Source: an optimization exercise on an open RTL-to-GDS flow (aim: a short achievable clock period and few clock cycles). Production flows keep margins and buffers that such runs may drop.
RTL that was checked went through simulation tests only; none was proved equivalent to the original.
Not every run is shown, and edits may drop behaviour that the tests do not exercise.
The RTL of runs 2, 3, 5 and 6 was laid out without a check of its function.
Power figures rest on the tool's default switching activity, not on a simulated workload.

<file path="flow/config.mk">
export PLATFORM = sky130hd
export DESIGN_NAME = cpu_pl
export DESIGN_NICKNAME = cpu_pl
export VERILOG_FILES = /design/flow/design.v
export SDC_FILE = /design/flow/constraint.sdc
export NUM_CORES = 4
export LEC_CHECK = 0
export CAP_MARGIN = 20
export CORE_MARGIN = 2
export CORE_UTILIZATION = 40
export PLACE_DENSITY = 0.6
export SLEW_MARGIN = 20
</file>
<file path="flow/constraint.sdc">
create_clock -name core_clock -period 6.6 [get_ports {clk}]
set_input_delay 1.3200 -clock core_clock [delete_from_list [all_inputs] [get_ports {clk}]]
set_output_delay 1.3200 -clock core_clock [all_outputs]
set_load 0.01 [all_outputs]
</file>
<file path="flow/design.v">
`timescale 1ns / 1ps
module MUX3_1(
    input [31:0] in0,
    input [31:0] in1,
    input [31:0] in2,
    input [1:0] sel,
    output reg [31:0] in
    );
    always @(*)
        begin
            if(sel==0)
                in = in0;
            else if(sel==2'b01)
                in = in1;
            else if(sel==2'b10)
                in = in2;
            else
                in = 0;
        end
endmodule
`timescale 1ns / 1ps
module regfile(
    input clk,we,
    input [4:0] wa, 
    input [31:0] wd, 
    input [4:0] ra1,ra2, 
    output reg [31:0] rd1,rd2 
    );
    reg [31:0] reg_file [31:0];
    always @(*)
        begin
            if(ra1 == wa && wa != 0 && we==1)
                rd1 = wd;
            else if(ra1==0)
                rd1 = 0;
            else
                rd1 = reg_file[ra1];
            if(ra2 == wa && wa != 0 && we==1)
                rd2 = wd;
            else if(ra2==0)
                rd2 = 0;
            else
                rd2 = reg_file[ra2];
        end
    always @(posedge clk)
        begin
            if(we==1 && wa !=0)
                reg_file[wa] <= wd;
        end
endmodule
`timescale 1ns / 1ps
module ALU(
    input clk,
    input rst,
    input flush,
    input [31:0] a,
    input [31:0] b,
    input [3: 0] ALUop,
    input branch,
    input jal,
    output reg [31:0] y,
    output reg pcsrc
    );
always @(posedge clk)
    begin
        if(rst==1)
            begin
                y <= 0;
                pcsrc <= 0;
            end
        else if(ALUop[1]==1) 
            begin
                y <= a + b;
                pcsrc <= jal & ~flush;
            end
        else if(ALUop[0]==1) 
            begin
                y <= a - b;
                pcsrc <= (branch | jal) & ((a - b) == 0) & ~flush;
            end
        else
            begin
                y <= 0;
                pcsrc <= jal & ~flush;
            end
    end
endmodule
`timescale 1ns / 1ps
module control(
    input clk,
    input rst,
    input [6:0] opcode,
    input [31:0] instruction,
    input stall, 
    input pcsrc,
    output reg [31:0] ctrl,
    output reg [31:0] Immediate
);
always @(posedge clk)
    begin
        if( pcsrc==1 || rst==1 || stall==1)
            begin
                 ctrl <= 0;
                 Immediate <= 0;
            end   
        else
            begin
                    begin
                        ctrl[31:30]<=0; 
                        ctrl[29:28]<=0; 
                        ctrl[27:26]<=0;
                        ctrl[25:24]<=0;
                        ctrl[23:22]<=0;
                        ctrl[21:20] <= 2'b00;
                        ctrl[19]<=0;
                        ctrl[18] <= (opcode == 7'b0110011 
                                        || opcode == 7'b0010011 
                                            || opcode == 7'b0000011 
                                                || opcode == 7'b1101111) ? 1:0; 
                        ctrl[17] <= 0;
                        ctrl[16] <= (opcode == 7'b0000011)?1:0; 
                        ctrl[15:14] <=0;
                        ctrl[13] <= (opcode ==7'b0000011)?1:0; 
                        ctrl[12] <= (opcode == 7'b0100011)?1:0; 
                        ctrl[11:10] <= 0;
                        ctrl[9] <= (opcode == 7'b1101111)?1:0; 
                        ctrl[8] <= (opcode == 7'b1100011)? 1:0; 
                        ctrl[7:6] <= 0;
                        ctrl[5] <= (opcode == 7'b0110011 || opcode ==7'b0010011 || opcode==7'b0000011)?1:0;
                        ctrl[4] <= (opcode == 7'b0110011 || opcode ==7'b1100011)? 0:1; 
                        ctrl[3:2] <= 0; 
                        ctrl[1] <= (opcode == 7'b0110011 
                                        || opcode ==7'b0010011 
                                            || opcode ==7'b0000011 
                                                ||opcode == 7'b0100011)?1:0; 
                        ctrl[0] <= (opcode == 7'b1100011)?1:0; 
                        if(opcode == 7'b1101111) 
                            begin
                                Immediate[19]     <= instruction[31];
                                Immediate[9:0]    <= instruction[30:21];
                                Immediate[10]     <= instruction[20];
                                Immediate[18:11]  <= instruction[19:12];
                                if(instruction[31] == 1)
                                    Immediate[31:20] <= 11'h7ff;
                                else 
                                    Immediate[31:20] <= 11'h000;
                            end
                        else if(opcode ==7'b1100011) 
                            begin
                                Immediate[11]   <= instruction[31];
                                Immediate[9:4]  <= instruction[30:25];
                                Immediate[3:0]  <= instruction[11:8];
                                Immediate[10]   <= instruction[7];
                                if(instruction[31] == 1)
                                    Immediate[31:12] <= 19'h7ffff;
                                else 
                                    Immediate[31:12] <= 19'h00000;
                            end
                        else if(opcode == 7'b0100011) 
                            begin
                                Immediate[11:5] <= instruction[31:25];
                                Immediate[4:0]  <= instruction[11:7];
                                if(instruction[31] == 1)
                                    Immediate[31:12] <= 20'hfffff;
                                else Immediate[31:12] <= 20'h00000;
                            end
                        else if(opcode ==7'b0010011 || opcode == 7'b0000011) 
                            begin
                                Immediate[11:0] <= instruction[31:20];
                                if(instruction[31] == 1)
                                    Immediate[31:12] <= 20'hfffff;
                                else Immediate[31:12] <= 20'h00000;
                            end
                        else
                            Immediate <= 0;
                    end   
            end                     
    end
endmodule
`timescale 1ns / 1ps
module cpu_pl(
    input clk,
    input rst, 
    output [7:0] imem_addr,
    input [31:0] imem_data,
    output [7:0] dmem_addr,
    output [31:0] dmem_wdata,
    output dmem_we,
    input [31:0] dmem_rdata,
    output [7:0] io_addr,
    output [31:0] io_dout,
    output io_we,
    input [31:0] io_din
    );
    reg [31:0] pc;
    reg [31:0] pcd;
    reg [31:0] ir;
    reg stall;
    reg [31:0] pce;
    reg [31:0] a;
    reg [31:0] b;
    wire [31:0] imm;
    reg [4:0] rd;
    wire [31:0] ctrl;
    reg [4:0] rs1_address;
    reg [4:0] rs2_address;
    wire [31:0] a_in, b_in;
    wire [31:0] y;
    reg [31:0] bm;
    reg [4:0] rdm;
    reg [31:0] ctrlm;
    reg [31:0] pcm;
    reg [31:0] imm_m;
    wire pcsrc;
    reg [31:0] yw;
    reg [31:0] mdr;
    reg [4:0] rdw;
    reg [31:0] ctrlw;
    reg [31:0] pcw;
    wire we;
    wire [31:0] wd1;
    reg [1:0] forwardA, forwardB;
    always @(posedge clk)
        begin
            if(rst == 1)
                begin
                   pc <= 0;
                end
            else if(pcsrc==1)
                begin
                    pc <= pcm + (imm_m<<1);
                    pcd <= 0;
                end
            else if(stall!=1)
                begin
                    pc <= pc+4;
                    pcd <= pc;
                end
        end
    wire [31:0] ir_out;
    assign imem_addr = pc[9:2];
    assign ir_out = imem_data;
    always @(posedge clk)
        begin
            if(pcsrc==1 || rst == 1)
                ir <= 0;
            else if(stall!=1)
                ir <= ir_out;
        end
    control my_instance_ctrl(
        .clk(clk),
        .rst(rst),
        .opcode(ir[6:0]),
        .instruction(ir),
        .stall(stall),
        .pcsrc(pcsrc),
        .ctrl(ctrl),
        .Immediate(imm)
    );
    wire [31:0] wd;
    assign wd = (ctrlw[16]==1)?mdr:yw;
    assign wd1 = (ctrlw[9]==1)?(pcw+32'b0100):wd;
    assign we = (ctrlw[9]==1)?1:ctrlw[18];
    wire [31:0] read_data1,read_data2;
    regfile my_instance_regfile(
        .clk(clk),
        .we(we),
        .wa(rdw),
        .wd(wd1),
        .ra1(ir[19:15]),
        .ra2(ir[24:20]),
        .rd1(read_data1),
        .rd2(read_data2)
    );
    always @(posedge clk)
        begin
            if(pcsrc == 1 || rst == 1)
                begin
                    pce <= 0;
                    rd <= 0;
                    a <= 0;
                    b <= 0;
                    rs1_address <= 0;
                    rs2_address <= 0;
                end
            else if(stall!=1)
                begin
                    pce <= pcd;
                    rd <= ir[11:7];
                    a <= read_data1;
                    b <= read_data2;
                    rs1_address <= ir[19:15];
                    rs2_address <= ir[24:20];
                end
        end
    always @(*)
        begin
            if(ctrl[13]==1 && (ir[19:15]==rd || ir[24:20]==rd) && rd !=0)
                stall = 1;
            else
                stall = 0;
        end
    always @(*)
        begin
            if(pcsrc==1 || rst==1)
                forwardA = 2'b00;
            else if(ctrlm[5]==1 && rs1_address==rdm[4:0] && rdm!=0)
                forwardA = 2'b10;
            else if(ctrlw[5]==1 && rs1_address==rdw[4:0] && rdw !=0)
                forwardA = 2'b01;
            else
                forwardA = 2'b00;
        end
    always @(*)
        begin
            if(pcsrc==1 || rst==1)
                forwardB = 2'b00;
            else if(ctrlm[5]==1 && rs2_address==rdm[4:0] && rdm!=0)
                forwardB = 2'b10;
            else if(ctrlw[5]==1 && rs2_address==rdw[4:0] && rdw !=0)
                forwardB = 2'b01;
            else
                forwardB = 2'b00;
        end
    wire [31:0] b_in_in;
    MUX3_1 mux_a(
        .in0(a),
        .in1(wd),
        .in2(y),
        .sel(forwardA),
        .in(a_in)
    );
    MUX3_1 mux_b(
        .in0(b),
        .in1(wd),
        .in2(y),
        .sel(forwardB),
        .in(b_in)
    );
    assign b_in_in = (ctrl[4]==1)?imm:b_in;
    ALU my_instance_ALU(
        .clk(clk),
        .rst(rst),
        .flush(pcsrc),
        .a(a_in),
        .b(b_in_in),
        .ALUop(ctrl[3:0]),
        .branch(ctrl[8]),
        .jal(ctrl[9]),
        .y(y),
        .pcsrc(pcsrc)
    );
    always @(posedge clk)
        begin
            if(pcsrc==1 || rst == 1)
                begin
                    pcm <= 0;
                    imm_m <= 0;
                end
            else
                begin
                    pcm <= pce; 
                    imm_m <= imm;
                end
        end
    always @(posedge clk)
        begin
            if(pcsrc==1 || rst == 1)
                begin
                    ctrlm <= 0;
                    bm <= 0;
                    rdm <= 0;
                end
            else
                begin
                    ctrlm <= ctrl;
                    bm <= b_in;
                    rdm <= rd;
                end
        end
    always @(posedge clk)
        begin
            if(rst == 1)
                begin
                    yw <= 0;
                    rdw <= 0;
                    ctrlw <= 0;
                    pcw <= 0;
                end
            else
                begin
                    yw <= y;
                    rdw <= rdm;
                    ctrlw <= ctrlm;
                    pcw <= pcm;
                end
        end
    wire [31:0] mdr_out;
    assign dmem_addr = y[9:2];
    assign dmem_wdata = bm;
    assign dmem_we = ctrlm[12] & (~y[10]);
    assign mdr_out = dmem_rdata;
    always @(posedge clk)
        begin
            if(rst == 1)
                mdr <= 0;
            else if(y[10]==0)
                mdr <= mdr_out;
            else
                mdr <= io_din;
        end
    assign io_addr = y[7:0];
    assign io_dout = bm;
    assign io_we = ctrlm[12] & y[10];
endmodule
</file>
<file path="flow/run.sh">
#!/bin/bash
# synth_recipe.tcl (not shown) runs the flow's synth.tcl, then flattens the netlist and writes it again
# the make line also repeats each setting of config.mk as NAME=value (left out here)
make -C /OpenROAD-flow-scripts/flow DESIGN_CONFIG=/design/flow/config.mk WORK_HOME=/design/flow/orfs CLKGATE_MAP_FILE= SYNTH_SCRIPT=/design/flow/synth_recipe.tcl finish
</file>
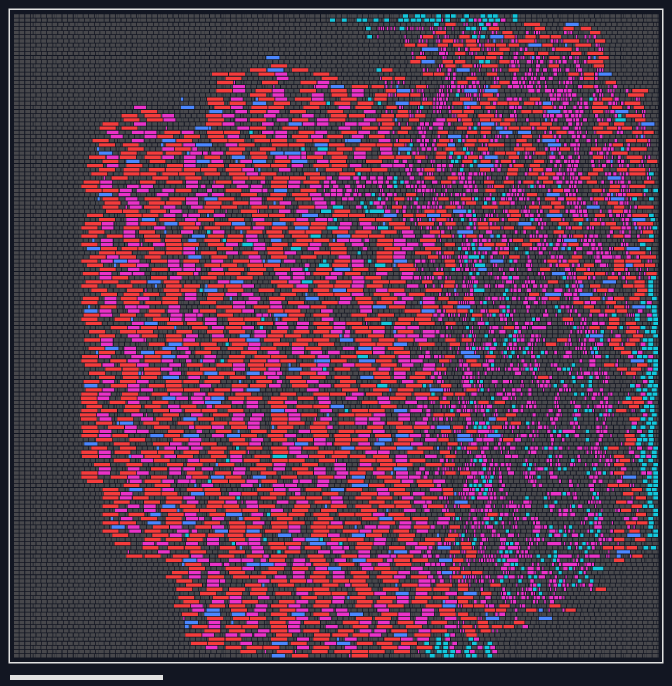
run_1/placement_by_type.png
Bar = 100 um. Fill, decap, tap and diode cells in gray.
other buffers and delay cells: in cyan, cells 491. flops: in red, cells 1502. combinational and other logic: in magenta, cells 3061. clock drivers and dummy loads: in blue, cells 293.
sequential share of cell area: 48.9%
core area: 178000 um2
final instance area: 83100 um2
Row Count: 155
fin util: 46.7%

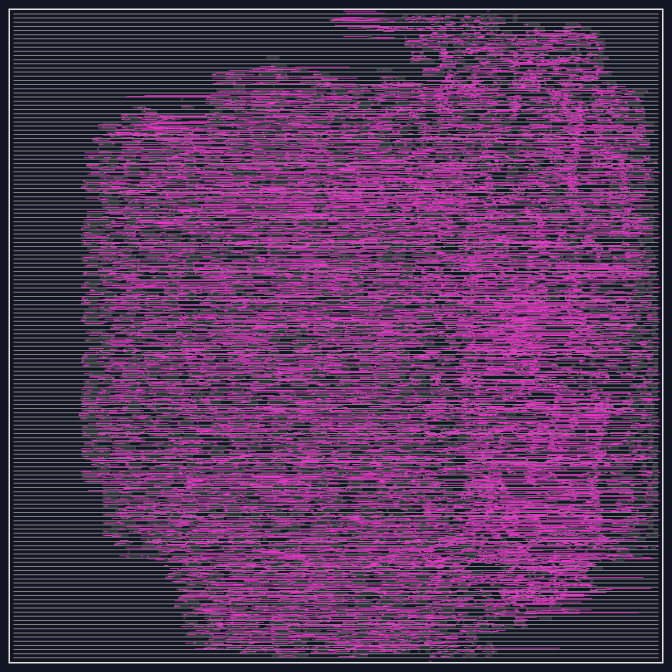
run_1/layer_met1.png
Supply wires on this layer in gray. Cells faint in the background.
The layer carries 89.3 mm of wire. The longest straight run is 124 um. The layer holds 40% of the routed length. 5146 nets have wire on it.
via count: 45.8k
met1 Usage GRT: 31.8%
DRT Wirelength: 221 mm

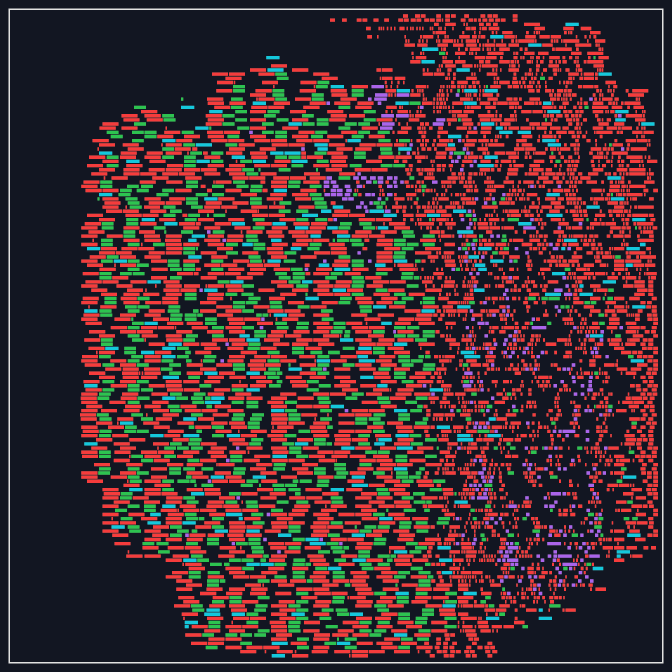
run_1/sizes.png
_6 and larger: in cyan, cells 223, most used clkbuf_16. _3 and _4 cells: in purple, cells 348, most used buf_4. _0 and _1 cells: in red, cells 3952, most used edfxtp_1. _2 cells: in green, cells 824, most used mux4_2.
nonclk buf count: 491
Layout Area Growth over Synthesis: 16.2%
Setup WS post-layout: 180 ps

==> impl_metrics.env, run 1 <==
export IMPL_cts_path_max_buffers=3
export IMPL_final_nonclk_buf_share_pct=5.33
export IMPL_fmax_ghz=0.156
export IMPL_synth_flop_cell="edfxtp_1"
export IMPL_cp_end_kind="flip-flop"
export IMPL_cts_htree_levels=4
export IMPL_postCtsSetupRepairBufs=0
export IMPL_grt_pass1_vias=45700
export IMPL_top_register="my_instance_regfile.reg_file"
export IMPL_ys_top_cells_by_area="edfxtp_1, mux4_2, dfxtp_1"
export IMPL_start_util_pct=40.2
export IMPL_clock_sinks=1502
export IMPL_ys_top_cells_by_count="edfxtp_1, mux4_2, dfxtp_1"
export IMPL_die_y_um=427
export IMPL_multi_input_area_share_pct=35.3
export IMPL_synth_edf_count=1056
export IMPL_hold_viol=0
export IMPL_hold_buffers=0
export IMPL_multi_input_area_um2=29300
export IMPL_grt_usage_pct=24.2
export IMPL_fin_worst_skew_ps=37.8
export IMPL_multi_input_gates=2961
export IMPL_yosysSeqAreaShare_pct=56.8
export IMPL_drcViolationCount=0
export IMPL_well_tap_count=2355
export IMPL_dominant_cell_class="flip-flops and latches"
export IMPL_ios=188
export IMPL_cts_tree="built"
export IMPL_clock_tree_root_cell="clkbuf_16"
export IMPL_max_stage_delay_ps=720
export IMPL_synthMostInstantiatedCell="edfxtp_1"
export IMPL_nNonClkInverters=100
export IMPL_numSequentialCells=1502
export IMPL_placedInstanceArea_um2=77600
export IMPL_first_iter_violations=4931
export IMPL_grt_max_degree=153
export IMPL_finalPower_mw=21.9
export IMPL_leakage_nw=27.6
export IMPL_critical_path_slowest_cell="or4_2"
export IMPL_whs_ps=432
export IMPL_finalCritPeriodShare_pct=97.3
export IMPL_worst_setup_path_type="reg2reg"
export IMPL_diodes=3
export IMPL_synth_top_cell_area_share_pct=44.3
export IMPL_required_ps=7340
export IMPL_finalMaxSlewViolations=0
export IMPL_status="complete, no violations"
export IMPL_dp_cells=7407
Testbench counts for the RTL of run 1, summed over its fixed seeds: cycles 22,147.
-- run 1: per-layer routing --
metal	up-vias	track usage [%]	share of wire [%]
li1	19800	-	-
met3	354	4.19	6.8
met4	2	9.15	3.9
met5	-	0	0.0041
met2	1787	40.2	49
met1	23900	31.8	40
-- run 1: timing repair --
| action | in CTS | in global routing |
|---|---|---|
| pin swaps | 0 | 5 |
| endpoints found under the setup margin | 1 | 3 |
| gates resized for setup | 1 | 31 |
-- run 1: where the power goes --
group,internal [mW],leakage (nW),switching [mW]
logic,1.08,11.9,1.25
registers,10.2,13.1,0.171
clock network,5.34,2.62,3.87
-- run 1: logic make-up (layout without fill, tap and decap cells) --
kind of cell	Yosys count	count (layout)	synth area share, %
buf+inv	515	884	3.04
xor+xnor	135	135	1.65
other cells	1	35	0.00524
fa+ha+maj	98	98	1.75
flops	1502	1502	56.8
compound gates	713	713	6.63
mux	778	778	22.2
simple gates	1205	1205	7.90
-- run 1: path summary, 6_finish.rpt --
check / from / end / slack (ps) / cells past startpoint
max: rdm[3]$_SDFF_PP0_ / my_instance_ALU.pcsrc$_SDFF_PP0_ / 180 / 21
min: my_instance_ctrl.ctrl[5]$_SDFF_PP0_ / ctrlm[5]$_SDFF_PP0_ / 430 / 1
max reg2reg: rdm[3]$_SDFF_PP0_ / my_instance_ALU.pcsrc$_SDFF_PP0_ / 180 / 21
min reg2reg: my_instance_ctrl.ctrl[5]$_SDFF_PP0_ / ctrlm[5]$_SDFF_PP0_ / 430 / 1
-- run 1: cells in the final DEF, fill, tap and decap left out, types with 57 or more instances in the layout --
cell | Yosys | final
edfxtp_1 | 1056 | 1056
mux4_2 | 640 | 640
dfxtp_1 | 446 | 431
nand2_1 | 351 | 351
nor2_1 | 366 | 334
buf_4 | 57 | 282
a21oi_1 | 214 | 192
clkdlybuf4s50_1 | 0 | 186
clkbuf_16 | 0 | 160
nor2b_1 | 120 | 119
o21ai_0 | 116 | 101
inv_1 | 97 | 97
ha_1 | 95 | 94
nor3_1 | 92 | 89
xnor2_1 | 82 | 82
mux2_2 | 77 | 77
nand3_1 | 74 | 74
and2_1 | 72 | 72
mux2i_1 | 61 | 61
a221oi_1 | 57 | 57
run_1/routing.png
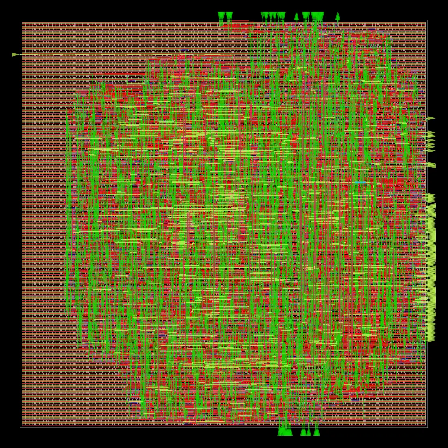

==> run 2: a larger rewrite; changed files in full <==
==> flow/design.v <==
`timescale 1ns / 1ps
`timescale 1ns / 1ps
module regfile(
    input clk,
    input we,
    input [4:0] wa,
    input [31:0] wd,
    input [4:0] ra1, ra2,
    output [31:0] rd1, rd2
    );
    reg [31:0] rf [1:31];
    always @(posedge clk)
        if (we && wa != 5'd0)
            rf[wa] <= wd;
    assign rd1 = (we && wa == ra1 && ra1 != 5'd0) ? wd : (ra1 == 5'd0) ? 32'd0 : rf[ra1];
    assign rd2 = (we && wa == ra2 && ra2 != 5'd0) ? wd : (ra2 == 5'd0) ? 32'd0 : rf[ra2];
endmodule
`timescale 1ns / 1ps
module ALU(
    input [31:0] a,
    input [31:0] b,
    output [31:0] y
    );
    assign y = a + b;
endmodule
`timescale 1ns / 1ps
`timescale 1ns / 1ps
module cpu_pl(
    input clk,
    input rst,
    output [7:0] imem_addr,
    input [31:0] imem_data,
    output [7:0] dmem_addr,
    output [31:0] dmem_wdata,
    output dmem_we,
    input [31:0] dmem_rdata,
    output [7:0] io_addr,
    output [31:0] io_dout,
    output io_we,
    input [31:0] io_din
    );
    localparam OP_ADD  = 7'b0110011;
    localparam OP_ADDI = 7'b0010011;
    localparam OP_LW   = 7'b0000011;
    localparam OP_SW   = 7'b0100011;
    localparam OP_BEQ  = 7'b1100011;
    localparam OP_JAL  = 7'b1101111;
    wire stall;       
    wire redirect;    
    wire [31:0] redirect_pc;
    reg  [9:0]  f_pc_lo;     
    reg  [21:0] f_pend_hi;   
    reg         f_pend_c;    
    reg  [31:0] d_ir;
    reg         d_valid;
    reg  [9:0]  d_pc_lo;
    reg  [21:0] d_pc_hi;     
    wire [31:0] inst = imem_data;
    wire        f_is_jal = inst[6:0] == OP_JAL;
    wire        f_is_beq = inst[6:0] == OP_BEQ;
    wire        f_take   = f_is_jal | (f_is_beq & (inst[19:15] == inst[24:20]));
    wire [9:0]  f_imm_lo = {inst[29:25], (inst[3] ? inst[24:21] : inst[11:8]), 1'b0};
    wire [21:0] f_imm_hi = inst[3] ? {{11{inst[31]}}, inst[31], inst[19:12], inst[20], inst[30]}
                                   : {{19{inst[31]}}, inst[31], inst[7], inst[30]};
    wire [10:0] f_tgt_lo = {1'b0, f_pc_lo} + {1'b0, f_imm_lo};
    wire [10:0] f_seq_lo = {1'b0, f_pc_lo} + 11'd4;
    wire [21:0] f_pc_hi  = d_pc_hi + f_pend_hi + {21'd0, f_pend_c};
    assign imem_addr = f_pc_lo[9:2];
    always @(posedge clk) begin
        if (rst) begin
            f_pc_lo   <= 10'd0;
            f_pend_hi <= 22'd0;
            f_pend_c  <= 1'b0;
            d_pc_hi   <= 22'd0;
            d_valid   <= 1'b0;
        end else if (redirect) begin
            f_pc_lo   <= redirect_pc[9:0];
            f_pend_hi <= 22'd0;
            f_pend_c  <= 1'b0;
            d_pc_hi   <= redirect_pc[31:10];
            d_valid   <= 1'b0;
        end else if (!stall) begin
            f_pc_lo   <= f_take ? f_tgt_lo[9:0] : f_seq_lo[9:0];
            f_pend_hi <= f_take ? f_imm_hi : 22'd0;
            f_pend_c  <= f_take ? f_tgt_lo[10] : f_seq_lo[10];
            d_pc_hi   <= f_pc_hi;
            d_valid   <= 1'b1;
        end
    end
    always @(posedge clk) begin
        if (!stall) begin
            d_ir    <= inst;
            d_pc_lo <= f_pc_lo;
        end
    end
    wire [6:0]  d_op  = d_ir[6:0];
    wire [4:0]  d_rd  = d_ir[11:7];
    wire [4:0]  d_rs1 = d_ir[19:15];
    wire [4:0]  d_rs2 = d_ir[24:20];
    wire [31:0] d_pc  = {d_pc_hi, d_pc_lo};
    wire d_add  = d_valid & (d_op == OP_ADD);
    wire d_addi = d_valid & (d_op == OP_ADDI);
    wire d_lw   = d_valid & (d_op == OP_LW);
    wire d_sw   = d_valid & (d_op == OP_SW);
    wire d_jal  = d_valid & (d_op == OP_JAL);
    wire d_beq  = d_valid & (d_op == OP_BEQ) & (d_rs1 != d_rs2);   
    wire d_use1 = d_add | d_addi | d_lw | d_sw | d_beq;
    wire d_use2 = d_add | d_beq;           
    wire d_wr   = (d_add | d_addi | d_lw | d_jal) & (d_rd != 5'd0);
    wire [31:0] d_imm_i = {{20{d_ir[31]}}, d_ir[31:20]};
    wire [31:0] d_imm_s = {{20{d_ir[31]}}, d_ir[31:25], d_ir[11:7]};
    wire [31:0] d_imm_b = {{20{d_ir[31]}}, d_ir[7], d_ir[30:25], d_ir[11:8], 1'b0};
    reg         e_wr, e_lw, e_sw, e_beq;
    reg  [4:0]  e_rd;
    reg         m_wr, m_lw, m_sw;
    reg  [4:0]  m_rd;
    reg  [31:0] m_y, m_sd;
    reg         w_wr;
    reg  [4:0]  w_rd;
    reg  [31:0] w_val;
    wire [31:0] rf_rd1, rf_rd2;
    regfile u_rf(
        .clk(clk),
        .we(w_wr),
        .wa(w_rd),
        .wd(w_val),
        .ra1(d_rs1),
        .ra2(d_rs2),
        .rd1(rf_rd1),
        .rd2(rf_rd2)
    );
    wire d_e1 = e_wr & (e_rd == d_rs1);
    wire d_e2 = e_wr & (e_rd == d_rs2);
    wire d_m1 = m_wr & (m_rd == d_rs1);
    wire d_m2 = m_wr & (m_rd == d_rs2);
    assign stall = e_lw & ((d_use1 & d_e1) | ((d_use2 | d_sw) & d_e2));
    wire [31:0] d_tgt = d_pc + d_imm_b;
    reg  [31:0] e_a, e_b, e_sd, e_tgt;
    reg         e_fa1, e_fa2, e_fb1, e_fb2, e_fs1, e_fs2;
    always @(posedge clk) begin
        if (rst | redirect | stall) begin
            e_wr  <= 1'b0;
            e_lw  <= 1'b0;
            e_sw  <= 1'b0;
            e_beq <= 1'b0;
        end else begin
            e_wr  <= d_wr;
            e_lw  <= d_lw & d_wr;
            e_sw  <= d_sw;
            e_beq <= d_beq;
        end
    end
    always @(posedge clk) begin
        e_rd  <= d_rd;
        e_a   <= d_jal ? d_pc : rf_rd1;
        e_b   <= d_jal ? 32'd4 : (d_addi | d_lw) ? d_imm_i : d_sw ? d_imm_s : rf_rd2;
        e_sd  <= rf_rd2;
        e_tgt <= d_tgt;
        e_fa1 <= d_use1 & d_e1;
        e_fa2 <= d_use1 & ~d_e1 & d_m1;
        e_fb1 <= d_use2 & d_e2;
        e_fb2 <= d_use2 & ~d_e2 & d_m2;
        e_fs1 <= d_e2;
        e_fs2 <= ~d_e2 & d_m2;
    end
    wire [31:0] x_a  = e_fa1 ? m_y : e_fa2 ? w_val : e_a;
    wire [31:0] x_b  = e_fb1 ? m_y : e_fb2 ? w_val : e_b;
    wire [31:0] x_sd = e_fs1 ? m_y : e_fs2 ? w_val : e_sd;
    wire [31:0] x_sum;
    ALU u_alu(.a(x_a), .b(x_b), .y(x_sum));
    assign redirect    = e_beq & (x_a == x_b);
    assign redirect_pc = e_tgt;
    always @(posedge clk) begin
        if (rst) begin
            m_wr <= 1'b0;
            m_lw <= 1'b0;
            m_sw <= 1'b0;
        end else begin
            m_wr <= e_wr;
            m_lw <= e_lw;
            m_sw <= e_sw;
        end
        m_rd <= e_rd;
        m_y  <= x_sum;
        m_sd <= x_sd;
    end
    assign dmem_addr  = m_y[9:2];
    assign dmem_wdata = m_sd;
    assign dmem_we    = m_sw & ~m_y[10];
    assign io_addr    = m_y[7:0];
    assign io_dout    = m_sd;
    assign io_we      = m_sw & m_y[10];
    wire [31:0] m_ld = m_y[10] ? io_din : dmem_rdata;
    always @(posedge clk) begin
        if (rst)
            w_wr <= 1'b0;
        else
            w_wr <= m_wr;
        w_rd  <= m_rd;
        w_val <= m_lw ? m_ld : m_y;
    end
endmodule
==> flow/config.mk <==
export PLATFORM = sky130hd
export DESIGN_NAME = cpu_pl
export DESIGN_NICKNAME = cpu_pl
export VERILOG_FILES = /design/flow/design.v
export SDC_FILE = /design/flow/constraint.sdc
export NUM_CORES = 4
export LEC_CHECK = 0
export ABC_CLOCK_PERIOD_IN_PS = 2500
export CAP_MARGIN = 20
export CORE_MARGIN = 2
export CORE_UTILIZATION = 40
export PLACE_DENSITY = 0.6
export SETUP_SLACK_MARGIN = 4.0
export SLEW_MARGIN = 20
export TNS_END_PERCENT = 100
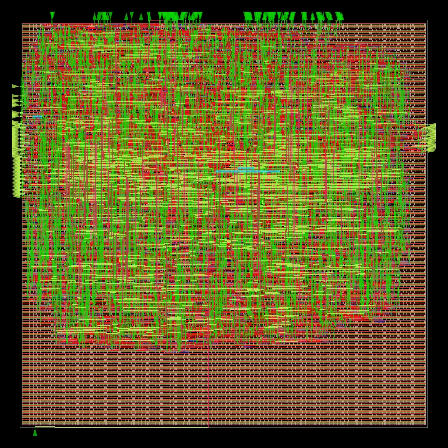
run_2/routing.png
DR WL met3: 24.8 mm
Met1 Wirelength: 87.8 mm
DRT Wirelength: 223 mm
total track usage: 26.4%
Met2 Wirelength: 101 mm

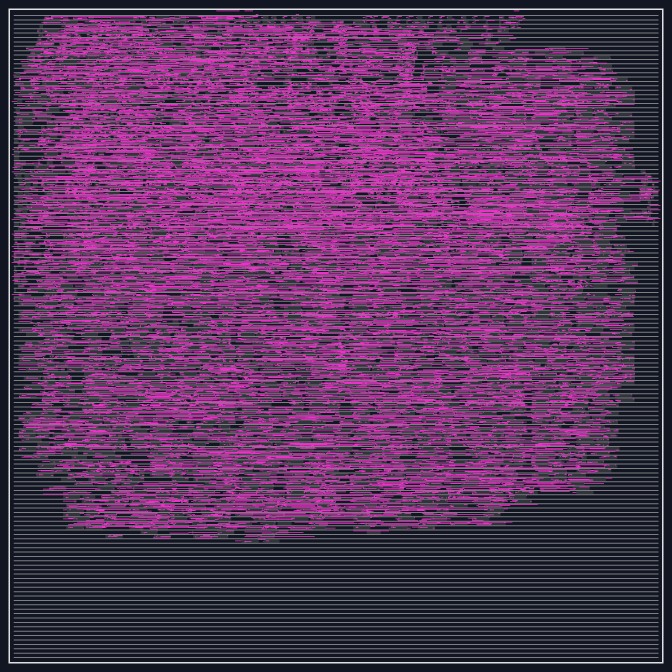
run_2/layer_met1.png
Supply wires on this layer in gray. Cells faint in the background.
The layer carries 87.8 mm of wire. The layer holds 39% of the routed length.
met1 Usage GRT: 36.9%
via count: 43.2k

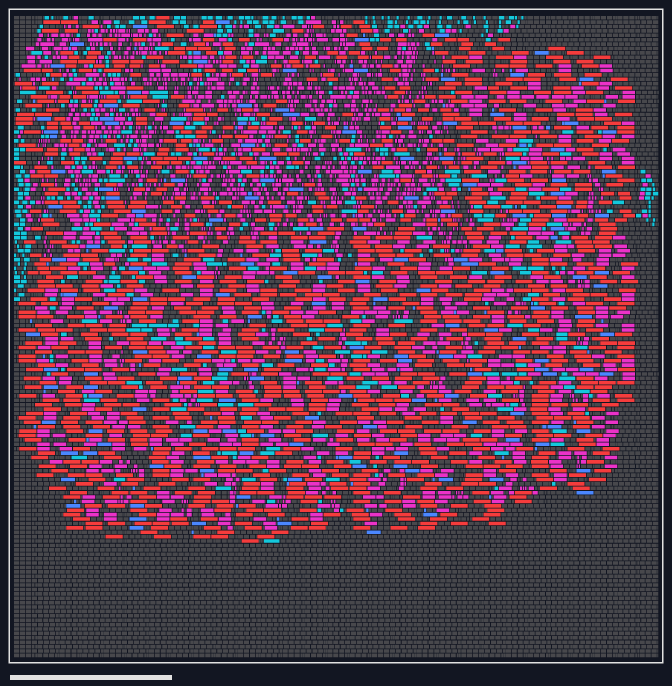
run_2/placement_by_type.png
Bar = 100 um. Fill, decap, tap and diode cells in gray.
final instance area: 80400 um2
fin util: 50.8%
sequential share of cell area: 46.5%
core area: 158000 um2

==> impl_metrics.env, run 2 <==
export IMPL_first_iter_violations=6022
export IMPL_drcViolationCount=0
export IMPL_worst_setup_path_type="reg2reg"
export IMPL_fin_nets=4851
export IMPL_ctsResizeCount=926
export IMPL_layout_commonest_cell="edfxtp_1"
export IMPL_synth_top_cell_area_share_pct=48.6
export IMPL_dp_cells=6168
export IMPL_synth_edf_count=1031
export IMPL_max_stage_delay_ps=520
export IMPL_leakage_nw=27.7
export IMPL_die_y_um=403
export IMPL_required_ps=7260
export IMPL_multi_input_area_um2=27400
export IMPL_finalMaxSlewViolations=0
export IMPL_antenna_found_initial=6
export IMPL_start_util_pct=40.3
export IMPL_grt_max_degree=78
export IMPL_cp_end_kind="flip-flop"
export IMPL_fin_worst_skew_ps=35.8
export IMPL_hold_viol=0
export IMPL_die_x_um=403
export IMPL_status="complete, no violations"
export IMPL_area_growth_pct=26.2
export IMPL_arrival_ps=3910
export IMPL_ys_top_cells_by_area="edfxtp_1, mux4_2, dfxtp_1"
export IMPL_critical_path_slowest_cell="or3_4"
export IMPL_peakVddDrop_uv=213
export IMPL_finalSetupTns_ps=0
export IMPL_grt_pass1_vias=41500
export IMPL_clock_tree_root_cell="clkbuf_16"
export IMPL_synthCells=4172
export IMPL_cts_path_max_buffers=3
export IMPL_finalPower_mw=23.2
export IMPL_rows=146
export IMPL_fmax_ghz=0.308
export IMPL_cts_htree_levels=4
export IMPL_layout_common_cells="edfxtp_1, mux4_2, nor2_1, buf_4, nand2_1"
export IMPL_synth_area_um2=63800
export IMPL_fin_ws_ps=3350
export IMPL_yosysSeqAreaShare_pct=58.2
export IMPL_setup_violations=0
export IMPL_clock_sinks=1339
export IMPL_ios=188
export IMPL_hold_buffers=0
export IMPL_finalCritPeriodShare_pct=49.2
export IMPL_fin_cells=6847
export IMPL_ys_top_cells_by_count="edfxtp_1, mux4_2, nor2_1"
export IMPL_cts_tree="built"
export IMPL_synthMostInstantiatedCell="edfxtp_1"
export IMPL_synth_flop_cell="edfxtp_1"
export IMPL_top_register="u_rf.rf"
export IMPL_postCtsSetupRepairBufs=215
==> run 2: changes by cell type after synthesis, sizes merged, moves of 67 or more <==
cell / delta
clkbuf: -98
dfxtp: -138
inv: -70
mux4: -87
nor2b: -95
mux2i: +199
mux2: -73
and2: -67
nand2: -115
==> run 2: where the power goes <==
| group | leakage [nW] | internal, mW | switching [mW] |
|---|---|---|---|
| combinational | 13.4 | 1.61 | 1.80 |
| sequential | 11.9 | 10.4 | 1.29 |
| clock | 2.28 | 4.68 | 3.42 |
==> run 2: layout make-up <==
class                      count  share of cell area (%)
timing repair buffer         673                    10.2
inverter                      30                   0.160
clock buffer                 185                    4.96
tap                         2072                    3.22
antenna                        4                  0.0124
multi-input combinational   2472                    34.1
clock inverter                72                   0.796
sequential                  1339                    46.5
==> run 2: final timing paths <==
check / from / to / slack, ps / cells past startpoint
setup / recovery: e_fa2$_DFF_P_ / f_pend_hi[8]$_SDFFE_PP0N_ / 3350 / 12
setup reg to reg: e_fa2$_DFF_P_ / f_pend_hi[8]$_SDFFE_PP0N_ / 3350 / 12
hold reg to reg: m_rd[0]$_DFF_P_ / w_rd[0]$_DFF_P_ / 390 / 0
hold / removal: m_rd[0]$_DFF_P_ / w_rd[0]$_DFF_P_ / 390 / 0
==> run 2: metal layers <==
metal | global-route usage (%) | share of wire, % | vias up
met3 | 5.68 | 11 | 495
met1 | 36.9 | 39 | 22300
met4 | 10.8 | 4.4 | 6
met2 | 40.2 | 45 | 2763
met5 | 0 | 0.037 | -
li1 | - | - | 17600
==> run 2: cells by family (layout without fill, tap and decap cells) <==
kind of cell	count (synthesis)	in the layout	synth area share, %
flops	1339	1339	58.2
mux	817	817	23.7
simple gates	759	766	5.16
compound gates	679	682	6.61
buf+inv	371	960	2.84
xor+xnor	111	111	1.52
fa+ha+maj	96	96	1.94
other cells	0	4	0
==> run 2: stage by stage <==
step           instance area [um2]  util, %  hold WS, ps
2_1_floorplan                64200        -          349
3_3_place_gp                 67700     42.8          363
3_5_place_dp                 67800     42.8          368
4_1_cts                      77600     49.0          390
5_1_grt                      80400     50.8          402
6_report                     80400     50.8          392
==> run 2: worst max-delay path: cells and delay by family, from the launching register on <==
family	cells	cell delay [ps]
multiplexers	1	200
AND/OR/NAND/NOR	5	1430
flip-flops	1	450
adder cells (fa/ha/maj)	1	300
AO/OA/AOI/OAI	2	190
buffers and inverters	3	530
run_2/detail.png
Region (189, 270) to (214, 295) um. Cells in gray, sequential cells in the stronger gray; small squares are vias.
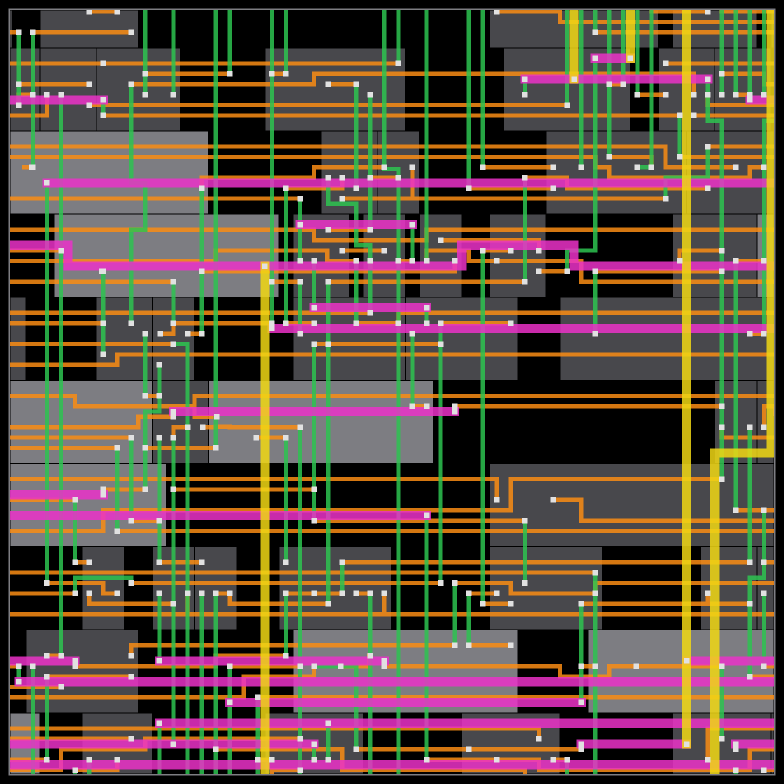

==> run 3: a larger rewrite; changed files in full <==
==> flow/design.v <==
`timescale 1ns / 1ps
`timescale 1ns / 1ps
module regfile(
    input clk,
    input we,
    input [4:0] wa,
    input [31:0] wd,
    input [4:0] ra1, ra2,
    output [31:0] rd1, rd2
    );
    reg [31:0] rf [1:31];
    always @(posedge clk)
        if (we && wa != 5'd0)
            rf[wa] <= wd;
    assign rd1 = (we && wa == ra1 && ra1 != 5'd0) ? wd : (ra1 == 5'd0) ? 32'd0 : rf[ra1];
    assign rd2 = (we && wa == ra2 && ra2 != 5'd0) ? wd : (ra2 == 5'd0) ? 32'd0 : rf[ra2];
endmodule
`timescale 1ns / 1ps
module ALU(
    input [31:0] a,
    input [31:0] b,
    output [31:0] y
    );
    assign y = a + b;
endmodule
`timescale 1ns / 1ps
`timescale 1ns / 1ps
module cpu_pl(
    input clk,
    input rst,
    output [7:0] imem_addr,
    input [31:0] imem_data,
    output [7:0] dmem_addr,
    output [31:0] dmem_wdata,
    output dmem_we,
    input [31:0] dmem_rdata,
    output [7:0] io_addr,
    output [31:0] io_dout,
    output io_we,
    input [31:0] io_din
    );
    localparam OP_ADD  = 7'b0110011;
    localparam OP_ADDI = 7'b0010011;
    localparam OP_LW   = 7'b0000011;
    localparam OP_SW   = 7'b0100011;
    localparam OP_BEQ  = 7'b1100011;
    localparam OP_JAL  = 7'b1101111;
    wire stall;       
    reg  redirect;    
    reg  [31:0] redirect_pc;
    reg  [9:0]  f_pc_lo;     
    reg         f_took;      
    reg  [21:0] f_imm_hi_q;  
    reg         f_tgt_c, f_seq_c;  
    reg  [31:0] d_ir;
    reg         d_valid;
    reg  [9:0]  d_pc_lo;
    reg  [21:0] d_pc_hi;     
    wire [31:0] inst = imem_data;
    wire        f_is_jal = inst[6:0] == OP_JAL;
    wire        f_is_beq = inst[6:0] == OP_BEQ;
    wire        f_take   = f_is_jal | (f_is_beq & (inst[19:15] == inst[24:20]));
    wire [9:0]  f_imm_lo = {inst[29:25], (inst[3] ? inst[24:21] : inst[11:8]), 1'b0};
    wire [21:0] f_imm_hi = inst[3] ? {{11{inst[31]}}, inst[31], inst[19:12], inst[20], inst[30]}
                                   : {{19{inst[31]}}, inst[31], inst[7], inst[30]};
    wire [10:0] f_tgt_lo = {1'b0, f_pc_lo} + {1'b0, f_imm_lo};
    wire [10:0] f_seq_lo = {1'b0, f_pc_lo} + 11'd4;
    wire [21:0] f_pend_hi = f_took ? f_imm_hi_q : 22'd0;
    wire        f_pend_c  = f_took ? f_tgt_c : f_seq_c;
    wire [21:0] f_pc_hi  = d_pc_hi + f_pend_hi + {21'd0, f_pend_c};
    assign imem_addr = f_pc_lo[9:2];
    always @(posedge clk) begin
        if (rst) begin
            f_pc_lo   <= 10'd0;
            f_took    <= 1'b0;
            f_seq_c   <= 1'b0;
            d_pc_hi   <= 22'd0;
            d_valid   <= 1'b0;
        end else if (redirect) begin
            f_pc_lo   <= redirect_pc[9:0];
            f_took    <= 1'b0;
            f_seq_c   <= 1'b0;
            d_pc_hi   <= redirect_pc[31:10];
            d_valid   <= 1'b0;
        end else if (!stall) begin
            f_pc_lo   <= f_take ? f_tgt_lo[9:0] : f_seq_lo[9:0];
            f_took    <= f_take;
            f_seq_c   <= f_seq_lo[10];
            d_pc_hi   <= f_pc_hi;
            d_valid   <= 1'b1;
        end
    end
    always @(posedge clk) begin
        if (!stall) begin
            f_imm_hi_q <= f_imm_hi;
            f_tgt_c    <= f_tgt_lo[10];
        end
    end
    always @(posedge clk) begin
        if (!stall) begin
            d_ir    <= inst;
            d_pc_lo <= f_pc_lo;
        end
    end
    wire [6:0]  d_op  = d_ir[6:0];
    wire [4:0]  d_rd  = d_ir[11:7];
    wire [4:0]  d_rs1 = d_ir[19:15];
    wire [4:0]  d_rs2 = d_ir[24:20];
    wire [31:0] d_pc  = {d_pc_hi, d_pc_lo};
    wire d_add  = d_valid & (d_op == OP_ADD);
    wire d_addi = d_valid & (d_op == OP_ADDI);
    wire d_lw   = d_valid & (d_op == OP_LW);
    wire d_sw   = d_valid & (d_op == OP_SW);
    wire d_jal  = d_valid & (d_op == OP_JAL);
    wire d_beq  = d_valid & (d_op == OP_BEQ) & (d_rs1 != d_rs2);   
    wire d_use1 = d_add | d_addi | d_lw | d_sw | d_beq;
    wire d_use2 = d_add | d_beq;           
    wire d_wr   = (d_add | d_addi | d_lw | d_jal) & (d_rd != 5'd0);
    wire [31:0] d_imm_i = {{20{d_ir[31]}}, d_ir[31:20]};
    wire [31:0] d_imm_s = {{20{d_ir[31]}}, d_ir[31:25], d_ir[11:7]};
    wire [31:0] d_imm_b = {{20{d_ir[31]}}, d_ir[7], d_ir[30:25], d_ir[11:8], 1'b0};
    reg         e_wr, e_lw, e_sw, e_beq;
    reg  [4:0]  e_rd;
    reg         m_wr, m_lw, m_dwe, m_iowe;
    reg  [4:0]  m_rd;
    reg  [31:0] m_y, m_sd;
    reg         w_wr;
    reg  [4:0]  w_rd;
    reg  [31:0] w_val;
    wire [31:0] rf_rd1, rf_rd2;
    regfile u_rf(
        .clk(clk),
        .we(w_wr),
        .wa(w_rd),
        .wd(w_val),
        .ra1(d_rs1),
        .ra2(d_rs2),
        .rd1(rf_rd1),
        .rd2(rf_rd2)
    );
    wire [31:0] m_ld, w_next;
    wire d_e1 = e_wr & (e_rd == d_rs1);
    wire d_e2 = e_wr & (e_rd == d_rs2);
    wire d_m1 = m_wr & (m_rd == d_rs1);
    wire d_m2 = m_wr & (m_rd == d_rs2);
    assign stall = e_lw & ((d_use1 & d_e1) | ((d_use2 | d_sw) & d_e2));
    wire [31:0] d_tgt = d_pc + d_imm_b;
    reg  [31:0] e_a, e_b, e_sd, e_tgt;
    reg         e_fa1, e_fb1, e_fs1;
    always @(posedge clk) begin
        if (rst | redirect | stall) begin
            e_wr  <= 1'b0;
            e_lw  <= 1'b0;
            e_sw  <= 1'b0;
            e_beq <= 1'b0;
        end else begin
            e_wr  <= d_wr;
            e_lw  <= d_lw & d_wr;
            e_sw  <= d_sw;
            e_beq <= d_beq;
        end
    end
    always @(posedge clk) begin
        e_rd  <= d_rd;
        e_a   <= d_jal ? d_pc : d_m1 ? w_next : rf_rd1;
        e_b   <= d_jal ? 32'd4 : (d_addi | d_lw) ? d_imm_i : d_sw ? d_imm_s : d_m2 ? w_next : rf_rd2;
        e_sd  <= d_m2 ? w_next : rf_rd2;
        e_tgt <= d_tgt;
        e_fa1 <= d_use1 & d_e1;
        e_fb1 <= d_use2 & d_e2;
        e_fs1 <= d_e2;
    end
    wire [31:0] x_a  = e_fa1 ? m_y : e_a;
    wire [31:0] x_b  = e_fb1 ? m_y : e_b;
    wire [31:0] x_sd = e_fs1 ? m_y : e_sd;
    wire [31:0] x_sum;
    ALU u_alu(.a(x_a), .b(x_b), .y(x_sum));
    wire x_taken = e_beq & (x_a == x_b);
    always @(posedge clk) begin
        if (rst)
            redirect <= 1'b0;
        else
            redirect <= x_taken & ~redirect;
        redirect_pc <= e_tgt;
    end
    always @(posedge clk) begin
        if (rst | redirect) begin
            m_wr   <= 1'b0;
            m_lw   <= 1'b0;
            m_dwe  <= 1'b0;
            m_iowe <= 1'b0;
        end else begin
            m_wr   <= e_wr;
            m_lw   <= e_lw;
            m_dwe  <= e_sw & ~x_sum[10];
            m_iowe <= e_sw & x_sum[10];
        end
        m_rd <= e_rd;
        m_y  <= x_sum;
        m_sd <= x_sd;
    end
    assign dmem_addr  = m_y[9:2];
    assign dmem_wdata = m_sd;
    assign dmem_we    = m_dwe;
    assign io_addr    = m_y[7:0];
    assign io_dout    = m_sd;
    assign io_we      = m_iowe;
    assign m_ld   = m_y[10] ? io_din : dmem_rdata;
    assign w_next = m_lw ? m_ld : m_y;
    always @(posedge clk) begin
        if (rst)
            w_wr <= 1'b0;
        else
            w_wr <= m_wr;
        w_rd  <= m_rd;
        w_val <= w_next;
    end
endmodule
==> flow/config.mk <==
export PLATFORM = sky130hd
export DESIGN_NAME = cpu_pl
export DESIGN_NICKNAME = cpu_pl
export VERILOG_FILES = /design/flow/design.v
export SDC_FILE = /design/flow/constraint.sdc
export NUM_CORES = 4
export LEC_CHECK = 0
export ABC_CLOCK_PERIOD_IN_PS = 2000
export CAP_MARGIN = 20
export CORE_MARGIN = 2
export CORE_UTILIZATION = 40
export PLACE_DENSITY = 0.6
export SETUP_SLACK_MARGIN = 4.2
export SLEW_MARGIN = 20
export TNS_END_PERCENT = 100
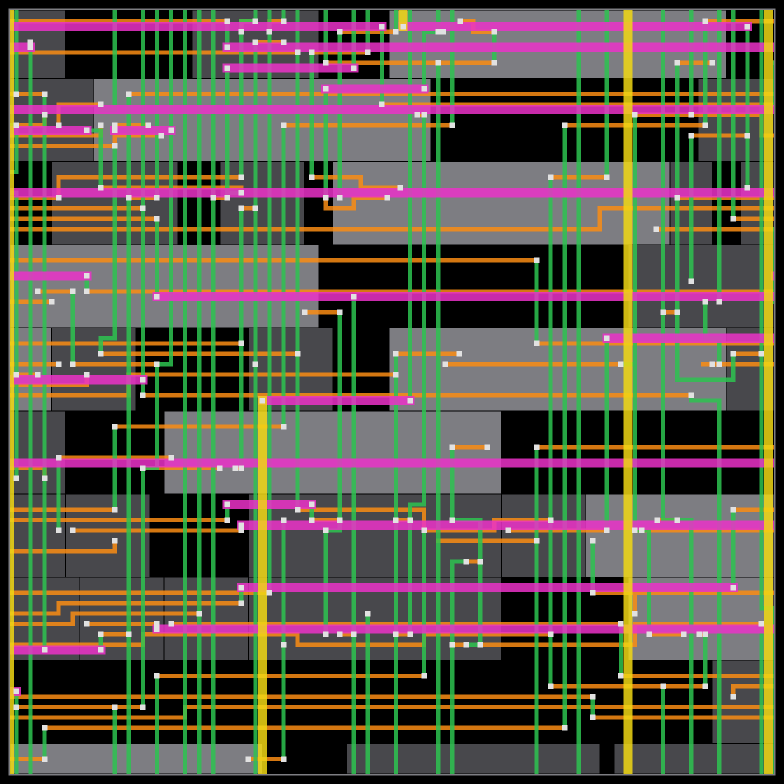
run_3/detail.png
Region (190, 271) to (215, 296) um. Cells in gray, sequential cells in the stronger gray; small squares are vias.
metal 2: in green. metal 3: in magenta. metal 4: in yellow. metal 1: in orange.
Netlist names of flops here include `u_rf.rf` (7). 23 logic cells have their middle in the window. Most frequent: buf_4 (9), edfxtp_1 (7). Sequential cells in the window: 7.

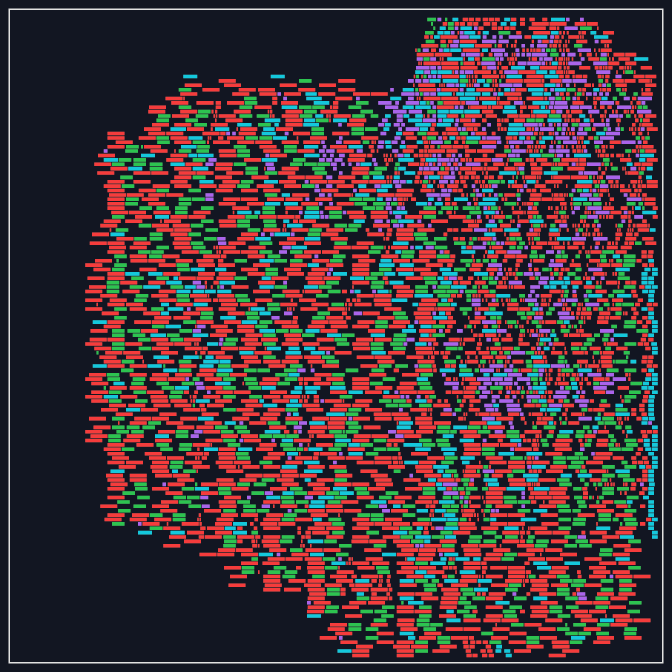
run_3/sizes.png
Setup WS post-layout: 3360 ps
Layout Area Growth over Synthesis: 28.7%
nonclk buf count: 743

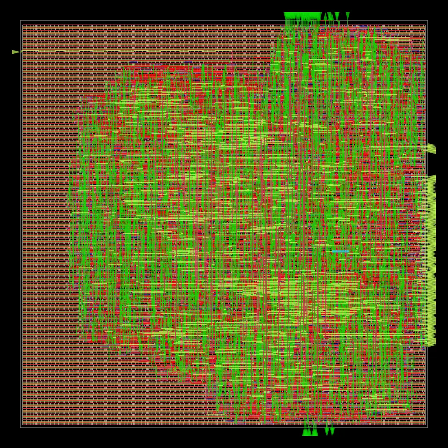
run_3/routing.png
Met1 Wirelength: 83.0 mm
DR WL met3: 19.7 mm
DRT Wirelength: 221 mm
Highest Signal Layer: met5
WL/cell: 32.6 um

==> impl_metrics.env, run 3 <==
export IMPL_finalPower_mw=23.1
export IMPL_placedInstanceArea_um2=68900
export IMPL_arrival_ps=3910
export IMPL_fmax_ghz=0.309
export IMPL_first_iter_violations=5312
export IMPL_start_util_pct=40.4
export IMPL_rows=146
export IMPL_dp_cells=6037
export IMPL_leakage_nw=28.9
export IMPL_diodes=0
export IMPL_peakVddDrop_uv=296
export IMPL_via_count=42300
export IMPL_required_ps=7270
export IMPL_setup_violations=0
export IMPL_layout_common_cells="edfxtp_1, mux4_2, buf_4, dfxtp_1, nor2_1"
export IMPL_synth_edf_count=1041
export IMPL_ys_top_cells_by_count="edfxtp_1, mux4_2, dfxtp_1"
export IMPL_status="complete, no violations"
export IMPL_final_core_util_pct=52.0
export IMPL_whs_ps=307
export IMPL_cts_path_max_buffers=3
export IMPL_core_area_um2=159000
export IMPL_clock_tree_root_cell="clkbuf_16"
export IMPL_regToRegSetupSlack_ps=3370
export IMPL_die_y_um=404
export IMPL_top_register="u_rf.rf"
export IMPL_synthCells=4025
export IMPL_grt_pass1_vias=41700
export IMPL_grt_usage_pct=26.6
export IMPL_fin_cells=6782
export IMPL_drcViolationCount=0
export IMPL_worst_setup_path_type="in2reg"
[run 3: layout make-up]
cell class                 instances  area [um2]  area share (%)
multi-input combinational       2274       27500            33.3
timing repair inverter             7         169           0.205
clock buffer                     190        3970            4.81
timing repair buffer             743        9480            11.5
clock inverter                    71         529           0.641
sequential                      1370       38000            46.1
inverter                          55         233           0.282
tap                             2072        2590            3.14
[run 3: kinds of logic after synthesis]
| family | count (synthesis) | synth area share (%) |
|---|---|---|
| adder cells (fa/ha/maj) | 96 | 1.93 |
| AND/OR/NAND/NOR | 594 | 4.13 |
| flip-flops | 1370 | 59.0 |
| multiplexers | 819 | 23.8 |
| XOR/XNOR | 111 | 1.52 |
| buffers and inverters | 386 | 2.89 |
| AO/OA/AOI/OAI | 649 | 6.70 |
[run 3: final timing paths]
| kind | endpoint | cells past startpoint | start |
|---|---|---|---|
| min reg2reg | redirect_pc[4]$_DFF_P_ | 0 | e_tgt[4]$_DFF_P_ |
| min | redirect_pc[4]$_DFF_P_ | 0 | e_tgt[4]$_DFF_P_ |
| max | f_pc_lo[9]$_SDFFE_PP0P_ | 13 | imem_data[3] |
| max reg2reg | m_y[31]$_DFF_P_ | 13 | e_fa1$_DFF_P_ |
[run 3: power by group]
part / switching, mW / internal, mW / total (mW)
clock network: 3.49 / 4.37 / 7.86
registers: 1.14 / 10.6 / 11.7
logic: 1.77 / 1.74 / 3.51
[run 3: worst max-delay path, cell delays in order]
cell       delay [ps]
buf_12            100
mux2_4            300
ha_4              170
fa_2              350
a21o_1            190
a21oi_4           180
o21bai_4           80
a2111oi_2         390
nor3_1            160
xor2_1            170
mux2_4            280
o221ai_2          120
a21oi_1            80
[run 3: repair_timing]
| item | in CTS | in global routing |
|---|---|---|
| pin swaps | 195 | 157 |
| endpoints found under the setup margin | 971 | 399 |
| cloned | 76 | 8 |
| gates resized for setup | 1087 | 183 |
| hold buffers | 0 | 0 |
| setup buffers | 304 | 96 |
[run 3: metal layers]
metal	track usage [%]	vias to the layer above	part of all wire (%)
li1	-	17400	-
met1	34.2	22200	38
met2	43.8	2346	49
met3	5.04	482	8.9
met4	11.9	2	4.9
met5	0	-	0.0063
run_3/layer_met1.png
Supply wires on this layer in gray. Cells faint in the background.
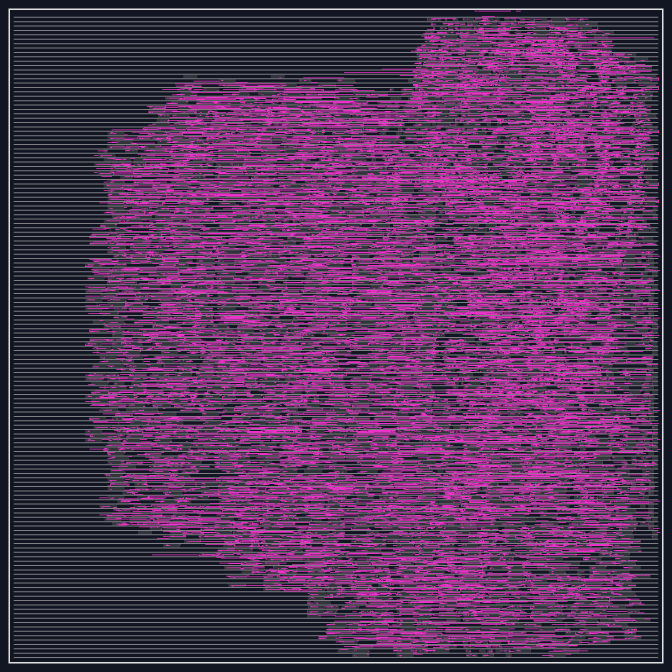

## Run 4: what changed since run 3
--- a/flow/design.v
+++ b/flow/design.v
@@ -23,3 +23,43 @@
     );
-    assign y = a + b;
+    wire [31:0] p0 = a ^ b;
+    wire [31:0] g0 = a & b;
+    wire [31:0] g1, p1, g2, p2, g3, p3, g4, p4, g5;
+    genvar i;
+    generate
+        for (i = 0; i < 32; i = i + 1) begin : ks
+            if (i >= 1) begin
+                assign g1[i] = g0[i] | (p0[i] & g0[i-1]);
+                assign p1[i] = p0[i] & p0[i-1];
+            end else begin
+                assign g1[i] = g0[i];
+                assign p1[i] = p0[i];
+            end
+            if (i >= 2) begin
+                assign g2[i] = g1[i] | (p1[i] & g1[i-2]);
+                assign p2[i] = p1[i] & p1[i-2];
+            end else begin
+                assign g2[i] = g1[i];
+                assign p2[i] = p1[i];
+            end
+            if (i >= 4) begin
+                assign g3[i] = g2[i] | (p2[i] & g2[i-4]);
+                assign p3[i] = p2[i] & p2[i-4];
+            end else begin
+                assign g3[i] = g2[i];
+                assign p3[i] = p2[i];
+            end
+            if (i >= 8) begin
+                assign g4[i] = g3[i] | (p3[i] & g3[i-8]);
+                assign p4[i] = p3[i] & p3[i-8];
+            end else begin
+                assign g4[i] = g3[i];
+                assign p4[i] = p3[i];
+            end
+            if (i >= 16)
+                assign g5[i] = g4[i] | (p4[i] & g4[i-16]);
+            else
+                assign g5[i] = g4[i];
+        end
+    endgenerate
+    assign y = p0 ^ {g5[30:0], 1'b0};
 endmodule
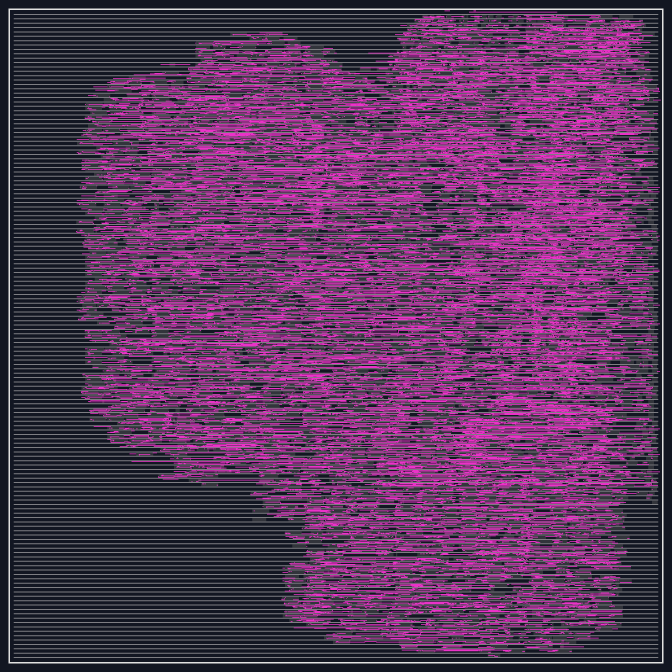
run_4/layer_met1.png
Supply wires on this layer in gray. Cells faint in the background.
The layer carries 85.6 mm of wire. The wires run mostly horizontal. 4572 nets have wire on it.
via count: 42.5k
met1 Usage GRT: 34.9%
DRT Wirelength: 221 mm

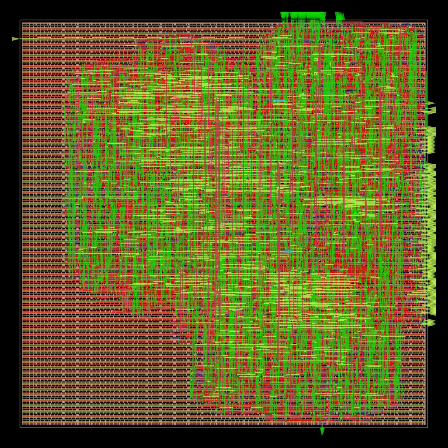
run_4/routing.png
total track usage: 26.2%
DR WL met3: 20.9 mm

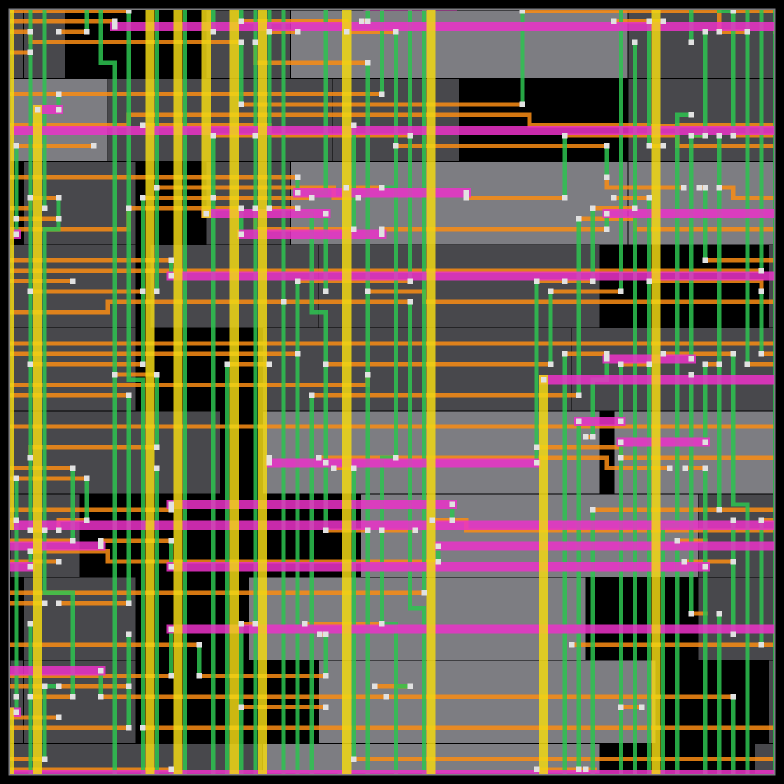
run_4/detail.png
Region (190, 271) to (215, 296) um. Cells in gray, sequential cells in the stronger gray; small squares are vias.
metal 4: in yellow. metal 1: in orange. metal 2: in green. metal 3: in magenta.
Sequential cells in the window: 6. 24 logic cells have their middle in the window. Netlist names of flops here include `u_rf.rf` (6). Most frequent: edfxtp_1 (6).

==> impl_metrics.env, run 4 <==
export IMPL_status="complete, no violations"
export IMPL_final_core_util_pct=52.2
export IMPL_cts_path_max_buffers=3
export IMPL_ys_top_cells_by_count="edfxtp_1, mux4_2, dfxtp_1"
export IMPL_finalCritPeriodShare_pct=47.5
export IMPL_leakage_nw=29.3
export IMPL_cp_end_kind="flip-flop"
export IMPL_fin_nets=4833
export IMPL_whs_path_depth=0
export IMPL_clock_sinks=1370
export IMPL_arrival_ps=3830
export IMPL_ff_latch_area_um2=38100
export IMPL_synth_top_cell_area_share_pct=48.5
export IMPL_yosysSeqAreaShare_pct=58.7
export IMPL_fmax_ghz=0.319
export IMPL_avgRoutedWirePerCell_um=31.9
export IMPL_clock_tree_root_cell="clkbuf_16"
export IMPL_finalMaxSlewViolations=0
export IMPL_placedInstanceArea_um2=69300
export IMPL_cts_tree="built"
export IMPL_synth_edf_count=1041
export IMPL_grt_pass1_vias=41100
export IMPL_busiest_layer="met2"
export IMPL_hold_buffers=0
export IMPL_cts_htree_levels=4
export IMPL_reg2reg_depth=13
export IMPL_synthMostInstantiatedCell="edfxtp_1"
export IMPL_start_util_pct=40.2
export IMPL_finalSetupTns_ps=0
export IMPL_die_y_um=405
export IMPL_grt_max_degree=97
export IMPL_fin_worst_skew_ps=45.6
export IMPL_hold_viol=0
export IMPL_synth_area_um2=64400
export IMPL_top_register="u_rf.rf"
export IMPL_layout_commonest_cell="edfxtp_1"
export IMPL_peakVddDrop_uv=253
export IMPL_met3_usage_pct=5.48
export IMPL_synth_flop_cell="edfxtp_1"
export IMPL_first_iter_violations=5388
export IMPL_required_ps=7300
Testbench counts for the RTL of run 4, summed over its fixed seeds: cycles 16,171.
## run 4: stage by stage
step,instances,hold slack [ps],total power [mW]
after floorplan,4051,310,13.2
after global placement,6143,311,14.4
after detailed placement,6145,312,14.5
after CTS,6791,313,23.5
after global routing,6922,321,24.4
final,6923,323,23.7
## run 4: layout make-up
class	count	area share, %
repair buffers	774	11.8
multi-input cells	2304	33.5
flip-flops and latches	1370	45.5
clock inverters	83	0.925
diodes	1	0.00299
clock buffers	189	4.86
well taps	2160	3.23
repair inverters	1	0.0135
inverters	41	0.208
## run 4: path summary, 6_finish.rpt
kind                                         from                 endpoint  slack [ps]
worst min-delay path            e_tgt[26]$_DFF_P_  redirect_pc[26]$_DFF_P_         320
worst max register to register      e_fa1$_DFF_P_          m_y[28]$_DFF_P_        3470
worst max-delay path                e_fa1$_DFF_P_          m_y[28]$_DFF_P_        3470
worst min register to register  e_tgt[26]$_DFF_P_  redirect_pc[26]$_DFF_P_         320
## run 4: metal layers
| layer | routed length [um] | vias up | part of all wire [%] |
|---|---|---|---|
| li1 | - | 17600 | - |
| met1 | 85600 | 22100 | 39 |
| met2 | 105000 | 2321 | 47 |
| met3 | 20900 | 437 | 9.5 |
| met4 | 9400 | 4 | 4.3 |
| met5 | 18 | - | 0.0082 |
## run 4: cells by family after synthesis
logic type	Yosys count	share of synthesized area, %
AOI/OAI and AO/OA	663	6.85
xor gates and xnor gates	106	1.44
adders and majority gates	96	1.92
buffers and inverters	381	2.99
DFF	1370	58.7
muxes	824	23.8
and+or+nand+nor	611	4.27
## run 4: timing repair
action                     4_1_cts  5_1_grt
resized for setup             1075      247
cloned                          71       16
setup buffers                  303      114
pin swaps                      168      182
setup endpoints to repair     1219      359
## run 4: power breakdown
part	switching, mW	leakage [nW]	internal [mW]	total, mW
Clock	3.56	2.37	4.81	8.37
Sequential	1.15	12.2	10.6	11.7
Combinational	1.84	14.7	1.80	3.64
## run 4: worst max-delay path: stages (launching register included)
cell,delay (ps)
dfxtp_4,350
buf_12,140
mux2_4,210
ha_4,130
inv_2,40
fa_2,390
nand2b_4,150
a21o_1,180
a211o_1,310
a211o_1,330
a31oi_4,290
o31ai_4,90
a311o_1,280
xnor2_1,120
run_4/placement_by_type.png
Bar = 100 um. Fill, decap, tap and diode cells in gray.
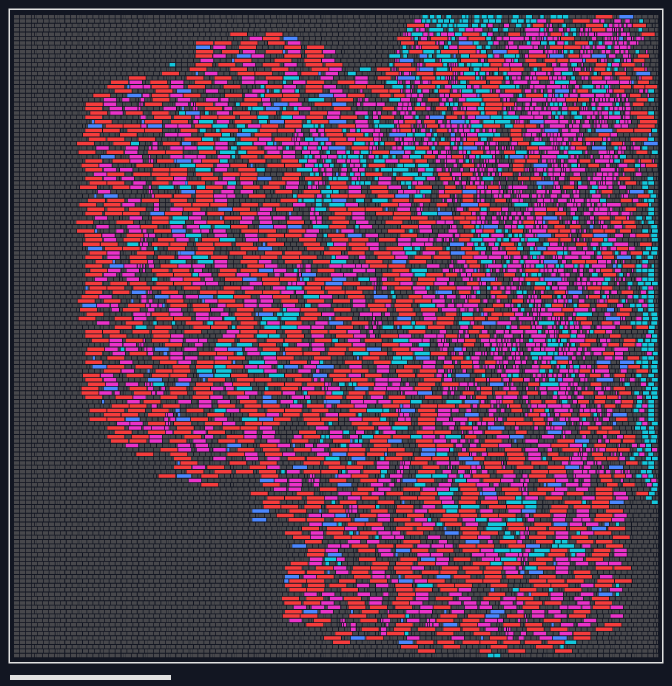

## Run 5: what changed since run 4
--- a/flow/design.v
+++ b/flow/design.v
@@ -4,14 +4,21 @@
     input clk,
-    input we,
-    input [4:0] wa,
+    input [31:1] we,
     input [31:0] wd,
-    input [4:0] ra1, ra2,
-    output [31:0] rd1, rd2
+    input [31:1] rs1, rs2,
+    output reg [31:0] rd1, rd2
     );
     reg [31:0] rf [1:31];
+    integer i;
     always @(posedge clk)
-        if (we && wa != 5'd0)
-            rf[wa] <= wd;
-    assign rd1 = (we && wa == ra1 && ra1 != 5'd0) ? wd : (ra1 == 5'd0) ? 32'd0 : rf[ra1];
-    assign rd2 = (we && wa == ra2 && ra2 != 5'd0) ? wd : (ra2 == 5'd0) ? 32'd0 : rf[ra2];
+        for (i = 1; i < 32; i = i + 1)
+            if (we[i])
+                rf[i] <= wd;
+    always @(*) begin
+        rd1 = 32'd0;
+        rd2 = 32'd0;
+        for (i = 1; i < 32; i = i + 1) begin
+            rd1 = rd1 | (rf[i] & {32{rs1[i]}});
+            rd2 = rd2 | (rf[i] & {32{rs2[i]}});
+        end
+    end
 endmodule
@@ -87,3 +94,3 @@
     localparam OP_JAL  = 7'b1101111;
-    wire stall;       
+    reg  stall;       
     reg  redirect;    
@@ -95,2 +102,3 @@
     reg  [31:0] d_ir;
+    reg  [31:1] d_sel1, d_sel2;   
     reg         d_valid;
@@ -99,2 +107,7 @@
     wire [31:0] inst = imem_data;
+    function [31:1] onehot(input [4:0] r);
+        integer k;
+        for (k = 1; k < 32; k = k + 1)
+            onehot[k] = (r == k);
+    endfunction
     wire        f_is_jal = inst[6:0] == OP_JAL;
@@ -102,6 +115,7 @@
     wire        f_take   = f_is_jal | (f_is_beq & (inst[19:15] == inst[24:20]));
-    wire [9:0]  f_imm_lo = {inst[29:25], (inst[3] ? inst[24:21] : inst[11:8]), 1'b0};
     wire [21:0] f_imm_hi = inst[3] ? {{11{inst[31]}}, inst[31], inst[19:12], inst[20], inst[30]}
                                    : {{19{inst[31]}}, inst[31], inst[7], inst[30]};
-    wire [10:0] f_tgt_lo = {1'b0, f_pc_lo} + {1'b0, f_imm_lo};
+    wire [10:0] f_tgt_j  = {1'b0, f_pc_lo} + {1'b0, inst[29:21], 1'b0};
+    wire [10:0] f_tgt_b  = {1'b0, f_pc_lo} + {1'b0, inst[29:25], inst[11:8], 1'b0};
+    wire [10:0] f_tgt_lo = (f_tgt_j & {11{inst[3]}}) | (f_tgt_b & {11{~inst[3]}});
     wire [10:0] f_seq_lo = {1'b0, f_pc_lo} + 11'd4;
@@ -142,2 +156,4 @@
             d_pc_lo <= f_pc_lo;
+            d_sel1  <= onehot(inst[19:15]);
+            d_sel2  <= onehot(inst[24:20]);
         end
@@ -170,9 +186,9 @@
     wire [31:0] rf_rd1, rf_rd2;
+    reg  [31:1] w_sel;    
     regfile u_rf(
         .clk(clk),
-        .we(w_wr),
-        .wa(w_rd),
+        .we(w_sel),
         .wd(w_val),
-        .ra1(d_rs1),
-        .ra2(d_rs2),
+        .rs1(d_sel1),
+        .rs2(d_sel2),
         .rd1(rf_rd1),
@@ -181,2 +197,6 @@
     wire [31:0] m_ld, w_next;
+    wire d_w1 = w_wr & (w_rd == d_rs1);
+    wire d_w2 = w_wr & (w_rd == d_rs2);
+    wire [31:0] d_v1 = d_w1 ? w_val : rf_rd1;
+    wire [31:0] d_v2 = d_w2 ? w_val : rf_rd2;
     wire d_e1 = e_wr & (e_rd == d_rs1);
@@ -185,3 +205,12 @@
     wire d_m2 = m_wr & (m_rd == d_rs2);
-    assign stall = e_lw & ((d_use1 & d_e1) | ((d_use2 | d_sw) & d_e2));
+    wire [6:0] f_op   = inst[6:0];
+    wire       f_bc   = (f_op == OP_BEQ) & (inst[19:15] != inst[24:20]);
+    wire       f_use1 = (f_op == OP_ADD) | (f_op == OP_ADDI) | (f_op == OP_LW) | (f_op == OP_SW) | f_bc;
+    wire       f_use2 = (f_op == OP_ADD) | (f_op == OP_SW) | f_bc;
+    always @(posedge clk) begin
+        if (rst | redirect | stall)
+            stall <= 1'b0;
+        else
+            stall <= d_lw & d_wr & ((f_use1 & (inst[19:15] == d_rd)) | (f_use2 & (inst[24:20] == d_rd)));
+    end
     wire [31:0] d_tgt = d_pc + d_imm_b;
@@ -204,5 +233,5 @@
         e_rd  <= d_rd;
-        e_a   <= d_jal ? d_pc : d_m1 ? w_next : rf_rd1;
-        e_b   <= d_jal ? 32'd4 : (d_addi | d_lw) ? d_imm_i : d_sw ? d_imm_s : d_m2 ? w_next : rf_rd2;
-        e_sd  <= d_m2 ? w_next : rf_rd2;
+        e_a   <= d_jal ? d_pc : d_m1 ? w_next : d_v1;
+        e_b   <= d_jal ? 32'd4 : (d_addi | d_lw) ? d_imm_i : d_sw ? d_imm_s : d_m2 ? w_next : d_v2;
+        e_sd  <= d_m2 ? w_next : d_v2;
         e_tgt <= d_tgt;
@@ -250,6 +279,9 @@
     always @(posedge clk) begin
-        if (rst)
-            w_wr <= 1'b0;
-        else
-            w_wr <= m_wr;
+        if (rst) begin
+            w_wr  <= 1'b0;
+            w_sel <= 31'd0;
+        end else begin
+            w_wr  <= m_wr;
+            w_sel <= m_wr ? onehot(m_rd) : 31'd0;
+        end
         w_rd  <= m_rd;
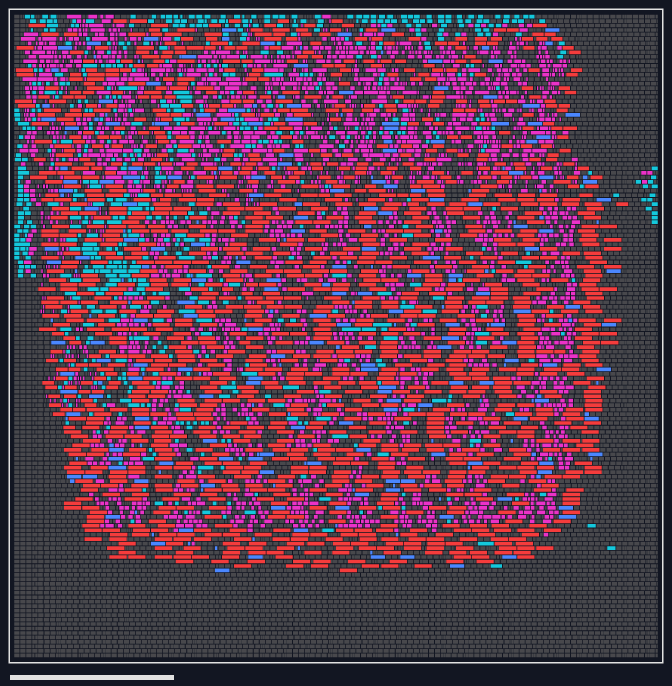
run_5/placement_by_type.png
Bar = 100 um. Fill, decap, tap and diode cells in gray.
other buffers and delay cells: in cyan, cells 719. clock drivers and dummy loads: in blue, cells 277. flops: in red, cells 1454. combinational and other logic: in magenta, cells 2805.
final instance area: 79600 um2
sequential share of cell area: 50.7%
fin util: 51.8%
Row Count: 144
core area: 154000 um2

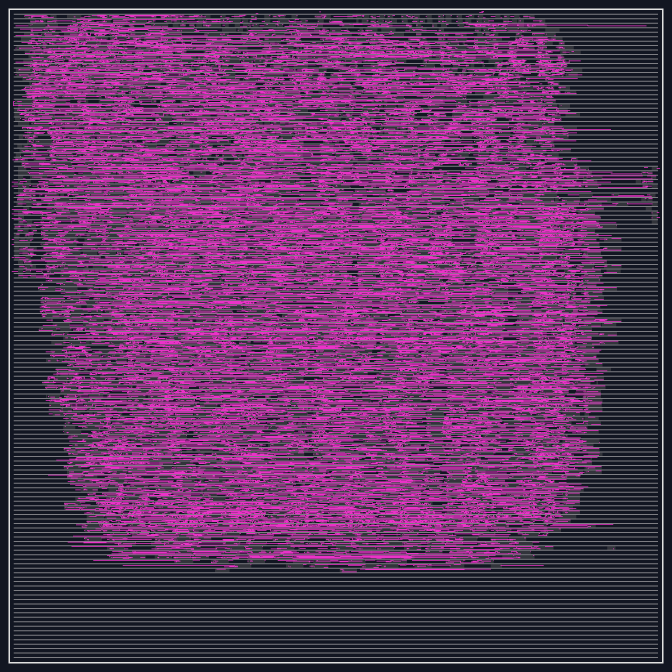
run_5/layer_met1.png
Supply wires on this layer in gray. Cells faint in the background.
The wires run mostly horizontal. The longest straight run is 213 um. 5069 nets have wire on it.
met1 Usage GRT: 45.1%
via count: 52.9k
DRT Wirelength: 293 mm

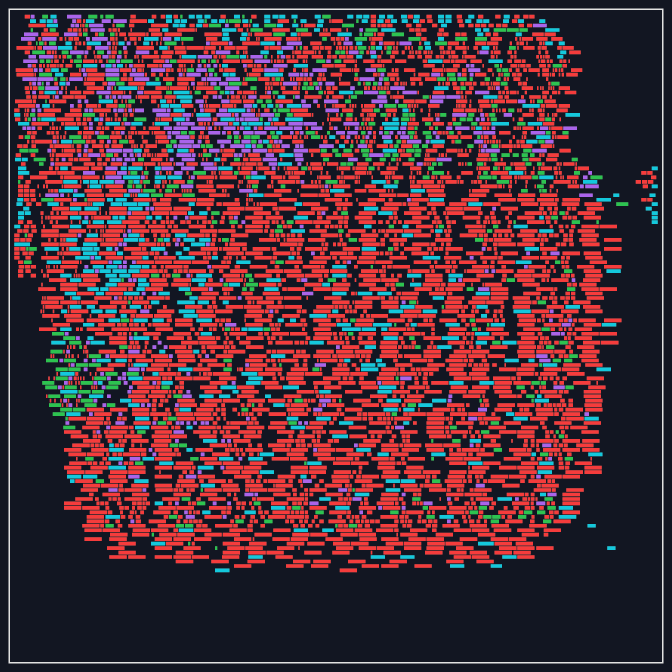
run_5/sizes.png
_6 and larger: in cyan, cells 517, most used buf_6. _0 and _1 cells: in red, cells 3718, most used edfxtp_1. _3 and _4 cells: in purple, cells 537, most used buf_4. _2 cells: in green, cells 483, most used a221oi_2.
Layout Area Growth over Synthesis: 28.7%
Setup WS post-layout: 3440 ps
nonclk buf count: 719

==> impl_metrics.env, run 5 <==
export IMPL_status="complete, no violations"
export IMPL_ys_top_cells_by_count="edfxtp_1, dfxtp_1, a22oi_1"
export IMPL_whs_ps=323
export IMPL_grt_usage_pct=34.7
export IMPL_fin_worst_skew_ps=49.0
export IMPL_leakage_nw=27.8
export IMPL_path_cells="buf_12 -> mux2_2 -> ha_4 -> nand3_2 -> a211oi_2 -> a21bo_4 -> a2111oi_4 -> buf_4 -> o2111ai_4 -> a21boi_2 -> o21ai_2 -> a211oi_2"
export IMPL_clock_sinks=1454
export IMPL_first_iter_violations=13000
export IMPL_finalPower_mw=24.3
export IMPL_synth_flop_cell="edfxtp_1"
export IMPL_required_ps=7310
export IMPL_synth_area_um2=61800
export IMPL_cts_path_max_buffers=3
export IMPL_die_y_um=397
export IMPL_grt_pass1_vias=48300
export IMPL_finalMaxSlewViolations=0
export IMPL_drcViolationCount=0
export IMPL_finalCritPeriodShare_pct=47.9
export IMPL_dp_cells=6648
export IMPL_crit_family="compound AO/OA/AOI/OAI gates"
export IMPL_synthCells=4618
export IMPL_cts_htree_levels=4
export IMPL_finalSetupTns_ps=0
export IMPL_antenna_found_initial=14
export IMPL_yosysSeqAreaShare_pct=65.0
export IMPL_placedInstanceArea_um2=66500
export IMPL_cpMostUsedCell="a211oi_2"
export IMPL_start_util_pct=40.2
export IMPL_ios=188
export IMPL_die_x_um=397
export IMPL_fin_cells=7313
export IMPL_avgRoutedWirePerCell_um=40.1
export IMPL_cts_tree="built"
export IMPL_max_stage_delay_ps=380
export IMPL_regToRegSetupSlack_ps=3440
export IMPL_layout_commonest_cell="edfxtp_1"
==> run 5: cell count changes in the layout (fill, tap and decap cells not counted), sizes merged, moves of 50 or more <==
cell	delta
mux4	-552
a22oi	+300
a22o	+280
a221oi	+279
nand4	+126
mux2i	-74
a222oi	+64
edfxtp	+62
nor3	+58
nand3	+53
buf	-50
==> run 5: cell families after synthesis <==
family / synth area share (%)
DFF: 65.0
xor gates and xnor gates: 1.80
buffers and inverters: 2.91
adders and majority gates: 2.12
AOI/OAI and AO/OA: 18.5
muxes: 2.64
and+or+nand+nor: 7.10
==> run 5: power by group <==
group | internal [mW] | switching (mW)
Clock | 5.16 | 3.78
Combinational | 1.31 | 1.76
Sequential | 11.2 | 1.12
==> run 5: area by class of cell <==
| type | instances | area [um2] | share of cell area, % |
|---|---|---|---|
| Antenna cell | 14 | 35.0 | 0.0440 |
| Multi-Input combinational cell | 2754 | 23200 | 29.1 |
| Clock inverter | 80 | 856 | 1.08 |
| Sequential cell | 1454 | 40400 | 50.7 |
| Inverter | 51 | 196 | 0.247 |
| Tap cell | 2044 | 2560 | 3.21 |
| Clock buffer | 197 | 4230 | 5.32 |
| Timing Repair Buffer | 719 | 8140 | 10.2 |
==> run 5: metrics by stage <==
stage	setup slack, ps	utilization, %
after global placement	2030	43.3
after floorplan	3530	-
final	3440	51.8
after detailed placement	1980	43.3
after global routing	3380	51.7
after CTS	3550	49.4
==> run 5: worst paths after layout <==
| path | startpoint | end | cells past startpoint |
|---|---|---|---|
| setup / recovery | e_fa1$_DFF_P_ | m_y[28]$_DFF_P_ | 12 |
| hold / removal | e_tgt[2]$_DFF_P_ | redirect_pc[2]$_DFF_P_ | 0 |
| setup reg to reg | e_fa1$_DFF_P_ | m_y[28]$_DFF_P_ | 12 |
| hold reg to reg | e_tgt[2]$_DFF_P_ | redirect_pc[2]$_DFF_P_ | 0 |
==> run 5: what timing repair did <==
item | CTS | global route
pin swaps | 164 | 208
endpoints found under the setup margin | 352 | 240
hold buffers | 0 | 0
setup buffers | 189 | 160
resized for setup | 1079 | 415
gates cloned | 10 | 15
hold endpoints to repair | 0 | 0
==> run 5: layer usage <==
metal  track usage, %  share of wire (%)
met1             45.1                 34
met2             46.8                 39
met3             15.8                 18
met4             20.8                8.4
met5            0.605               0.12
run_5/detail.png
Region (186, 265) to (211, 290) um. Cells in gray, sequential cells in the stronger gray; small squares are vias.
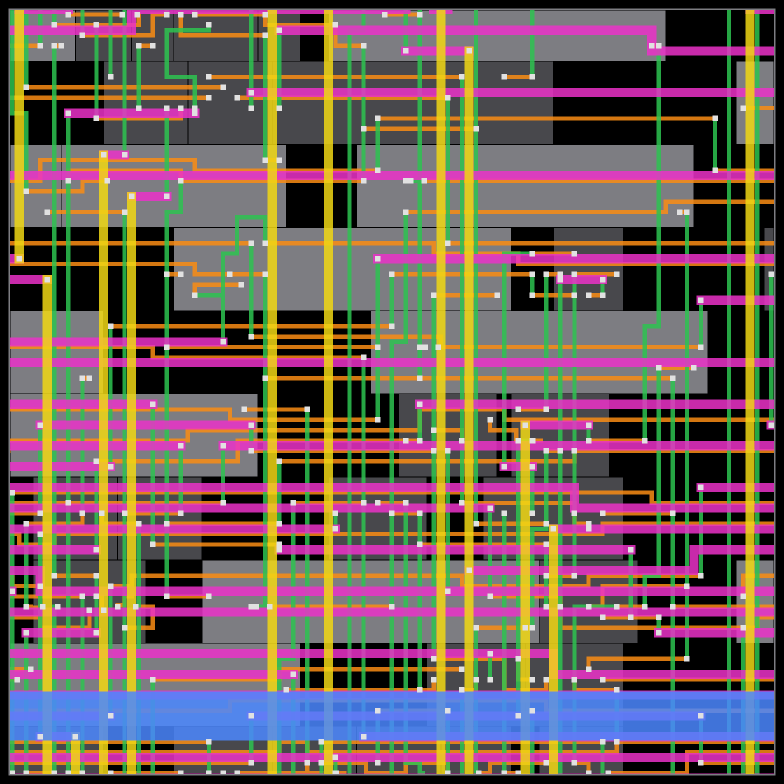

==> run 6: a larger rewrite; changed files in full <==
==> flow/design.v <==
`timescale 1ns / 1ps
`timescale 1ns / 1ps
module regfile(
    input clk,
    input [31:1] we,
    input [31:0] wd,
    input [31:1] rs1, rs2,
    output reg [31:0] rd1, rd2
    );
    reg [31:0] rf [1:31];
    integer i;
    always @(posedge clk)
        for (i = 1; i < 32; i = i + 1)
            if (we[i])
                rf[i] <= wd;
    always @(*) begin
        rd1 = 32'd0;
        rd2 = 32'd0;
        for (i = 1; i < 32; i = i + 1) begin
            rd1 = rd1 | (rf[i] & {32{rs1[i]}});
            rd2 = rd2 | (rf[i] & {32{rs2[i]}});
        end
    end
endmodule
`timescale 1ns / 1ps
module ALU #(parameter W = 16) (
    input [W-1:0] a,
    input [W-1:0] b,
    input ci,
    output [W-1:0] y,
    output co
    );
    wire [W-1:0] p0 = a ^ b;
    wire [6*W-1:0] g, p;
    assign g[W-1:0] = {a[W-1:1] & b[W-1:1], (a[0] & b[0]) | (p0[0] & ci)};
    assign p[W-1:0] = p0;
    genvar l, i;
    generate
        for (l = 0; l < 5; l = l + 1) begin : lvl
            for (i = 0; i < W; i = i + 1) begin : col
                if (i >= (1 << l)) begin : merge
                    assign g[(l+1)*W+i] = g[l*W+i] | (p[l*W+i] & g[l*W+i-(1<<l)]);
                    assign p[(l+1)*W+i] = p[l*W+i] & p[l*W+i-(1<<l)];
                end else begin : pass
                    assign g[(l+1)*W+i] = g[l*W+i];
                    assign p[(l+1)*W+i] = p[l*W+i];
                end
            end
        end
    endgenerate
    assign y  = p0 ^ {g[5*W +: W-1], ci};
    assign co = g[5*W+W-1];
endmodule
`timescale 1ns / 1ps
`timescale 1ns / 1ps
module cpu_pl(
    input clk,
    input rst,
    output [7:0] imem_addr,
    input [31:0] imem_data,
    output [7:0] dmem_addr,
    output [31:0] dmem_wdata,
    output dmem_we,
    input [31:0] dmem_rdata,
    output [7:0] io_addr,
    output [31:0] io_dout,
    output io_we,
    input [31:0] io_din
    );
    localparam OP_ADD  = 7'b0110011;
    localparam OP_ADDI = 7'b0010011;
    localparam OP_LW   = 7'b0000011;
    localparam OP_SW   = 7'b0100011;
    localparam OP_BEQ  = 7'b1100011;
    localparam OP_JAL  = 7'b1101111;
    reg  stall;       
    reg  redirect;    
    reg  [31:0] redirect_pc;
    function [31:1] onehot(input [4:0] r);
        integer k;
        for (k = 1; k < 32; k = k + 1)
            onehot[k] = (r == k);
    endfunction
    reg  [9:0]  f_pc_lo;     
    reg         f_took;      
    reg  [21:0] f_imm_hi_q;  
    reg         f_tgt_c, f_seq_c;  
    reg  [31:0] d_ir;
    reg  [31:1] d_sel1, d_sel2;   
    reg         d_valid;
    reg  [9:0]  d_pc_lo;
    reg  [21:0] d_pc_hi;     
    wire [31:0] inst = imem_data;
    wire [6:0]  f_op     = inst[6:0];
    wire        f_is_jal = f_op == OP_JAL;
    wire        f_is_beq = f_op == OP_BEQ;
    wire        f_take   = f_is_jal | (f_is_beq & (inst[19:15] == inst[24:20]));
    wire [21:0] f_imm_hi = inst[3] ? {{11{inst[31]}}, inst[31], inst[19:12], inst[20], inst[30]}
                                   : {{19{inst[31]}}, inst[31], inst[7], inst[30]};
    wire [10:0] f_tgt_j, f_tgt_b;
    ALU #(10) u_tgt_j(.a(f_pc_lo), .b({inst[29:21], 1'b0}), .ci(1'b0), .y(f_tgt_j[9:0]), .co(f_tgt_j[10]));
    ALU #(10) u_tgt_b(.a(f_pc_lo), .b({inst[29:25], inst[11:8], 1'b0}), .ci(1'b0), .y(f_tgt_b[9:0]), .co(f_tgt_b[10]));
    wire [10:0] f_tgt_lo = (f_tgt_j & {11{inst[3]}}) | (f_tgt_b & {11{~inst[3]}});
    wire [10:0] f_seq_lo = {1'b0, f_pc_lo} + 11'd4;
    wire [21:0] f_hi_t, f_hi_s;
    ALU #(22) u_hi_t(.a(d_pc_hi), .b(f_imm_hi_q), .ci(f_tgt_c), .y(f_hi_t), .co());
    ALU #(22) u_hi_s(.a(d_pc_hi), .b(22'd0), .ci(f_seq_c), .y(f_hi_s), .co());
    wire [21:0] f_pc_hi = (f_hi_t & {22{f_took}}) | (f_hi_s & {22{~f_took}});
    assign imem_addr = f_pc_lo[9:2];
    always @(posedge clk) begin
        if (rst) begin
            f_pc_lo   <= 10'd0;
            f_took    <= 1'b0;
            f_seq_c   <= 1'b0;
            d_pc_hi   <= 22'd0;
            d_valid   <= 1'b0;
        end else if (redirect) begin
            f_pc_lo   <= redirect_pc[9:0];
            f_took    <= 1'b0;
            f_seq_c   <= 1'b0;
            d_pc_hi   <= redirect_pc[31:10];
            d_valid   <= 1'b0;
        end else if (!stall) begin
            f_pc_lo   <= f_take ? f_tgt_lo[9:0] : f_seq_lo[9:0];
            f_took    <= f_take;
            f_seq_c   <= f_seq_lo[10];
            d_pc_hi   <= f_pc_hi;
            d_valid   <= 1'b1;
        end
    end
    always @(posedge clk) begin
        if (!stall) begin
            f_imm_hi_q <= f_imm_hi;
            f_tgt_c    <= f_tgt_lo[10];
            d_ir       <= inst;
            d_sel1     <= onehot(inst[19:15]);
            d_sel2     <= onehot(inst[24:20]);
            d_pc_lo    <= f_pc_lo;
        end
    end
    wire [6:0]  d_op  = d_ir[6:0];
    wire [4:0]  d_rd  = d_ir[11:7];
    wire [4:0]  d_rs1 = d_ir[19:15];
    wire [4:0]  d_rs2 = d_ir[24:20];
    wire [31:0] d_pc  = {d_pc_hi, d_pc_lo};
    wire d_add  = d_valid & (d_op == OP_ADD);
    wire d_addi = d_valid & (d_op == OP_ADDI);
    wire d_lw   = d_valid & (d_op == OP_LW);
    wire d_sw   = d_valid & (d_op == OP_SW);
    wire d_jal  = d_valid & (d_op == OP_JAL);
    wire d_beq  = d_valid & (d_op == OP_BEQ) & (d_rs1 != d_rs2);   
    wire d_use1 = d_add | d_addi | d_lw | d_sw | d_beq;
    wire d_use2 = d_add | d_beq;           
    wire d_wr   = (d_add | d_addi | d_lw | d_jal) & (d_rd != 5'd0);
    wire [31:0] d_imm_i = {{20{d_ir[31]}}, d_ir[31:20]};
    wire [31:0] d_imm_s = {{20{d_ir[31]}}, d_ir[31:25], d_ir[11:7]};
    wire [31:0] d_imm_b = {{20{d_ir[31]}}, d_ir[7], d_ir[30:25], d_ir[11:8], 1'b0};
    reg         e_wr, e_lw, e_sw, e_beq;
    reg  [4:0]  e_rd;
    reg         m_wr, m_lw, m_dwe, m_iowe, m_beq;
    reg  [4:0]  m_rd;
    reg  [15:0] m_lo;
    reg  [31:0] m_sd;
    reg         w_wr;
    reg  [4:0]  w_rd;
    reg  [31:0] w_val;
    reg  [31:1] w_sel;    
    wire [31:0] w_next;
    wire [31:0] rf_rd1, rf_rd2;
    regfile u_rf(
        .clk(clk),
        .we(w_sel),
        .wd(w_val),
        .rs1(d_sel1),
        .rs2(d_sel2),
        .rd1(rf_rd1),
        .rd2(rf_rd2)
    );
    wire d_w1 = w_wr & (w_rd == d_rs1);
    wire d_w2 = w_wr & (w_rd == d_rs2);
    wire [31:0] d_v1 = d_w1 ? w_val : rf_rd1;
    wire [31:0] d_v2 = d_w2 ? w_val : rf_rd2;
    wire d_e1 = e_wr & (e_rd == d_rs1);
    wire d_e2 = e_wr & (e_rd == d_rs2);
    wire d_m1 = m_wr & (m_rd == d_rs1);
    wire d_m2 = m_wr & (m_rd == d_rs2);
    wire       f_bc   = f_is_beq & (inst[19:15] != inst[24:20]);
    wire       f_is_sw = f_op == OP_SW;
    wire       f_use1 = (f_op == OP_ADD) | (f_op == OP_ADDI) | (f_op == OP_LW) | f_is_sw | f_bc;
    wire       f_use2 = (f_op == OP_ADD) | f_bc;
    wire       f_m1   = inst[19:15] == d_rd;
    wire       f_m2   = inst[24:20] == d_rd;
    always @(posedge clk) begin
        if (rst | redirect | stall)
            stall <= 1'b0;
        else
            stall <= d_wr & ((d_lw & ((f_use1 & f_m1) | ((f_use2 | f_is_sw) & f_m2))) | (f_is_sw & f_m2));
    end
    wire [15:0] d_tgt_lo;
    wire        d_tgt_c;
    ALU #(16) u_tgt_lo(.a(d_pc[15:0]), .b(d_imm_b[15:0]), .ci(1'b0), .y(d_tgt_lo), .co(d_tgt_c));
    reg  [15:0] e_a_lo, e_b_lo;
    reg  [15:0] e_a_hi, e_b_hi;
    reg  [31:0] e_sd;
    reg  [15:0] e_tgt_lo, e_pc_hi;
    reg         e_tgt_c, e_tgt_s;
    reg         e_fa1, e_fb1;     
    reg         e_s00, e_s10, e_s01, e_s11;   
    reg         e_fa2, e_fb2;     
    reg         e_fs2;            
    wire kill;    
    always @(posedge clk) begin
        if (rst | redirect | stall) begin
            e_wr  <= 1'b0;
            e_lw  <= 1'b0;
            e_sw  <= 1'b0;
            e_beq <= 1'b0;
        end else begin
            e_wr  <= d_wr;
            e_lw  <= d_lw & d_wr;
            e_sw  <= d_sw;
            e_beq <= d_beq;
        end
    end
    wire [31:0] d_b = (d_addi | d_lw) ? d_imm_i : d_sw ? d_imm_s : d_v2;
    always @(posedge clk) begin
        e_rd   <= d_rd;
        e_a_lo <= d_jal ? d_pc[15:0] : (d_use1 & d_m1) ? w_next[15:0] : d_v1[15:0];
        e_b_lo <= d_jal ? 16'd4 : (d_use2 & d_m2) ? w_next[15:0] : d_b[15:0];
        e_a_hi <= d_jal ? d_pc[31:16] : d_v1[31:16];
        e_b_hi <= d_jal ? 16'd0 : d_b[31:16];
        e_sd   <= d_v2;
        e_tgt_lo <= d_tgt_lo;
        e_tgt_c  <= d_tgt_c;
        e_tgt_s  <= d_ir[31];
        e_pc_hi  <= d_pc[31:16];
        e_fa1  <= d_use1 & d_e1;
        e_fb1  <= d_use2 & d_e2;
        e_s00  <= ~(d_use1 & d_e1) & ~(d_use2 & d_e2);
        e_s10  <=  (d_use1 & d_e1) & ~(d_use2 & d_e2);
        e_s01  <= ~(d_use1 & d_e1) &  (d_use2 & d_e2);
        e_s11  <=  (d_use1 & d_e1) &  (d_use2 & d_e2);
        e_fa2  <= d_use1 & ~d_e1 & d_m1;
        e_fb2  <= d_use2 & ~d_e2 & d_m2;
        e_fs2  <= ~d_e2 & d_m2;
    end
    wire [15:0] s00, s10, s01;
    wire        c00, c10, c01;
    ALU #(16) u_lo00(.a(e_a_lo), .b(e_b_lo), .ci(1'b0), .y(s00), .co(c00));
    ALU #(16) u_lo10(.a(m_lo),   .b(e_b_lo), .ci(1'b0), .y(s10), .co(c10));
    ALU #(16) u_lo01(.a(e_a_lo), .b(m_lo),   .ci(1'b0), .y(s01), .co(c01));
    wire [15:0] s11 = {m_lo[14:0], 1'b0};
    wire        c11 = m_lo[15];
    wire [15:0] x_lo = (s00 & {16{e_s00}}) | (s10 & {16{e_s10}}) | (s01 & {16{e_s01}}) | (s11 & {16{e_s11}});
    wire        x_c  = (c00 & e_s00) | (c10 & e_s10) | (c01 & e_s01) | (c11 & e_s11);
    wire [15:0] x_tgt_hi;
    ALU #(16) u_tgt_hi(.a(e_pc_hi), .b({16{e_tgt_s}}), .ci(e_tgt_c), .y(x_tgt_hi), .co());
    wire        x_eq = e_fa1 ? (e_fb1 | (m_lo == e_b_lo)) : (e_fb1 ? (e_a_lo == m_lo) : (e_a_lo == e_b_lo));
    reg  [15:0] m_a_hi, m_b_hi;
    reg         m_fa1, m_fb1;     
    reg         m_h00, m_h10, m_h01, m_h11;   
    reg         m_c, m_eq;
    reg  [31:0] m_tgt;
    always @(posedge clk) begin
        if (rst | kill) begin
            m_wr   <= 1'b0;
            m_lw   <= 1'b0;
            m_dwe  <= 1'b0;
            m_iowe <= 1'b0;
            m_beq  <= 1'b0;
        end else begin
            m_wr   <= e_wr;
            m_lw   <= e_lw;
            m_dwe  <= e_sw & ~x_lo[10];
            m_iowe <= e_sw & x_lo[10];
            m_beq  <= e_beq;
        end
        m_rd   <= e_rd;
        m_lo   <= x_lo;
        m_c    <= x_c;
        m_eq   <= x_eq;
        m_a_hi <= e_fa2 ? w_val[31:16] : e_a_hi;
        m_b_hi <= e_fb2 ? w_val[31:16] : e_b_hi;
        m_fa1  <= e_fa1;
        m_fb1  <= e_fb1;
        m_h00  <= e_s00 & ~e_lw;
        m_h10  <= e_s10 & ~e_lw;
        m_h01  <= e_s01 & ~e_lw;
        m_h11  <= e_s11 & ~e_lw;
        m_sd   <= e_fs2 ? w_val : e_sd;
        m_tgt  <= {x_tgt_hi, e_tgt_lo};
    end
    assign dmem_addr  = m_lo[9:2];
    assign dmem_wdata = m_sd;
    assign dmem_we    = m_dwe;
    assign io_addr    = m_lo[7:0];
    assign io_dout    = m_sd;
    assign io_we      = m_iowe;
    wire [15:0] w_hi = w_val[31:16];
    wire [15:0] h00, h10, h01;
    wire        hc00, hc10, hc01;
    ALU #(16) u_hi00(.a(m_a_hi), .b(m_b_hi), .ci(m_c), .y(h00), .co(hc00));
    ALU #(16) u_hi10(.a(w_hi),   .b(m_b_hi), .ci(m_c), .y(h10), .co(hc10));
    ALU #(16) u_hi01(.a(m_a_hi), .b(w_hi),   .ci(m_c), .y(h01), .co(hc01));
    wire [15:0] h11 = {w_hi[14:0], m_c};
    wire        y_eq = m_fa1 ? (m_fb1 | (w_hi == m_b_hi)) : (m_fb1 ? (m_a_hi == w_hi) : (m_a_hi == m_b_hi));
    wire        taken = m_beq & m_eq & y_eq;
    assign kill = taken | redirect;
    always @(posedge clk) begin
        if (rst)
            redirect <= 1'b0;
        else
            redirect <= taken;
        redirect_pc <= m_tgt;
    end
    wire [31:0] m_ld = m_lo[10] ? io_din : dmem_rdata;
    assign w_next = {(h00 & {16{m_h00}}) | (h10 & {16{m_h10}}) | (h01 & {16{m_h01}}) | (h11 & {16{m_h11}}) | (m_ld[31:16] & {16{m_lw}}),
                     m_lw ? m_ld[15:0] : m_lo};
    always @(posedge clk) begin
        if (rst | redirect) begin
            w_wr  <= 1'b0;
            w_sel <= 31'd0;
        end else begin
            w_wr  <= m_wr;
            w_sel <= m_wr ? onehot(m_rd) : 31'd0;
        end
        w_rd  <= m_rd;
        w_val <= w_next;
    end
endmodule
==> flow/config.mk <==
export PLATFORM = sky130hd
export DESIGN_NAME = cpu_pl
export DESIGN_NICKNAME = cpu_pl
export VERILOG_FILES = /design/flow/design.v
export SDC_FILE = /design/flow/constraint.sdc
export NUM_CORES = 4
export LEC_CHECK = 0
export ABC_CLOCK_PERIOD_IN_PS = 2000
export CAP_MARGIN = 20
export CORE_MARGIN = 2
export CORE_UTILIZATION = 35
export PLACE_DENSITY = 0.55
export SETUP_SLACK_MARGIN = 4.2
export SLEW_MARGIN = 20
export TNS_END_PERCENT = 100
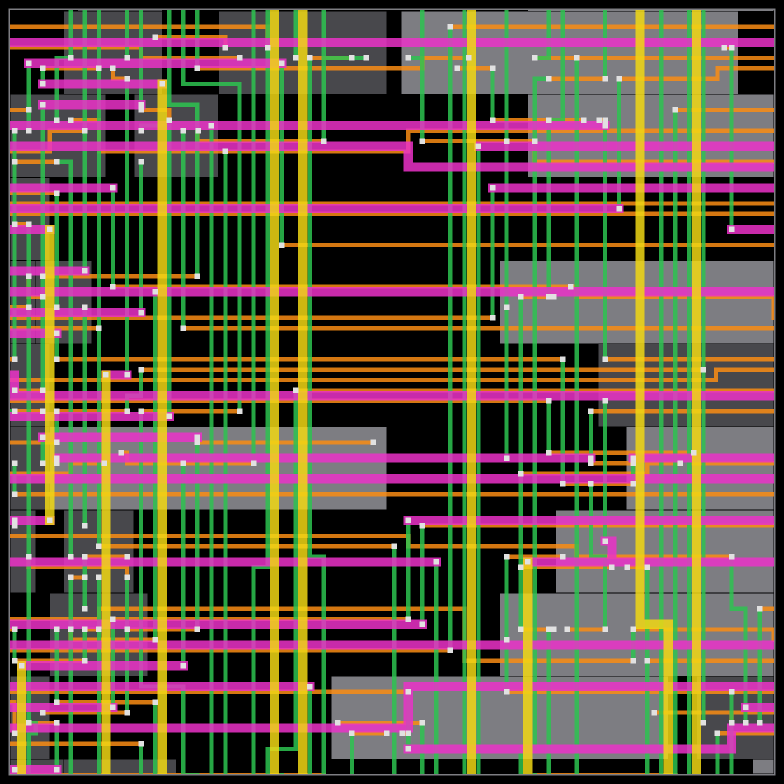
run_6/detail.png
Region (208, 296) to (233, 321) um. Cells in gray, sequential cells in the stronger gray; small squares are vias.

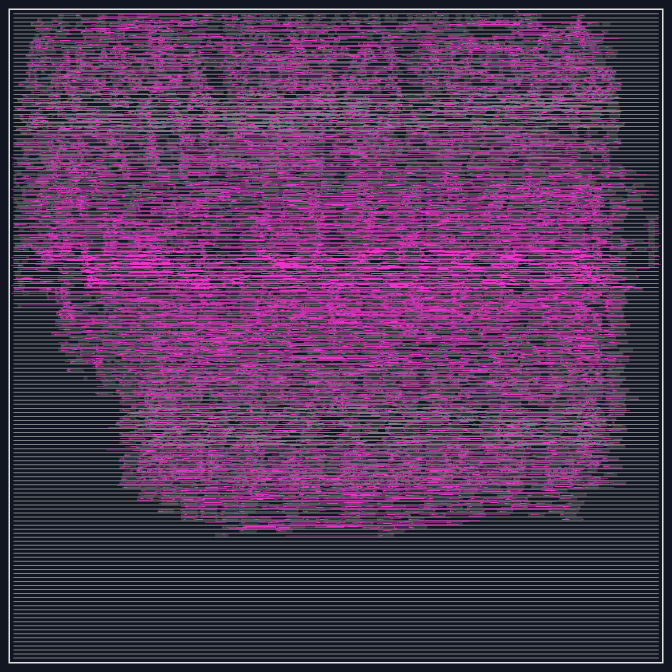
run_6/layer_met1.png
Supply wires on this layer in gray. Cells faint in the background.
via count: 56.3k
DRT Wirelength: 315 mm
met1 Usage GRT: 40.1%

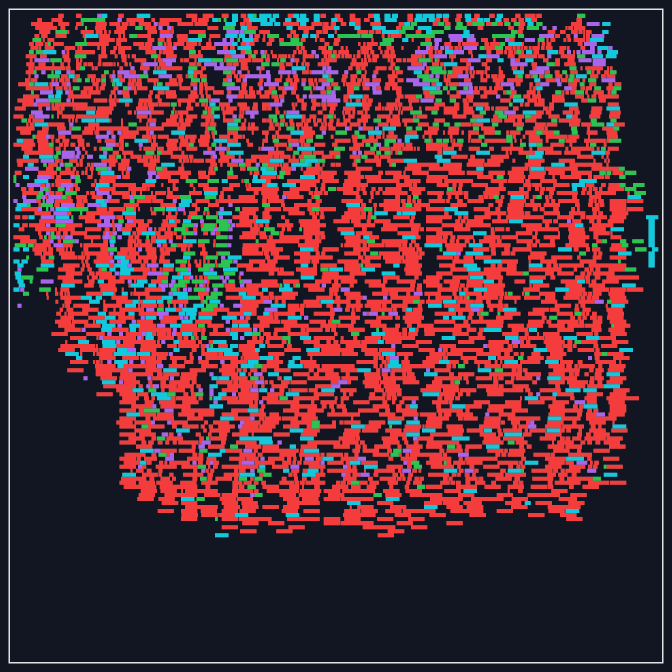
run_6/sizes.png
nonclk buf count: 657
Layout Area Growth over Synthesis: 24.9%
final instance area: 83300 um2

==> impl_metrics.env, run 6 <==
export IMPL_hold_viol=0
export IMPL_hold_buffers=0
export IMPL_ys_top_cells_by_count="edfxtp_1, dfxtp_1, a22oi_1"
export IMPL_leakage_nw=29.4
export IMPL_yosysSeqAreaShare_pct=62.1
export IMPL_path_cells="ha_4 -> fa_2 -> a21o_1 -> a21o_1 -> a2111oi_4 -> buf_4 -> nor4_2 -> o31a_1 -> or3_1 -> a32o_1 -> a211o_1"
export IMPL_start_util_pct=35.1
export IMPL_grt_pass1_vias=51600
export IMPL_crit_family="compound AO/OA/AOI/OAI gates"
export IMPL_synth_area_um2=66700
export IMPL_p_clk_share_pct=31.9
export IMPL_required_ps=7290
export IMPL_fin_worst_skew_ps=41.5
export IMPL_grt_usage_pct=30.2
export IMPL_ys_top_cells_by_area="edfxtp_1, dfxtp_1, a22o_1"
export IMPL_muxShareOfSynthArea_pct=2.71
export IMPL_critical_path_slowest_cell="dfxtp_4"
export IMPL_combPwrFrac_pct=23.0
export IMPL_die_x_um=441
export IMPL_layout_common_cells="edfxtp_1, a22oi_1, dfxtp_1, a22o_1, nor2_1"
export IMPL_finalSetupTns_ps=0
export IMPL_rows=160
export IMPL_synth_xor_area_share_pct=2.60
export IMPL_synthMostInstantiatedCell="edfxtp_1"
export IMPL_status="complete, no violations"
export IMPL_cpMostUsedCell="a21o_1"
run 6: cell families (layout without fill, tap and decap cells):
family                     after synthesis  after routing
adders and majority gates              172            172
and+or+nand+nor                       1066           1067
AOI/OAI and AO/OA                     1618           1620
buffers and inverters                  434           1005
DFF                                   1519           1519
xor gates and xnor gates               198            198
muxes                                  170            170
other                                    0              6
run 6: worst paths after layout:
kind	endpoint	slack (ps)	cells after the start
setup / recovery	m_lo[14]$_DFF_P_	3600	11
hold / removal	redirect_pc[23]$_DFF_P_	320	0
setup reg to reg	m_lo[14]$_DFF_P_	3600	11
hold reg to reg	redirect_pc[23]$_DFF_P_	320	0
run 6: cell type report:
type	count	area [um2]
diodes	6	15.0
flip-flops and latches	1519	41700
fillers	17100	106000
well taps	2511	3140
multi-input cells	3227	25800
repair buffers	657	7520
inverters	65	246
clock inverters	74	613
clock buffers	209	4260
run 6: routing by layer:
metal	track usage [%]	wire (um)	vias up
met4	16.2	23600	10
met2	42.2	126000	5616
li1	-	-	21800
met5	0	495	-
met3	11.6	51500	1440
met1	40.1	113000	27400
run 6: what timing repair did:
action,CTS,global route
cloned,15,21
setup buffers,177,96
resized for setup,1038,368
pin swaps,145,217
endpoints found under the setup margin,340,301
run 6: stage by stage:
step                utilization [%]  instances  instance area (um2)  hold WS [ps]  power, mW
floorplan                         -       5177                67000           310       15.2
global placement               37.8       7670                71600           310       17.0
detailed placement             37.8       7670                71700           312       17.0
CTS                            42.5       8145                80600           325       26.6
global route                   43.9       8262                83300           328       28.0
finish                         43.9       8268                83300           322       27.3
run 6: power by group through the flow:
stage / Sequential, mW / Clock [mW] / Combinational (mW)
3_3_place_gp: 12.6 / 0 / 4.42
2_1_floorplan: 12.5 / 0 / 2.72
5_1_grt: 12.3 / 9.05 / 6.60
3_5_place_dp: 12.6 / 0 / 4.46
4_1_cts: 12.3 / 8.69 / 5.66
6_report: 12.3 / 8.69 / 6.26
run_6/placement_by_type.png
Bar = 100 um. Fill, decap, tap and diode cells in gray.
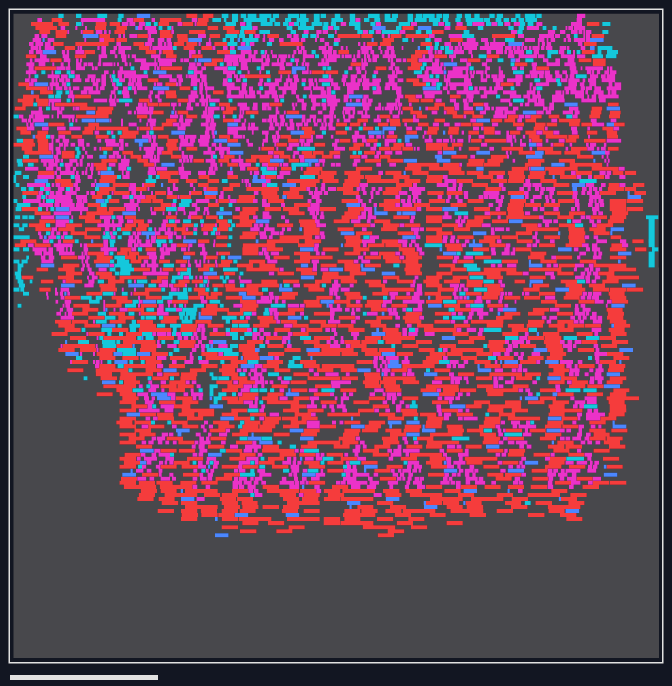

## Run 7: what changed since run 6
--- a/flow/design.v
+++ b/flow/design.v
@@ -77,3 +77,6 @@
     reg  redirect;    
-    reg  [31:0] redirect_pc;
+    reg  undo;        
+    reg  [31:0] undo_pc;
+    wire [31:0] redirect_pc;
+    wire f_redirect = redirect | undo;
     function [31:1] onehot(input [4:0] r);
@@ -116,3 +119,3 @@
             d_valid   <= 1'b0;
-        end else if (redirect) begin
+        end else if (f_redirect) begin
             f_pc_lo   <= redirect_pc[9:0];
@@ -193,3 +196,3 @@
     always @(posedge clk) begin
-        if (rst | redirect | stall)
+        if (rst | f_redirect | stall)
             stall <= 1'b0;
@@ -203,3 +206,3 @@
     reg  [15:0] e_a_hi, e_b_hi;
-    reg  [31:0] e_sd;
+    reg  [31:0] e_sd, e_pc4;
     reg  [15:0] e_tgt_lo, e_pc_hi;
@@ -212,3 +215,3 @@
     always @(posedge clk) begin
-        if (rst | redirect | stall) begin
+        if (rst | f_redirect | stall) begin
             e_wr  <= 1'b0;
@@ -236,2 +239,3 @@
         e_pc_hi  <= d_pc[31:16];
+        e_pc4    <= d_pc + 32'd4;
         e_fa1  <= d_use1 & d_e1;
@@ -262,3 +266,3 @@
     reg         m_c, m_eq;
-    reg  [31:0] m_tgt;
+    reg  [31:0] m_tgt, m_pc4;
     always @(posedge clk) begin
@@ -291,2 +295,3 @@
         m_tgt  <= {x_tgt_hi, e_tgt_lo};
+        m_pc4  <= e_pc4;
     end
@@ -306,10 +311,13 @@
     wire        y_eq = m_fa1 ? (m_fb1 | (w_hi == m_b_hi)) : (m_fb1 ? (m_a_hi == w_hi) : (m_a_hi == m_b_hi));
-    wire        taken = m_beq & m_eq & y_eq;
-    assign kill = taken | redirect;
+    assign kill = f_redirect;
+    assign redirect_pc = undo ? undo_pc : m_tgt;
     always @(posedge clk) begin
-        if (rst)
+        if (rst) begin
             redirect <= 1'b0;
-        else
-            redirect <= taken;
-        redirect_pc <= m_tgt;
+            undo     <= 1'b0;
+        end else begin
+            redirect <= e_beq & x_eq & ~kill;
+            undo     <= m_beq & m_eq & ~y_eq;
+        end
+        undo_pc <= m_pc4;
     end
@@ -319,3 +327,3 @@
     always @(posedge clk) begin
-        if (rst | redirect) begin
+        if (rst) begin
             w_wr  <= 1'b0;
--- a/flow/config.mk
+++ b/flow/config.mk
@@ -10,4 +10,4 @@
 export CORE_MARGIN = 2
-export CORE_UTILIZATION = 35
-export PLACE_DENSITY = 0.55
+export CORE_UTILIZATION = 40
+export PLACE_DENSITY = 0.6
 export SETUP_SLACK_MARGIN = 4.2
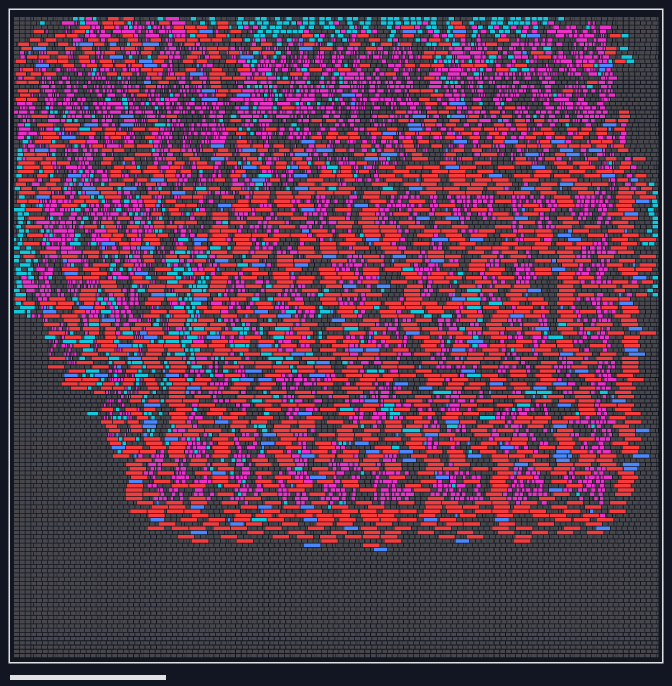
run_7/placement_by_type.png
Bar = 100 um. Fill, decap, tap and diode cells in gray.
final instance area: 84900 um2
sequential share of cell area: 50.6%

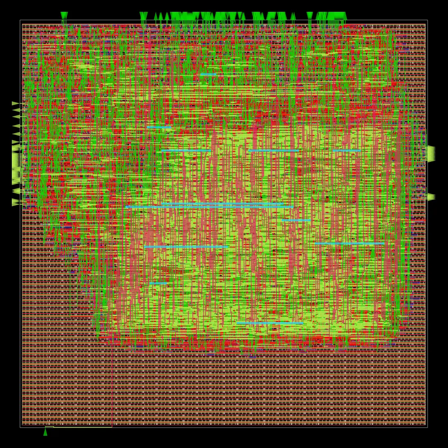
run_7/routing.png
total track usage: 33.5%
DRT Wirelength: 311 mm
Met2 Wirelength: 121 mm
via count: 58.1k

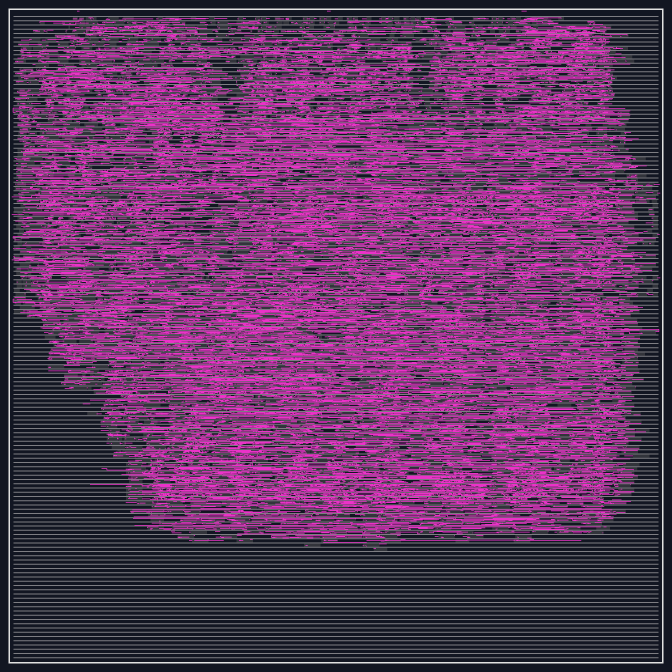
run_7/layer_met1.png
Supply wires on this layer in gray. Cells faint in the background.
The longest straight run is 136 um. The layer carries 108 mm of wire. The wires run mostly horizontal. The layer holds 35% of the routed length.
met1 Usage GRT: 43.3%

==> impl_metrics.env, run 7 <==
export IMPL_status="complete, no violations"
export IMPL_synth_flop_cell="edfxtp_1"
export IMPL_antenna_found_initial=17
export IMPL_whs_path_depth=0
export IMPL_dp_cells=7494
export IMPL_min_to="undo_pc[9]$_DFF_P_"
export IMPL_grt_pass1_wl_mm=410
export IMPL_peakVddDrop_uv=210
export IMPL_reg2reg_depth=9
export IMPL_avgRoutedWirePerCell_um=38.3
export IMPL_met3_usage_pct=15.2
export IMPL_clock_tree_root_cell="clkbuf_16"
export IMPL_reg2reg_to="w_val[31]$_DFF_P_"
export IMPL_synth_area_um2=68400
export IMPL_regToRegSetupSlack_ps=3710
export IMPL_core_area_um2=170000
export IMPL_cts_path_max_buffers=3
export IMPL_die_y_um=418
export IMPL_placedInstanceArea_um2=73000
export IMPL_gr_usage_met2_pct=45.6
export IMPL_yosysSeqAreaShare_pct=62.4
export IMPL_fin_worst_skew_ps=42.5
export IMPL_fin_nets=6041
export IMPL_layout_common_cells="edfxtp_1, dfxtp_1, a22oi_1, buf_4, a22o_1"
export IMPL_drcViolationCount=0
export IMPL_fmax_ghz=0.346
export IMPL_worst_setup_path_type="reg2reg"
export IMPL_clock_sinks=1582
export IMPL_setup_violations=0
export IMPL_area_growth_pct=24.1
export IMPL_hold_viol=0
export IMPL_cp_startpoint="m_b_hi[0]$_DFF_P_"
export IMPL_grt_max_degree=73
export IMPL_leakage_nw=30.2
export IMPL_finalMaxSlewViolations=0
export IMPL_rows=151
export IMPL_rr_startpoint="m_b_hi[0]$_DFF_P_"
export IMPL_synthCells=5314
export IMPL_ys_top_cells_by_count="edfxtp_1, dfxtp_1, a22oi_1"
export IMPL_arrival_ps=3610
export IMPL_ios=188
export IMPL_layout_commonest_cell="edfxtp_1"
export IMPL_ys_top_cells_by_area="edfxtp_1, dfxtp_1, a22oi_1"
export IMPL_cp_end_kind="flip-flop"
export IMPL_busiest_layer="met2"
export IMPL_cts_tree="built"
export IMPL_cts_htree_levels=4
export IMPL_first_iter_violations=13300
export IMPL_synth_top_cell_area_share_pct=48.4
export IMPL_fin_cells=8137
export IMPL_start_util_pct=40.3
export IMPL_finalSetupTns_ps=0
export IMPL_die_x_um=418
export IMPL_hold_buffers=0
Testbench counts for the RTL of run 7, summed over its fixed seeds: cycles 16,190.
run 7: power by group:
group | internal, mW | switching (mW) | leakage [nW] | total, mW
Clock | 5.38 | 3.99 | 2.60 | 9.36
Combinational | 2.43 | 3.59 | 13.4 | 6.01
Sequential | 11.9 | 0.600 | 14.2 | 12.5
Total | 19.8 | 8.17 | 30.2 | 27.9
run 7: worst max path at each step:
stage | end
floorplan | f_pc_lo[7]$_SDFFE_PP0P_
global placement | f_pc_lo[7]$_SDFFE_PP0P_
detailed placement | f_pc_lo[7]$_SDFFE_PP0P_
CTS | w_val[31]$_DFF_P_
global route | w_val[27]$_DFF_P_
finish | w_val[31]$_DFF_P_
run 7: timing repair:
action / in CTS / in global routing
gates resized for setup: 993 / 388
endpoints found under the setup margin: 271 / 232
pin swaps: 151 / 208
gates cloned: 2 / 17
buffers inserted: 197 / 115
run 7: final cells by class:
class	instances	area, um2
clock inverters	83	872
fillers	14500	84700
flip-flops and latches	1582	43000
clock buffers	204	4430
diodes	23	57.6
well taps	2218	2780
repair buffers	679	7270
multi-input cells	3274	26300
inverters	74	293
run 7: per-layer routing:
metal | vias to the layer above | part of all wire [%]
met5 | - | 0.23
met4 | 26 | 8.5
met3 | 1698 | 18
met2 | 6018 | 39
met1 | 28100 | 35
li1 | 22200 | -
run 7: cells by family after synthesis:
kind of cell	synth area share [%]
adders and majority gates	3.34
and+or+nand+nor	7.83
AOI/OAI and AO/OA	17.7
buffers and inverters	2.84
DFF	62.4
xor gates and xnor gates	3.21
muxes	2.64
run 7: worst max-delay path, stage by stage (launching register included):
cell and delay, ps:
dfxtp_4 360, fa_2 410, a21o_1 190, a41o_1 210, or4b_4 590, a2111oi_4 370
nor3_2 100, a211oi_4 220, mux2i_1 120, a211o_1 230
run 7: through the flow:
stage	hold slack [ps]	power [mW]	setup WS (ps)
5_1_grt	319	28.7	3620
4_1_cts	312	27.3	3680
2_1_floorplan	310	15.6	3460
3_5_place_dp	312	17.5	2240
6_report	313	27.9	3710
3_3_place_gp	310	17.4	2360
run_7/sizes.png
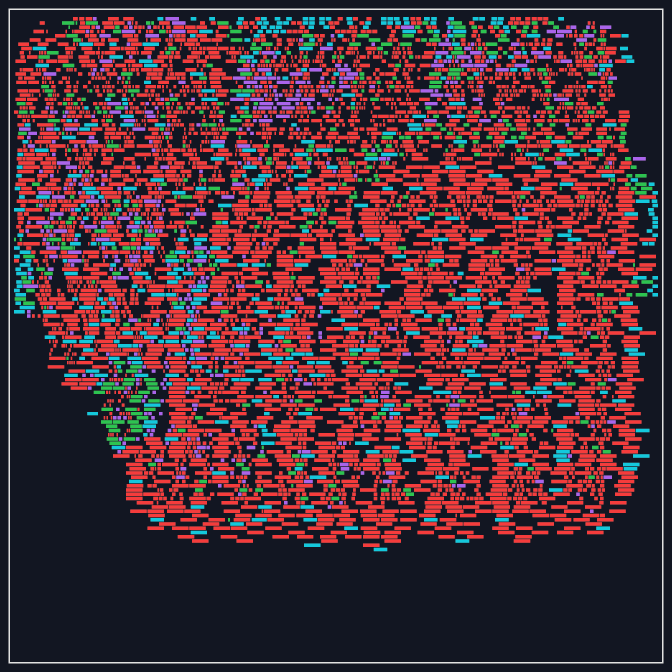

## Run 8: what changed since run 7
--- a/flow/design.v
+++ b/flow/design.v
@@ -81,2 +81,12 @@
     wire f_redirect = redirect | undo;
+    function [15:0] inc16(input [15:0] x);
+        integer k;
+        for (k = 0; k < 16; k = k + 1)
+            inc16[k] = x[k] ^ (&(x | ~((16'd1 << k) - 16'd1)));
+    endfunction
+    function [15:0] dec16(input [15:0] x);
+        integer k;
+        for (k = 0; k < 16; k = k + 1)
+            dec16[k] = x[k] ^ ~(|(x & ((16'd1 << k) - 16'd1)));
+    endfunction
     function [31:1] onehot(input [4:0] r);
@@ -107,6 +117,18 @@
     wire [10:0] f_seq_lo = {1'b0, f_pc_lo} + 11'd4;
-    wire [21:0] f_hi_t, f_hi_s;
-    ALU #(22) u_hi_t(.a(d_pc_hi), .b(f_imm_hi_q), .ci(f_tgt_c), .y(f_hi_t), .co());
-    ALU #(22) u_hi_s(.a(d_pc_hi), .b(22'd0), .ci(f_seq_c), .y(f_hi_s), .co());
-    wire [21:0] f_pc_hi = (f_hi_t & {22{f_took}}) | (f_hi_s & {22{~f_took}});
+    wire [10:0] f_hl_t, f_hl_s;
+    wire        f_hc_t, f_hc_s;
+    ALU #(11) u_hi_t(.a(d_pc_hi[10:0]), .b(f_imm_hi_q[10:0]), .ci(f_tgt_c), .y(f_hl_t), .co(f_hc_t));
+    ALU #(11) u_hi_s(.a(d_pc_hi[10:0]), .b(11'd0), .ci(f_seq_c), .y(f_hl_s), .co(f_hc_s));
+    wire [15:0] f_hu_inc16 = inc16({5'd0, d_pc_hi[21:11]});
+    wire [15:0] f_hu_dec16 = dec16({5'd0, d_pc_hi[21:11]});
+    wire [10:0] f_hu_inc = f_hu_inc16[10:0];
+    wire [10:0] f_hu_dec = f_hu_dec16[10:0];
+    wire        f_t_inc  = f_hc_t & ~f_imm_hi_q[21];
+    wire        f_t_dec  = ~f_hc_t & f_imm_hi_q[21];
+    wire        f_up_inc = f_took ? f_t_inc : f_hc_s;
+    wire        f_up_dec = f_took & f_t_dec;
+    wire [10:0] f_hu = (f_hu_inc & {11{f_up_inc}}) | (f_hu_dec & {11{f_up_dec}})
+                     | (d_pc_hi[21:11] & {11{~f_up_inc & ~f_up_dec}});
+    wire [10:0] f_hl = (f_hl_t & {11{f_took}}) | (f_hl_s & {11{~f_took}});
+    wire [21:0] f_pc_hi = {f_hu, f_hl};
     assign imem_addr = f_pc_lo[9:2];
@@ -165,2 +187,3 @@
     reg  [15:0] m_lo;
+    reg  [9:0]  m_oaddr;    
     reg  [31:0] m_sd;
@@ -283,2 +306,4 @@
         m_lo   <= x_lo;
+        if (e_lw | e_sw)
+            m_oaddr <= x_lo[9:0];
         m_c    <= x_c;
@@ -297,6 +322,6 @@
     end
-    assign dmem_addr  = m_lo[9:2];
+    assign dmem_addr  = m_oaddr[9:2];
     assign dmem_wdata = m_sd;
     assign dmem_we    = m_dwe;
-    assign io_addr    = m_lo[7:0];
+    assign io_addr    = m_oaddr[7:0];
     assign io_dout    = m_sd;
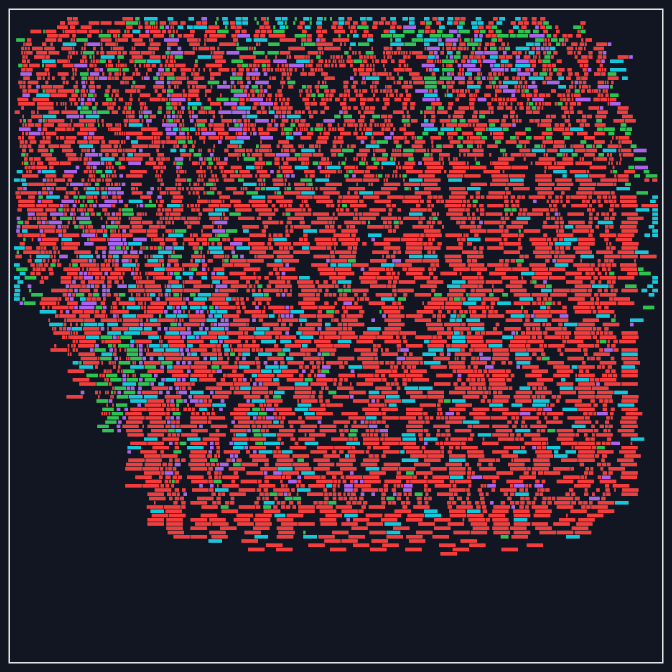
run_8/sizes.png
_0 and _1 cells: in red, cells 4489, most used edfxtp_1. _6 and larger: in cyan, cells 435, most used clkbuf_16. _3 and _4 cells: in purple, cells 487, most used buf_4. _2 cells: in green, cells 454, most used dfxtp_2.
nonclk buf count: 662
Setup WS post-layout: 3830 ps
final instance area: 84400 um2
Layout Area Growth over Synthesis: 23.3%

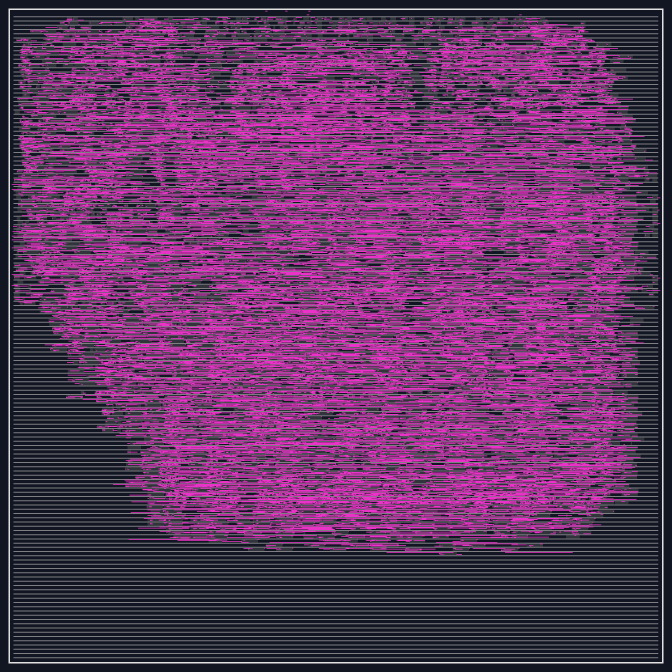
run_8/layer_met1.png
Supply wires on this layer in gray. Cells faint in the background.
DRT Wirelength: 313 mm
met1 Usage GRT: 43.8%
via count: 58.0k

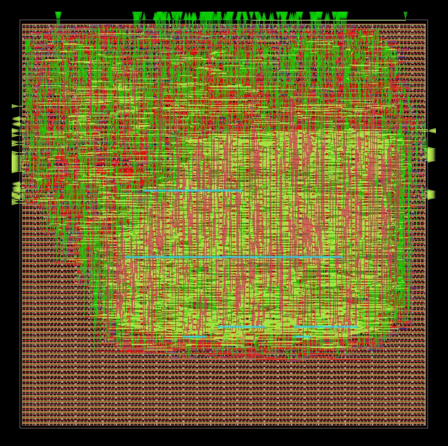
run_8/routing.png
total track usage: 33.6%
Met1 Wirelength: 108 mm
DR WL met3: 55.0 mm

==> impl_metrics.env, run 8 <==
export IMPL_cts_tree="built"
export IMPL_ios=188
export IMPL_combPwrFrac_pct=20.7
export IMPL_reg2reg_depth=11
export IMPL_cts_path_max_buffers=3
export IMPL_synth_area_um2=68500
export IMPL_placedInstanceArea_um2=72900
export IMPL_hold_buffers=0
export IMPL_worstSetupEndpoint="d_pc_hi[20]$_SDFFE_PP0P_"
export IMPL_arrival_ps=3500
export IMPL_leakage_nw=30.1
export IMPL_fin_cells=8098
export IMPL_status="complete, no violations"
export IMPL_drive_gt1_share_pct=23.5
export IMPL_cts_htree_levels=4
export IMPL_power_density_nw_per_um2=330
export IMPL_reg2reg_to="d_pc_hi[20]$_SDFFE_PP0P_"
export IMPL_fmax_ghz=0.361
export IMPL_yosysSeqAreaShare_pct=62.8
export IMPL_p_seq_share_pct=45.7
export IMPL_antenna_found_initial=7
export IMPL_finalCritPeriodShare_pct=41.9
export IMPL_finalMaxSlewViolations=0
export IMPL_layout_common_cells="edfxtp_1, dfxtp_1, a22oi_1, buf_4, a22o_1"
export IMPL_cp_end_kind="flip-flop"
export IMPL_peakVddDrop_uv=237
export IMPL_ys_top_cells_by_area="edfxtp_1, dfxtp_1, a22oi_1"
export IMPL_final_core_util_pct=49.7
export IMPL_whs_ps=320
export IMPL_grt_pass1_vias=53000
export IMPL_ys_top_cells_by_count="edfxtp_1, dfxtp_1, a22oi_1"
export IMPL_start_util_pct=40.4
export IMPL_rr_startpoint="d_ir[30]$_DFFE_PN_"
export IMPL_switching_share_pct=29.7
export IMPL_fin_worst_skew_ps=42.2
export IMPL_core_area_um2=170000
export IMPL_hold_class="reg2reg"
export IMPL_layout_commonest_cell="edfxtp_1"
export IMPL_p_switching_mw=8.26
export IMPL_dp_cells=7466
export IMPL_fin_nets=6000
export IMPL_setup_violations=0
export IMPL_grt_pass1_wl_mm=410
export IMPL_clock_tree_root_cell="clkbuf_16"
export IMPL_finalSetupTns_ps=0
export IMPL_p_clk_share_pct=33.5
export IMPL_first_iter_violations=13000
export IMPL_dp_slack_ps=2430
export IMPL_synth_flop_cell="edfxtp_1"
export IMPL_finalPower_mw=27.8
export IMPL_rows=151
export IMPL_synth_edf_count=1113
export IMPL_synthCells=5277
export IMPL_synthMostInstantiatedCell="edfxtp_1"
export IMPL_cp_startpoint="d_ir[30]$_DFFE_PN_"
export IMPL_die_y_um=418
export IMPL_regToRegSetupSlack_ps=3830
export IMPL_die_x_um=418
export IMPL_grt_max_degree=79
Testbench counts for the RTL of run 8, summed over its fixed seeds: cycles 16,190.
## run 8: cell families after synthesis
| logic type | after synthesis | share of synthesized area, % |
|---|---|---|
| simple gates | 1066 | 7.65 |
| flops | 1592 | 62.8 |
| buf+inv | 444 | 2.75 |
| fa+ha+maj | 171 | 3.30 |
| compound gates | 1607 | 17.9 |
| mux | 167 | 2.59 |
| xor+xnor | 230 | 2.94 |
## run 8: repair_timing
action | CTS | global route
hold endpoints to repair | 0 | 0
gates cloned | 1 | 22
setup buffers | 158 | 142
resized for setup | 904 | 380
endpoints found under the setup margin | 331 | 269
pin swaps | 126 | 189
## run 8: worst max-delay path, cell delays in order, from the launching register on
cell,delay [ps]
edfxtp_1,430
inv_2,60
fa_2,360
nor2b_2,130
o2111a_2,270
nor3_4,60
or3_4,360
buf_4,170
a2111oi_4,340
a211oi_2,90
a221o_1,330
o211ai_1,80
## run 8: area by class of cell
type / count / area, um2
diodes: 15 / 37.5
clock buffers: 210 / 4330
clock inverters: 84 / 920
fillers: 14500 / 85300
inverters: 76 / 297
multi-input cells: 3241 / 25900
flip-flops and latches: 1592 / 43200
well taps: 2218 / 2780
repair buffers: 662 / 6890
## run 8: how the worst min path moves through the flow
stage / to / startpoint / cells past startpoint
after global routing: m_pc4[2]$_DFF_P_ / e_pc4[2]$_DFF_P_ / 0
after CTS: m_tgt[8]$_DFF_P_ / e_tgt_lo[8]$_DFF_P_ / 0
after detailed placement: m_pc4[19]$_DFF_P_ / e_pc4[19]$_DFF_P_ / 0
final: undo_pc[6]$_DFF_P_ / m_pc4[6]$_DFF_P_ / 0
after floorplan: m_pc4[0]$_DFF_P_ / e_tgt_lo[0]$_DFF_P_ / 0
after global placement: undo_pc[16]$_DFF_P_ / m_pc4[16]$_DFF_P_ / 0
## run 8: power groups by stage
stage	combinational (mW)	clock, mW	sequential [mW]
6_report	5.77	9.33	12.7
3_3_place_gp	4.11	0	13.1
3_5_place_dp	4.17	0	13.1
2_1_floorplan	2.59	0	13.0
4_1_cts	5.22	9.31	12.7
5_1_grt	6.09	9.71	12.8
## run 8: per-layer routing
layer	GRT usage, %	share of wire (%)	wire length, um
met4	19.6	8.3	25900
met1	43.8	34	108000
met5	0.389	0.15	464
met3	13.7	18	55000
met2	46.6	40	124000

[static timing again, ports no longer ideal]
No port has a modelled driver above. Below, the same layouts with a new extraction and two added sets of constraints. Step 1 (the two cells are an assumption about what drives the block):
set clk [get_ports {clk}]
set_driving_cell -lib_cell sky130_fd_sc_hd__clkbuf_16 $clk
set_driving_cell -lib_cell sky130_fd_sc_hd__buf_2 [delete_from_list [all_inputs] $clk]
Step 2, shift: input delay + t, output delay - t, t = (earliest + latest rising clock arrival at the registers) / 2. This alone moves slack from input paths to output paths. Three values: ideal, step 1, step 2; two values: the first two.
| run | shift t [ns] | setup WS [ns] | worst data-port slew with drivers (ns) |
|---|---|---|---|
| run 1 | 0.897 | 0.180 / 0.180 / -0.213 | 0.06 |
| run 2 | 0.863 | 3.354 / 3.354 / 2.843 | 0.10 |
| run 3 | 0.878 | 3.362 / 3.375 / 2.520 | 0.06 |
| run 4 | 0.875 | 3.468 / 3.468 / 2.790 | 0.06 |
| run 5 | 0.887 | 3.437 / 3.437 / 3.211 | 0.08 |
| run 6 | 0.909 | 3.603 / 3.603 / 3.331 | 0.08 |
| run 7 | 0.905 | 3.707 / 3.707 / 3.205 | 0.15 |
| run 8 | 0.893 | 3.832 / 3.832 / 3.354 | 0.06 |
With both steps, setup timing fails in run 1, where it was met with ideal ports. For run 3, which loses most, drivers alone change the setup slack by +0.013 ns; drivers and shift together by -0.842 ns.
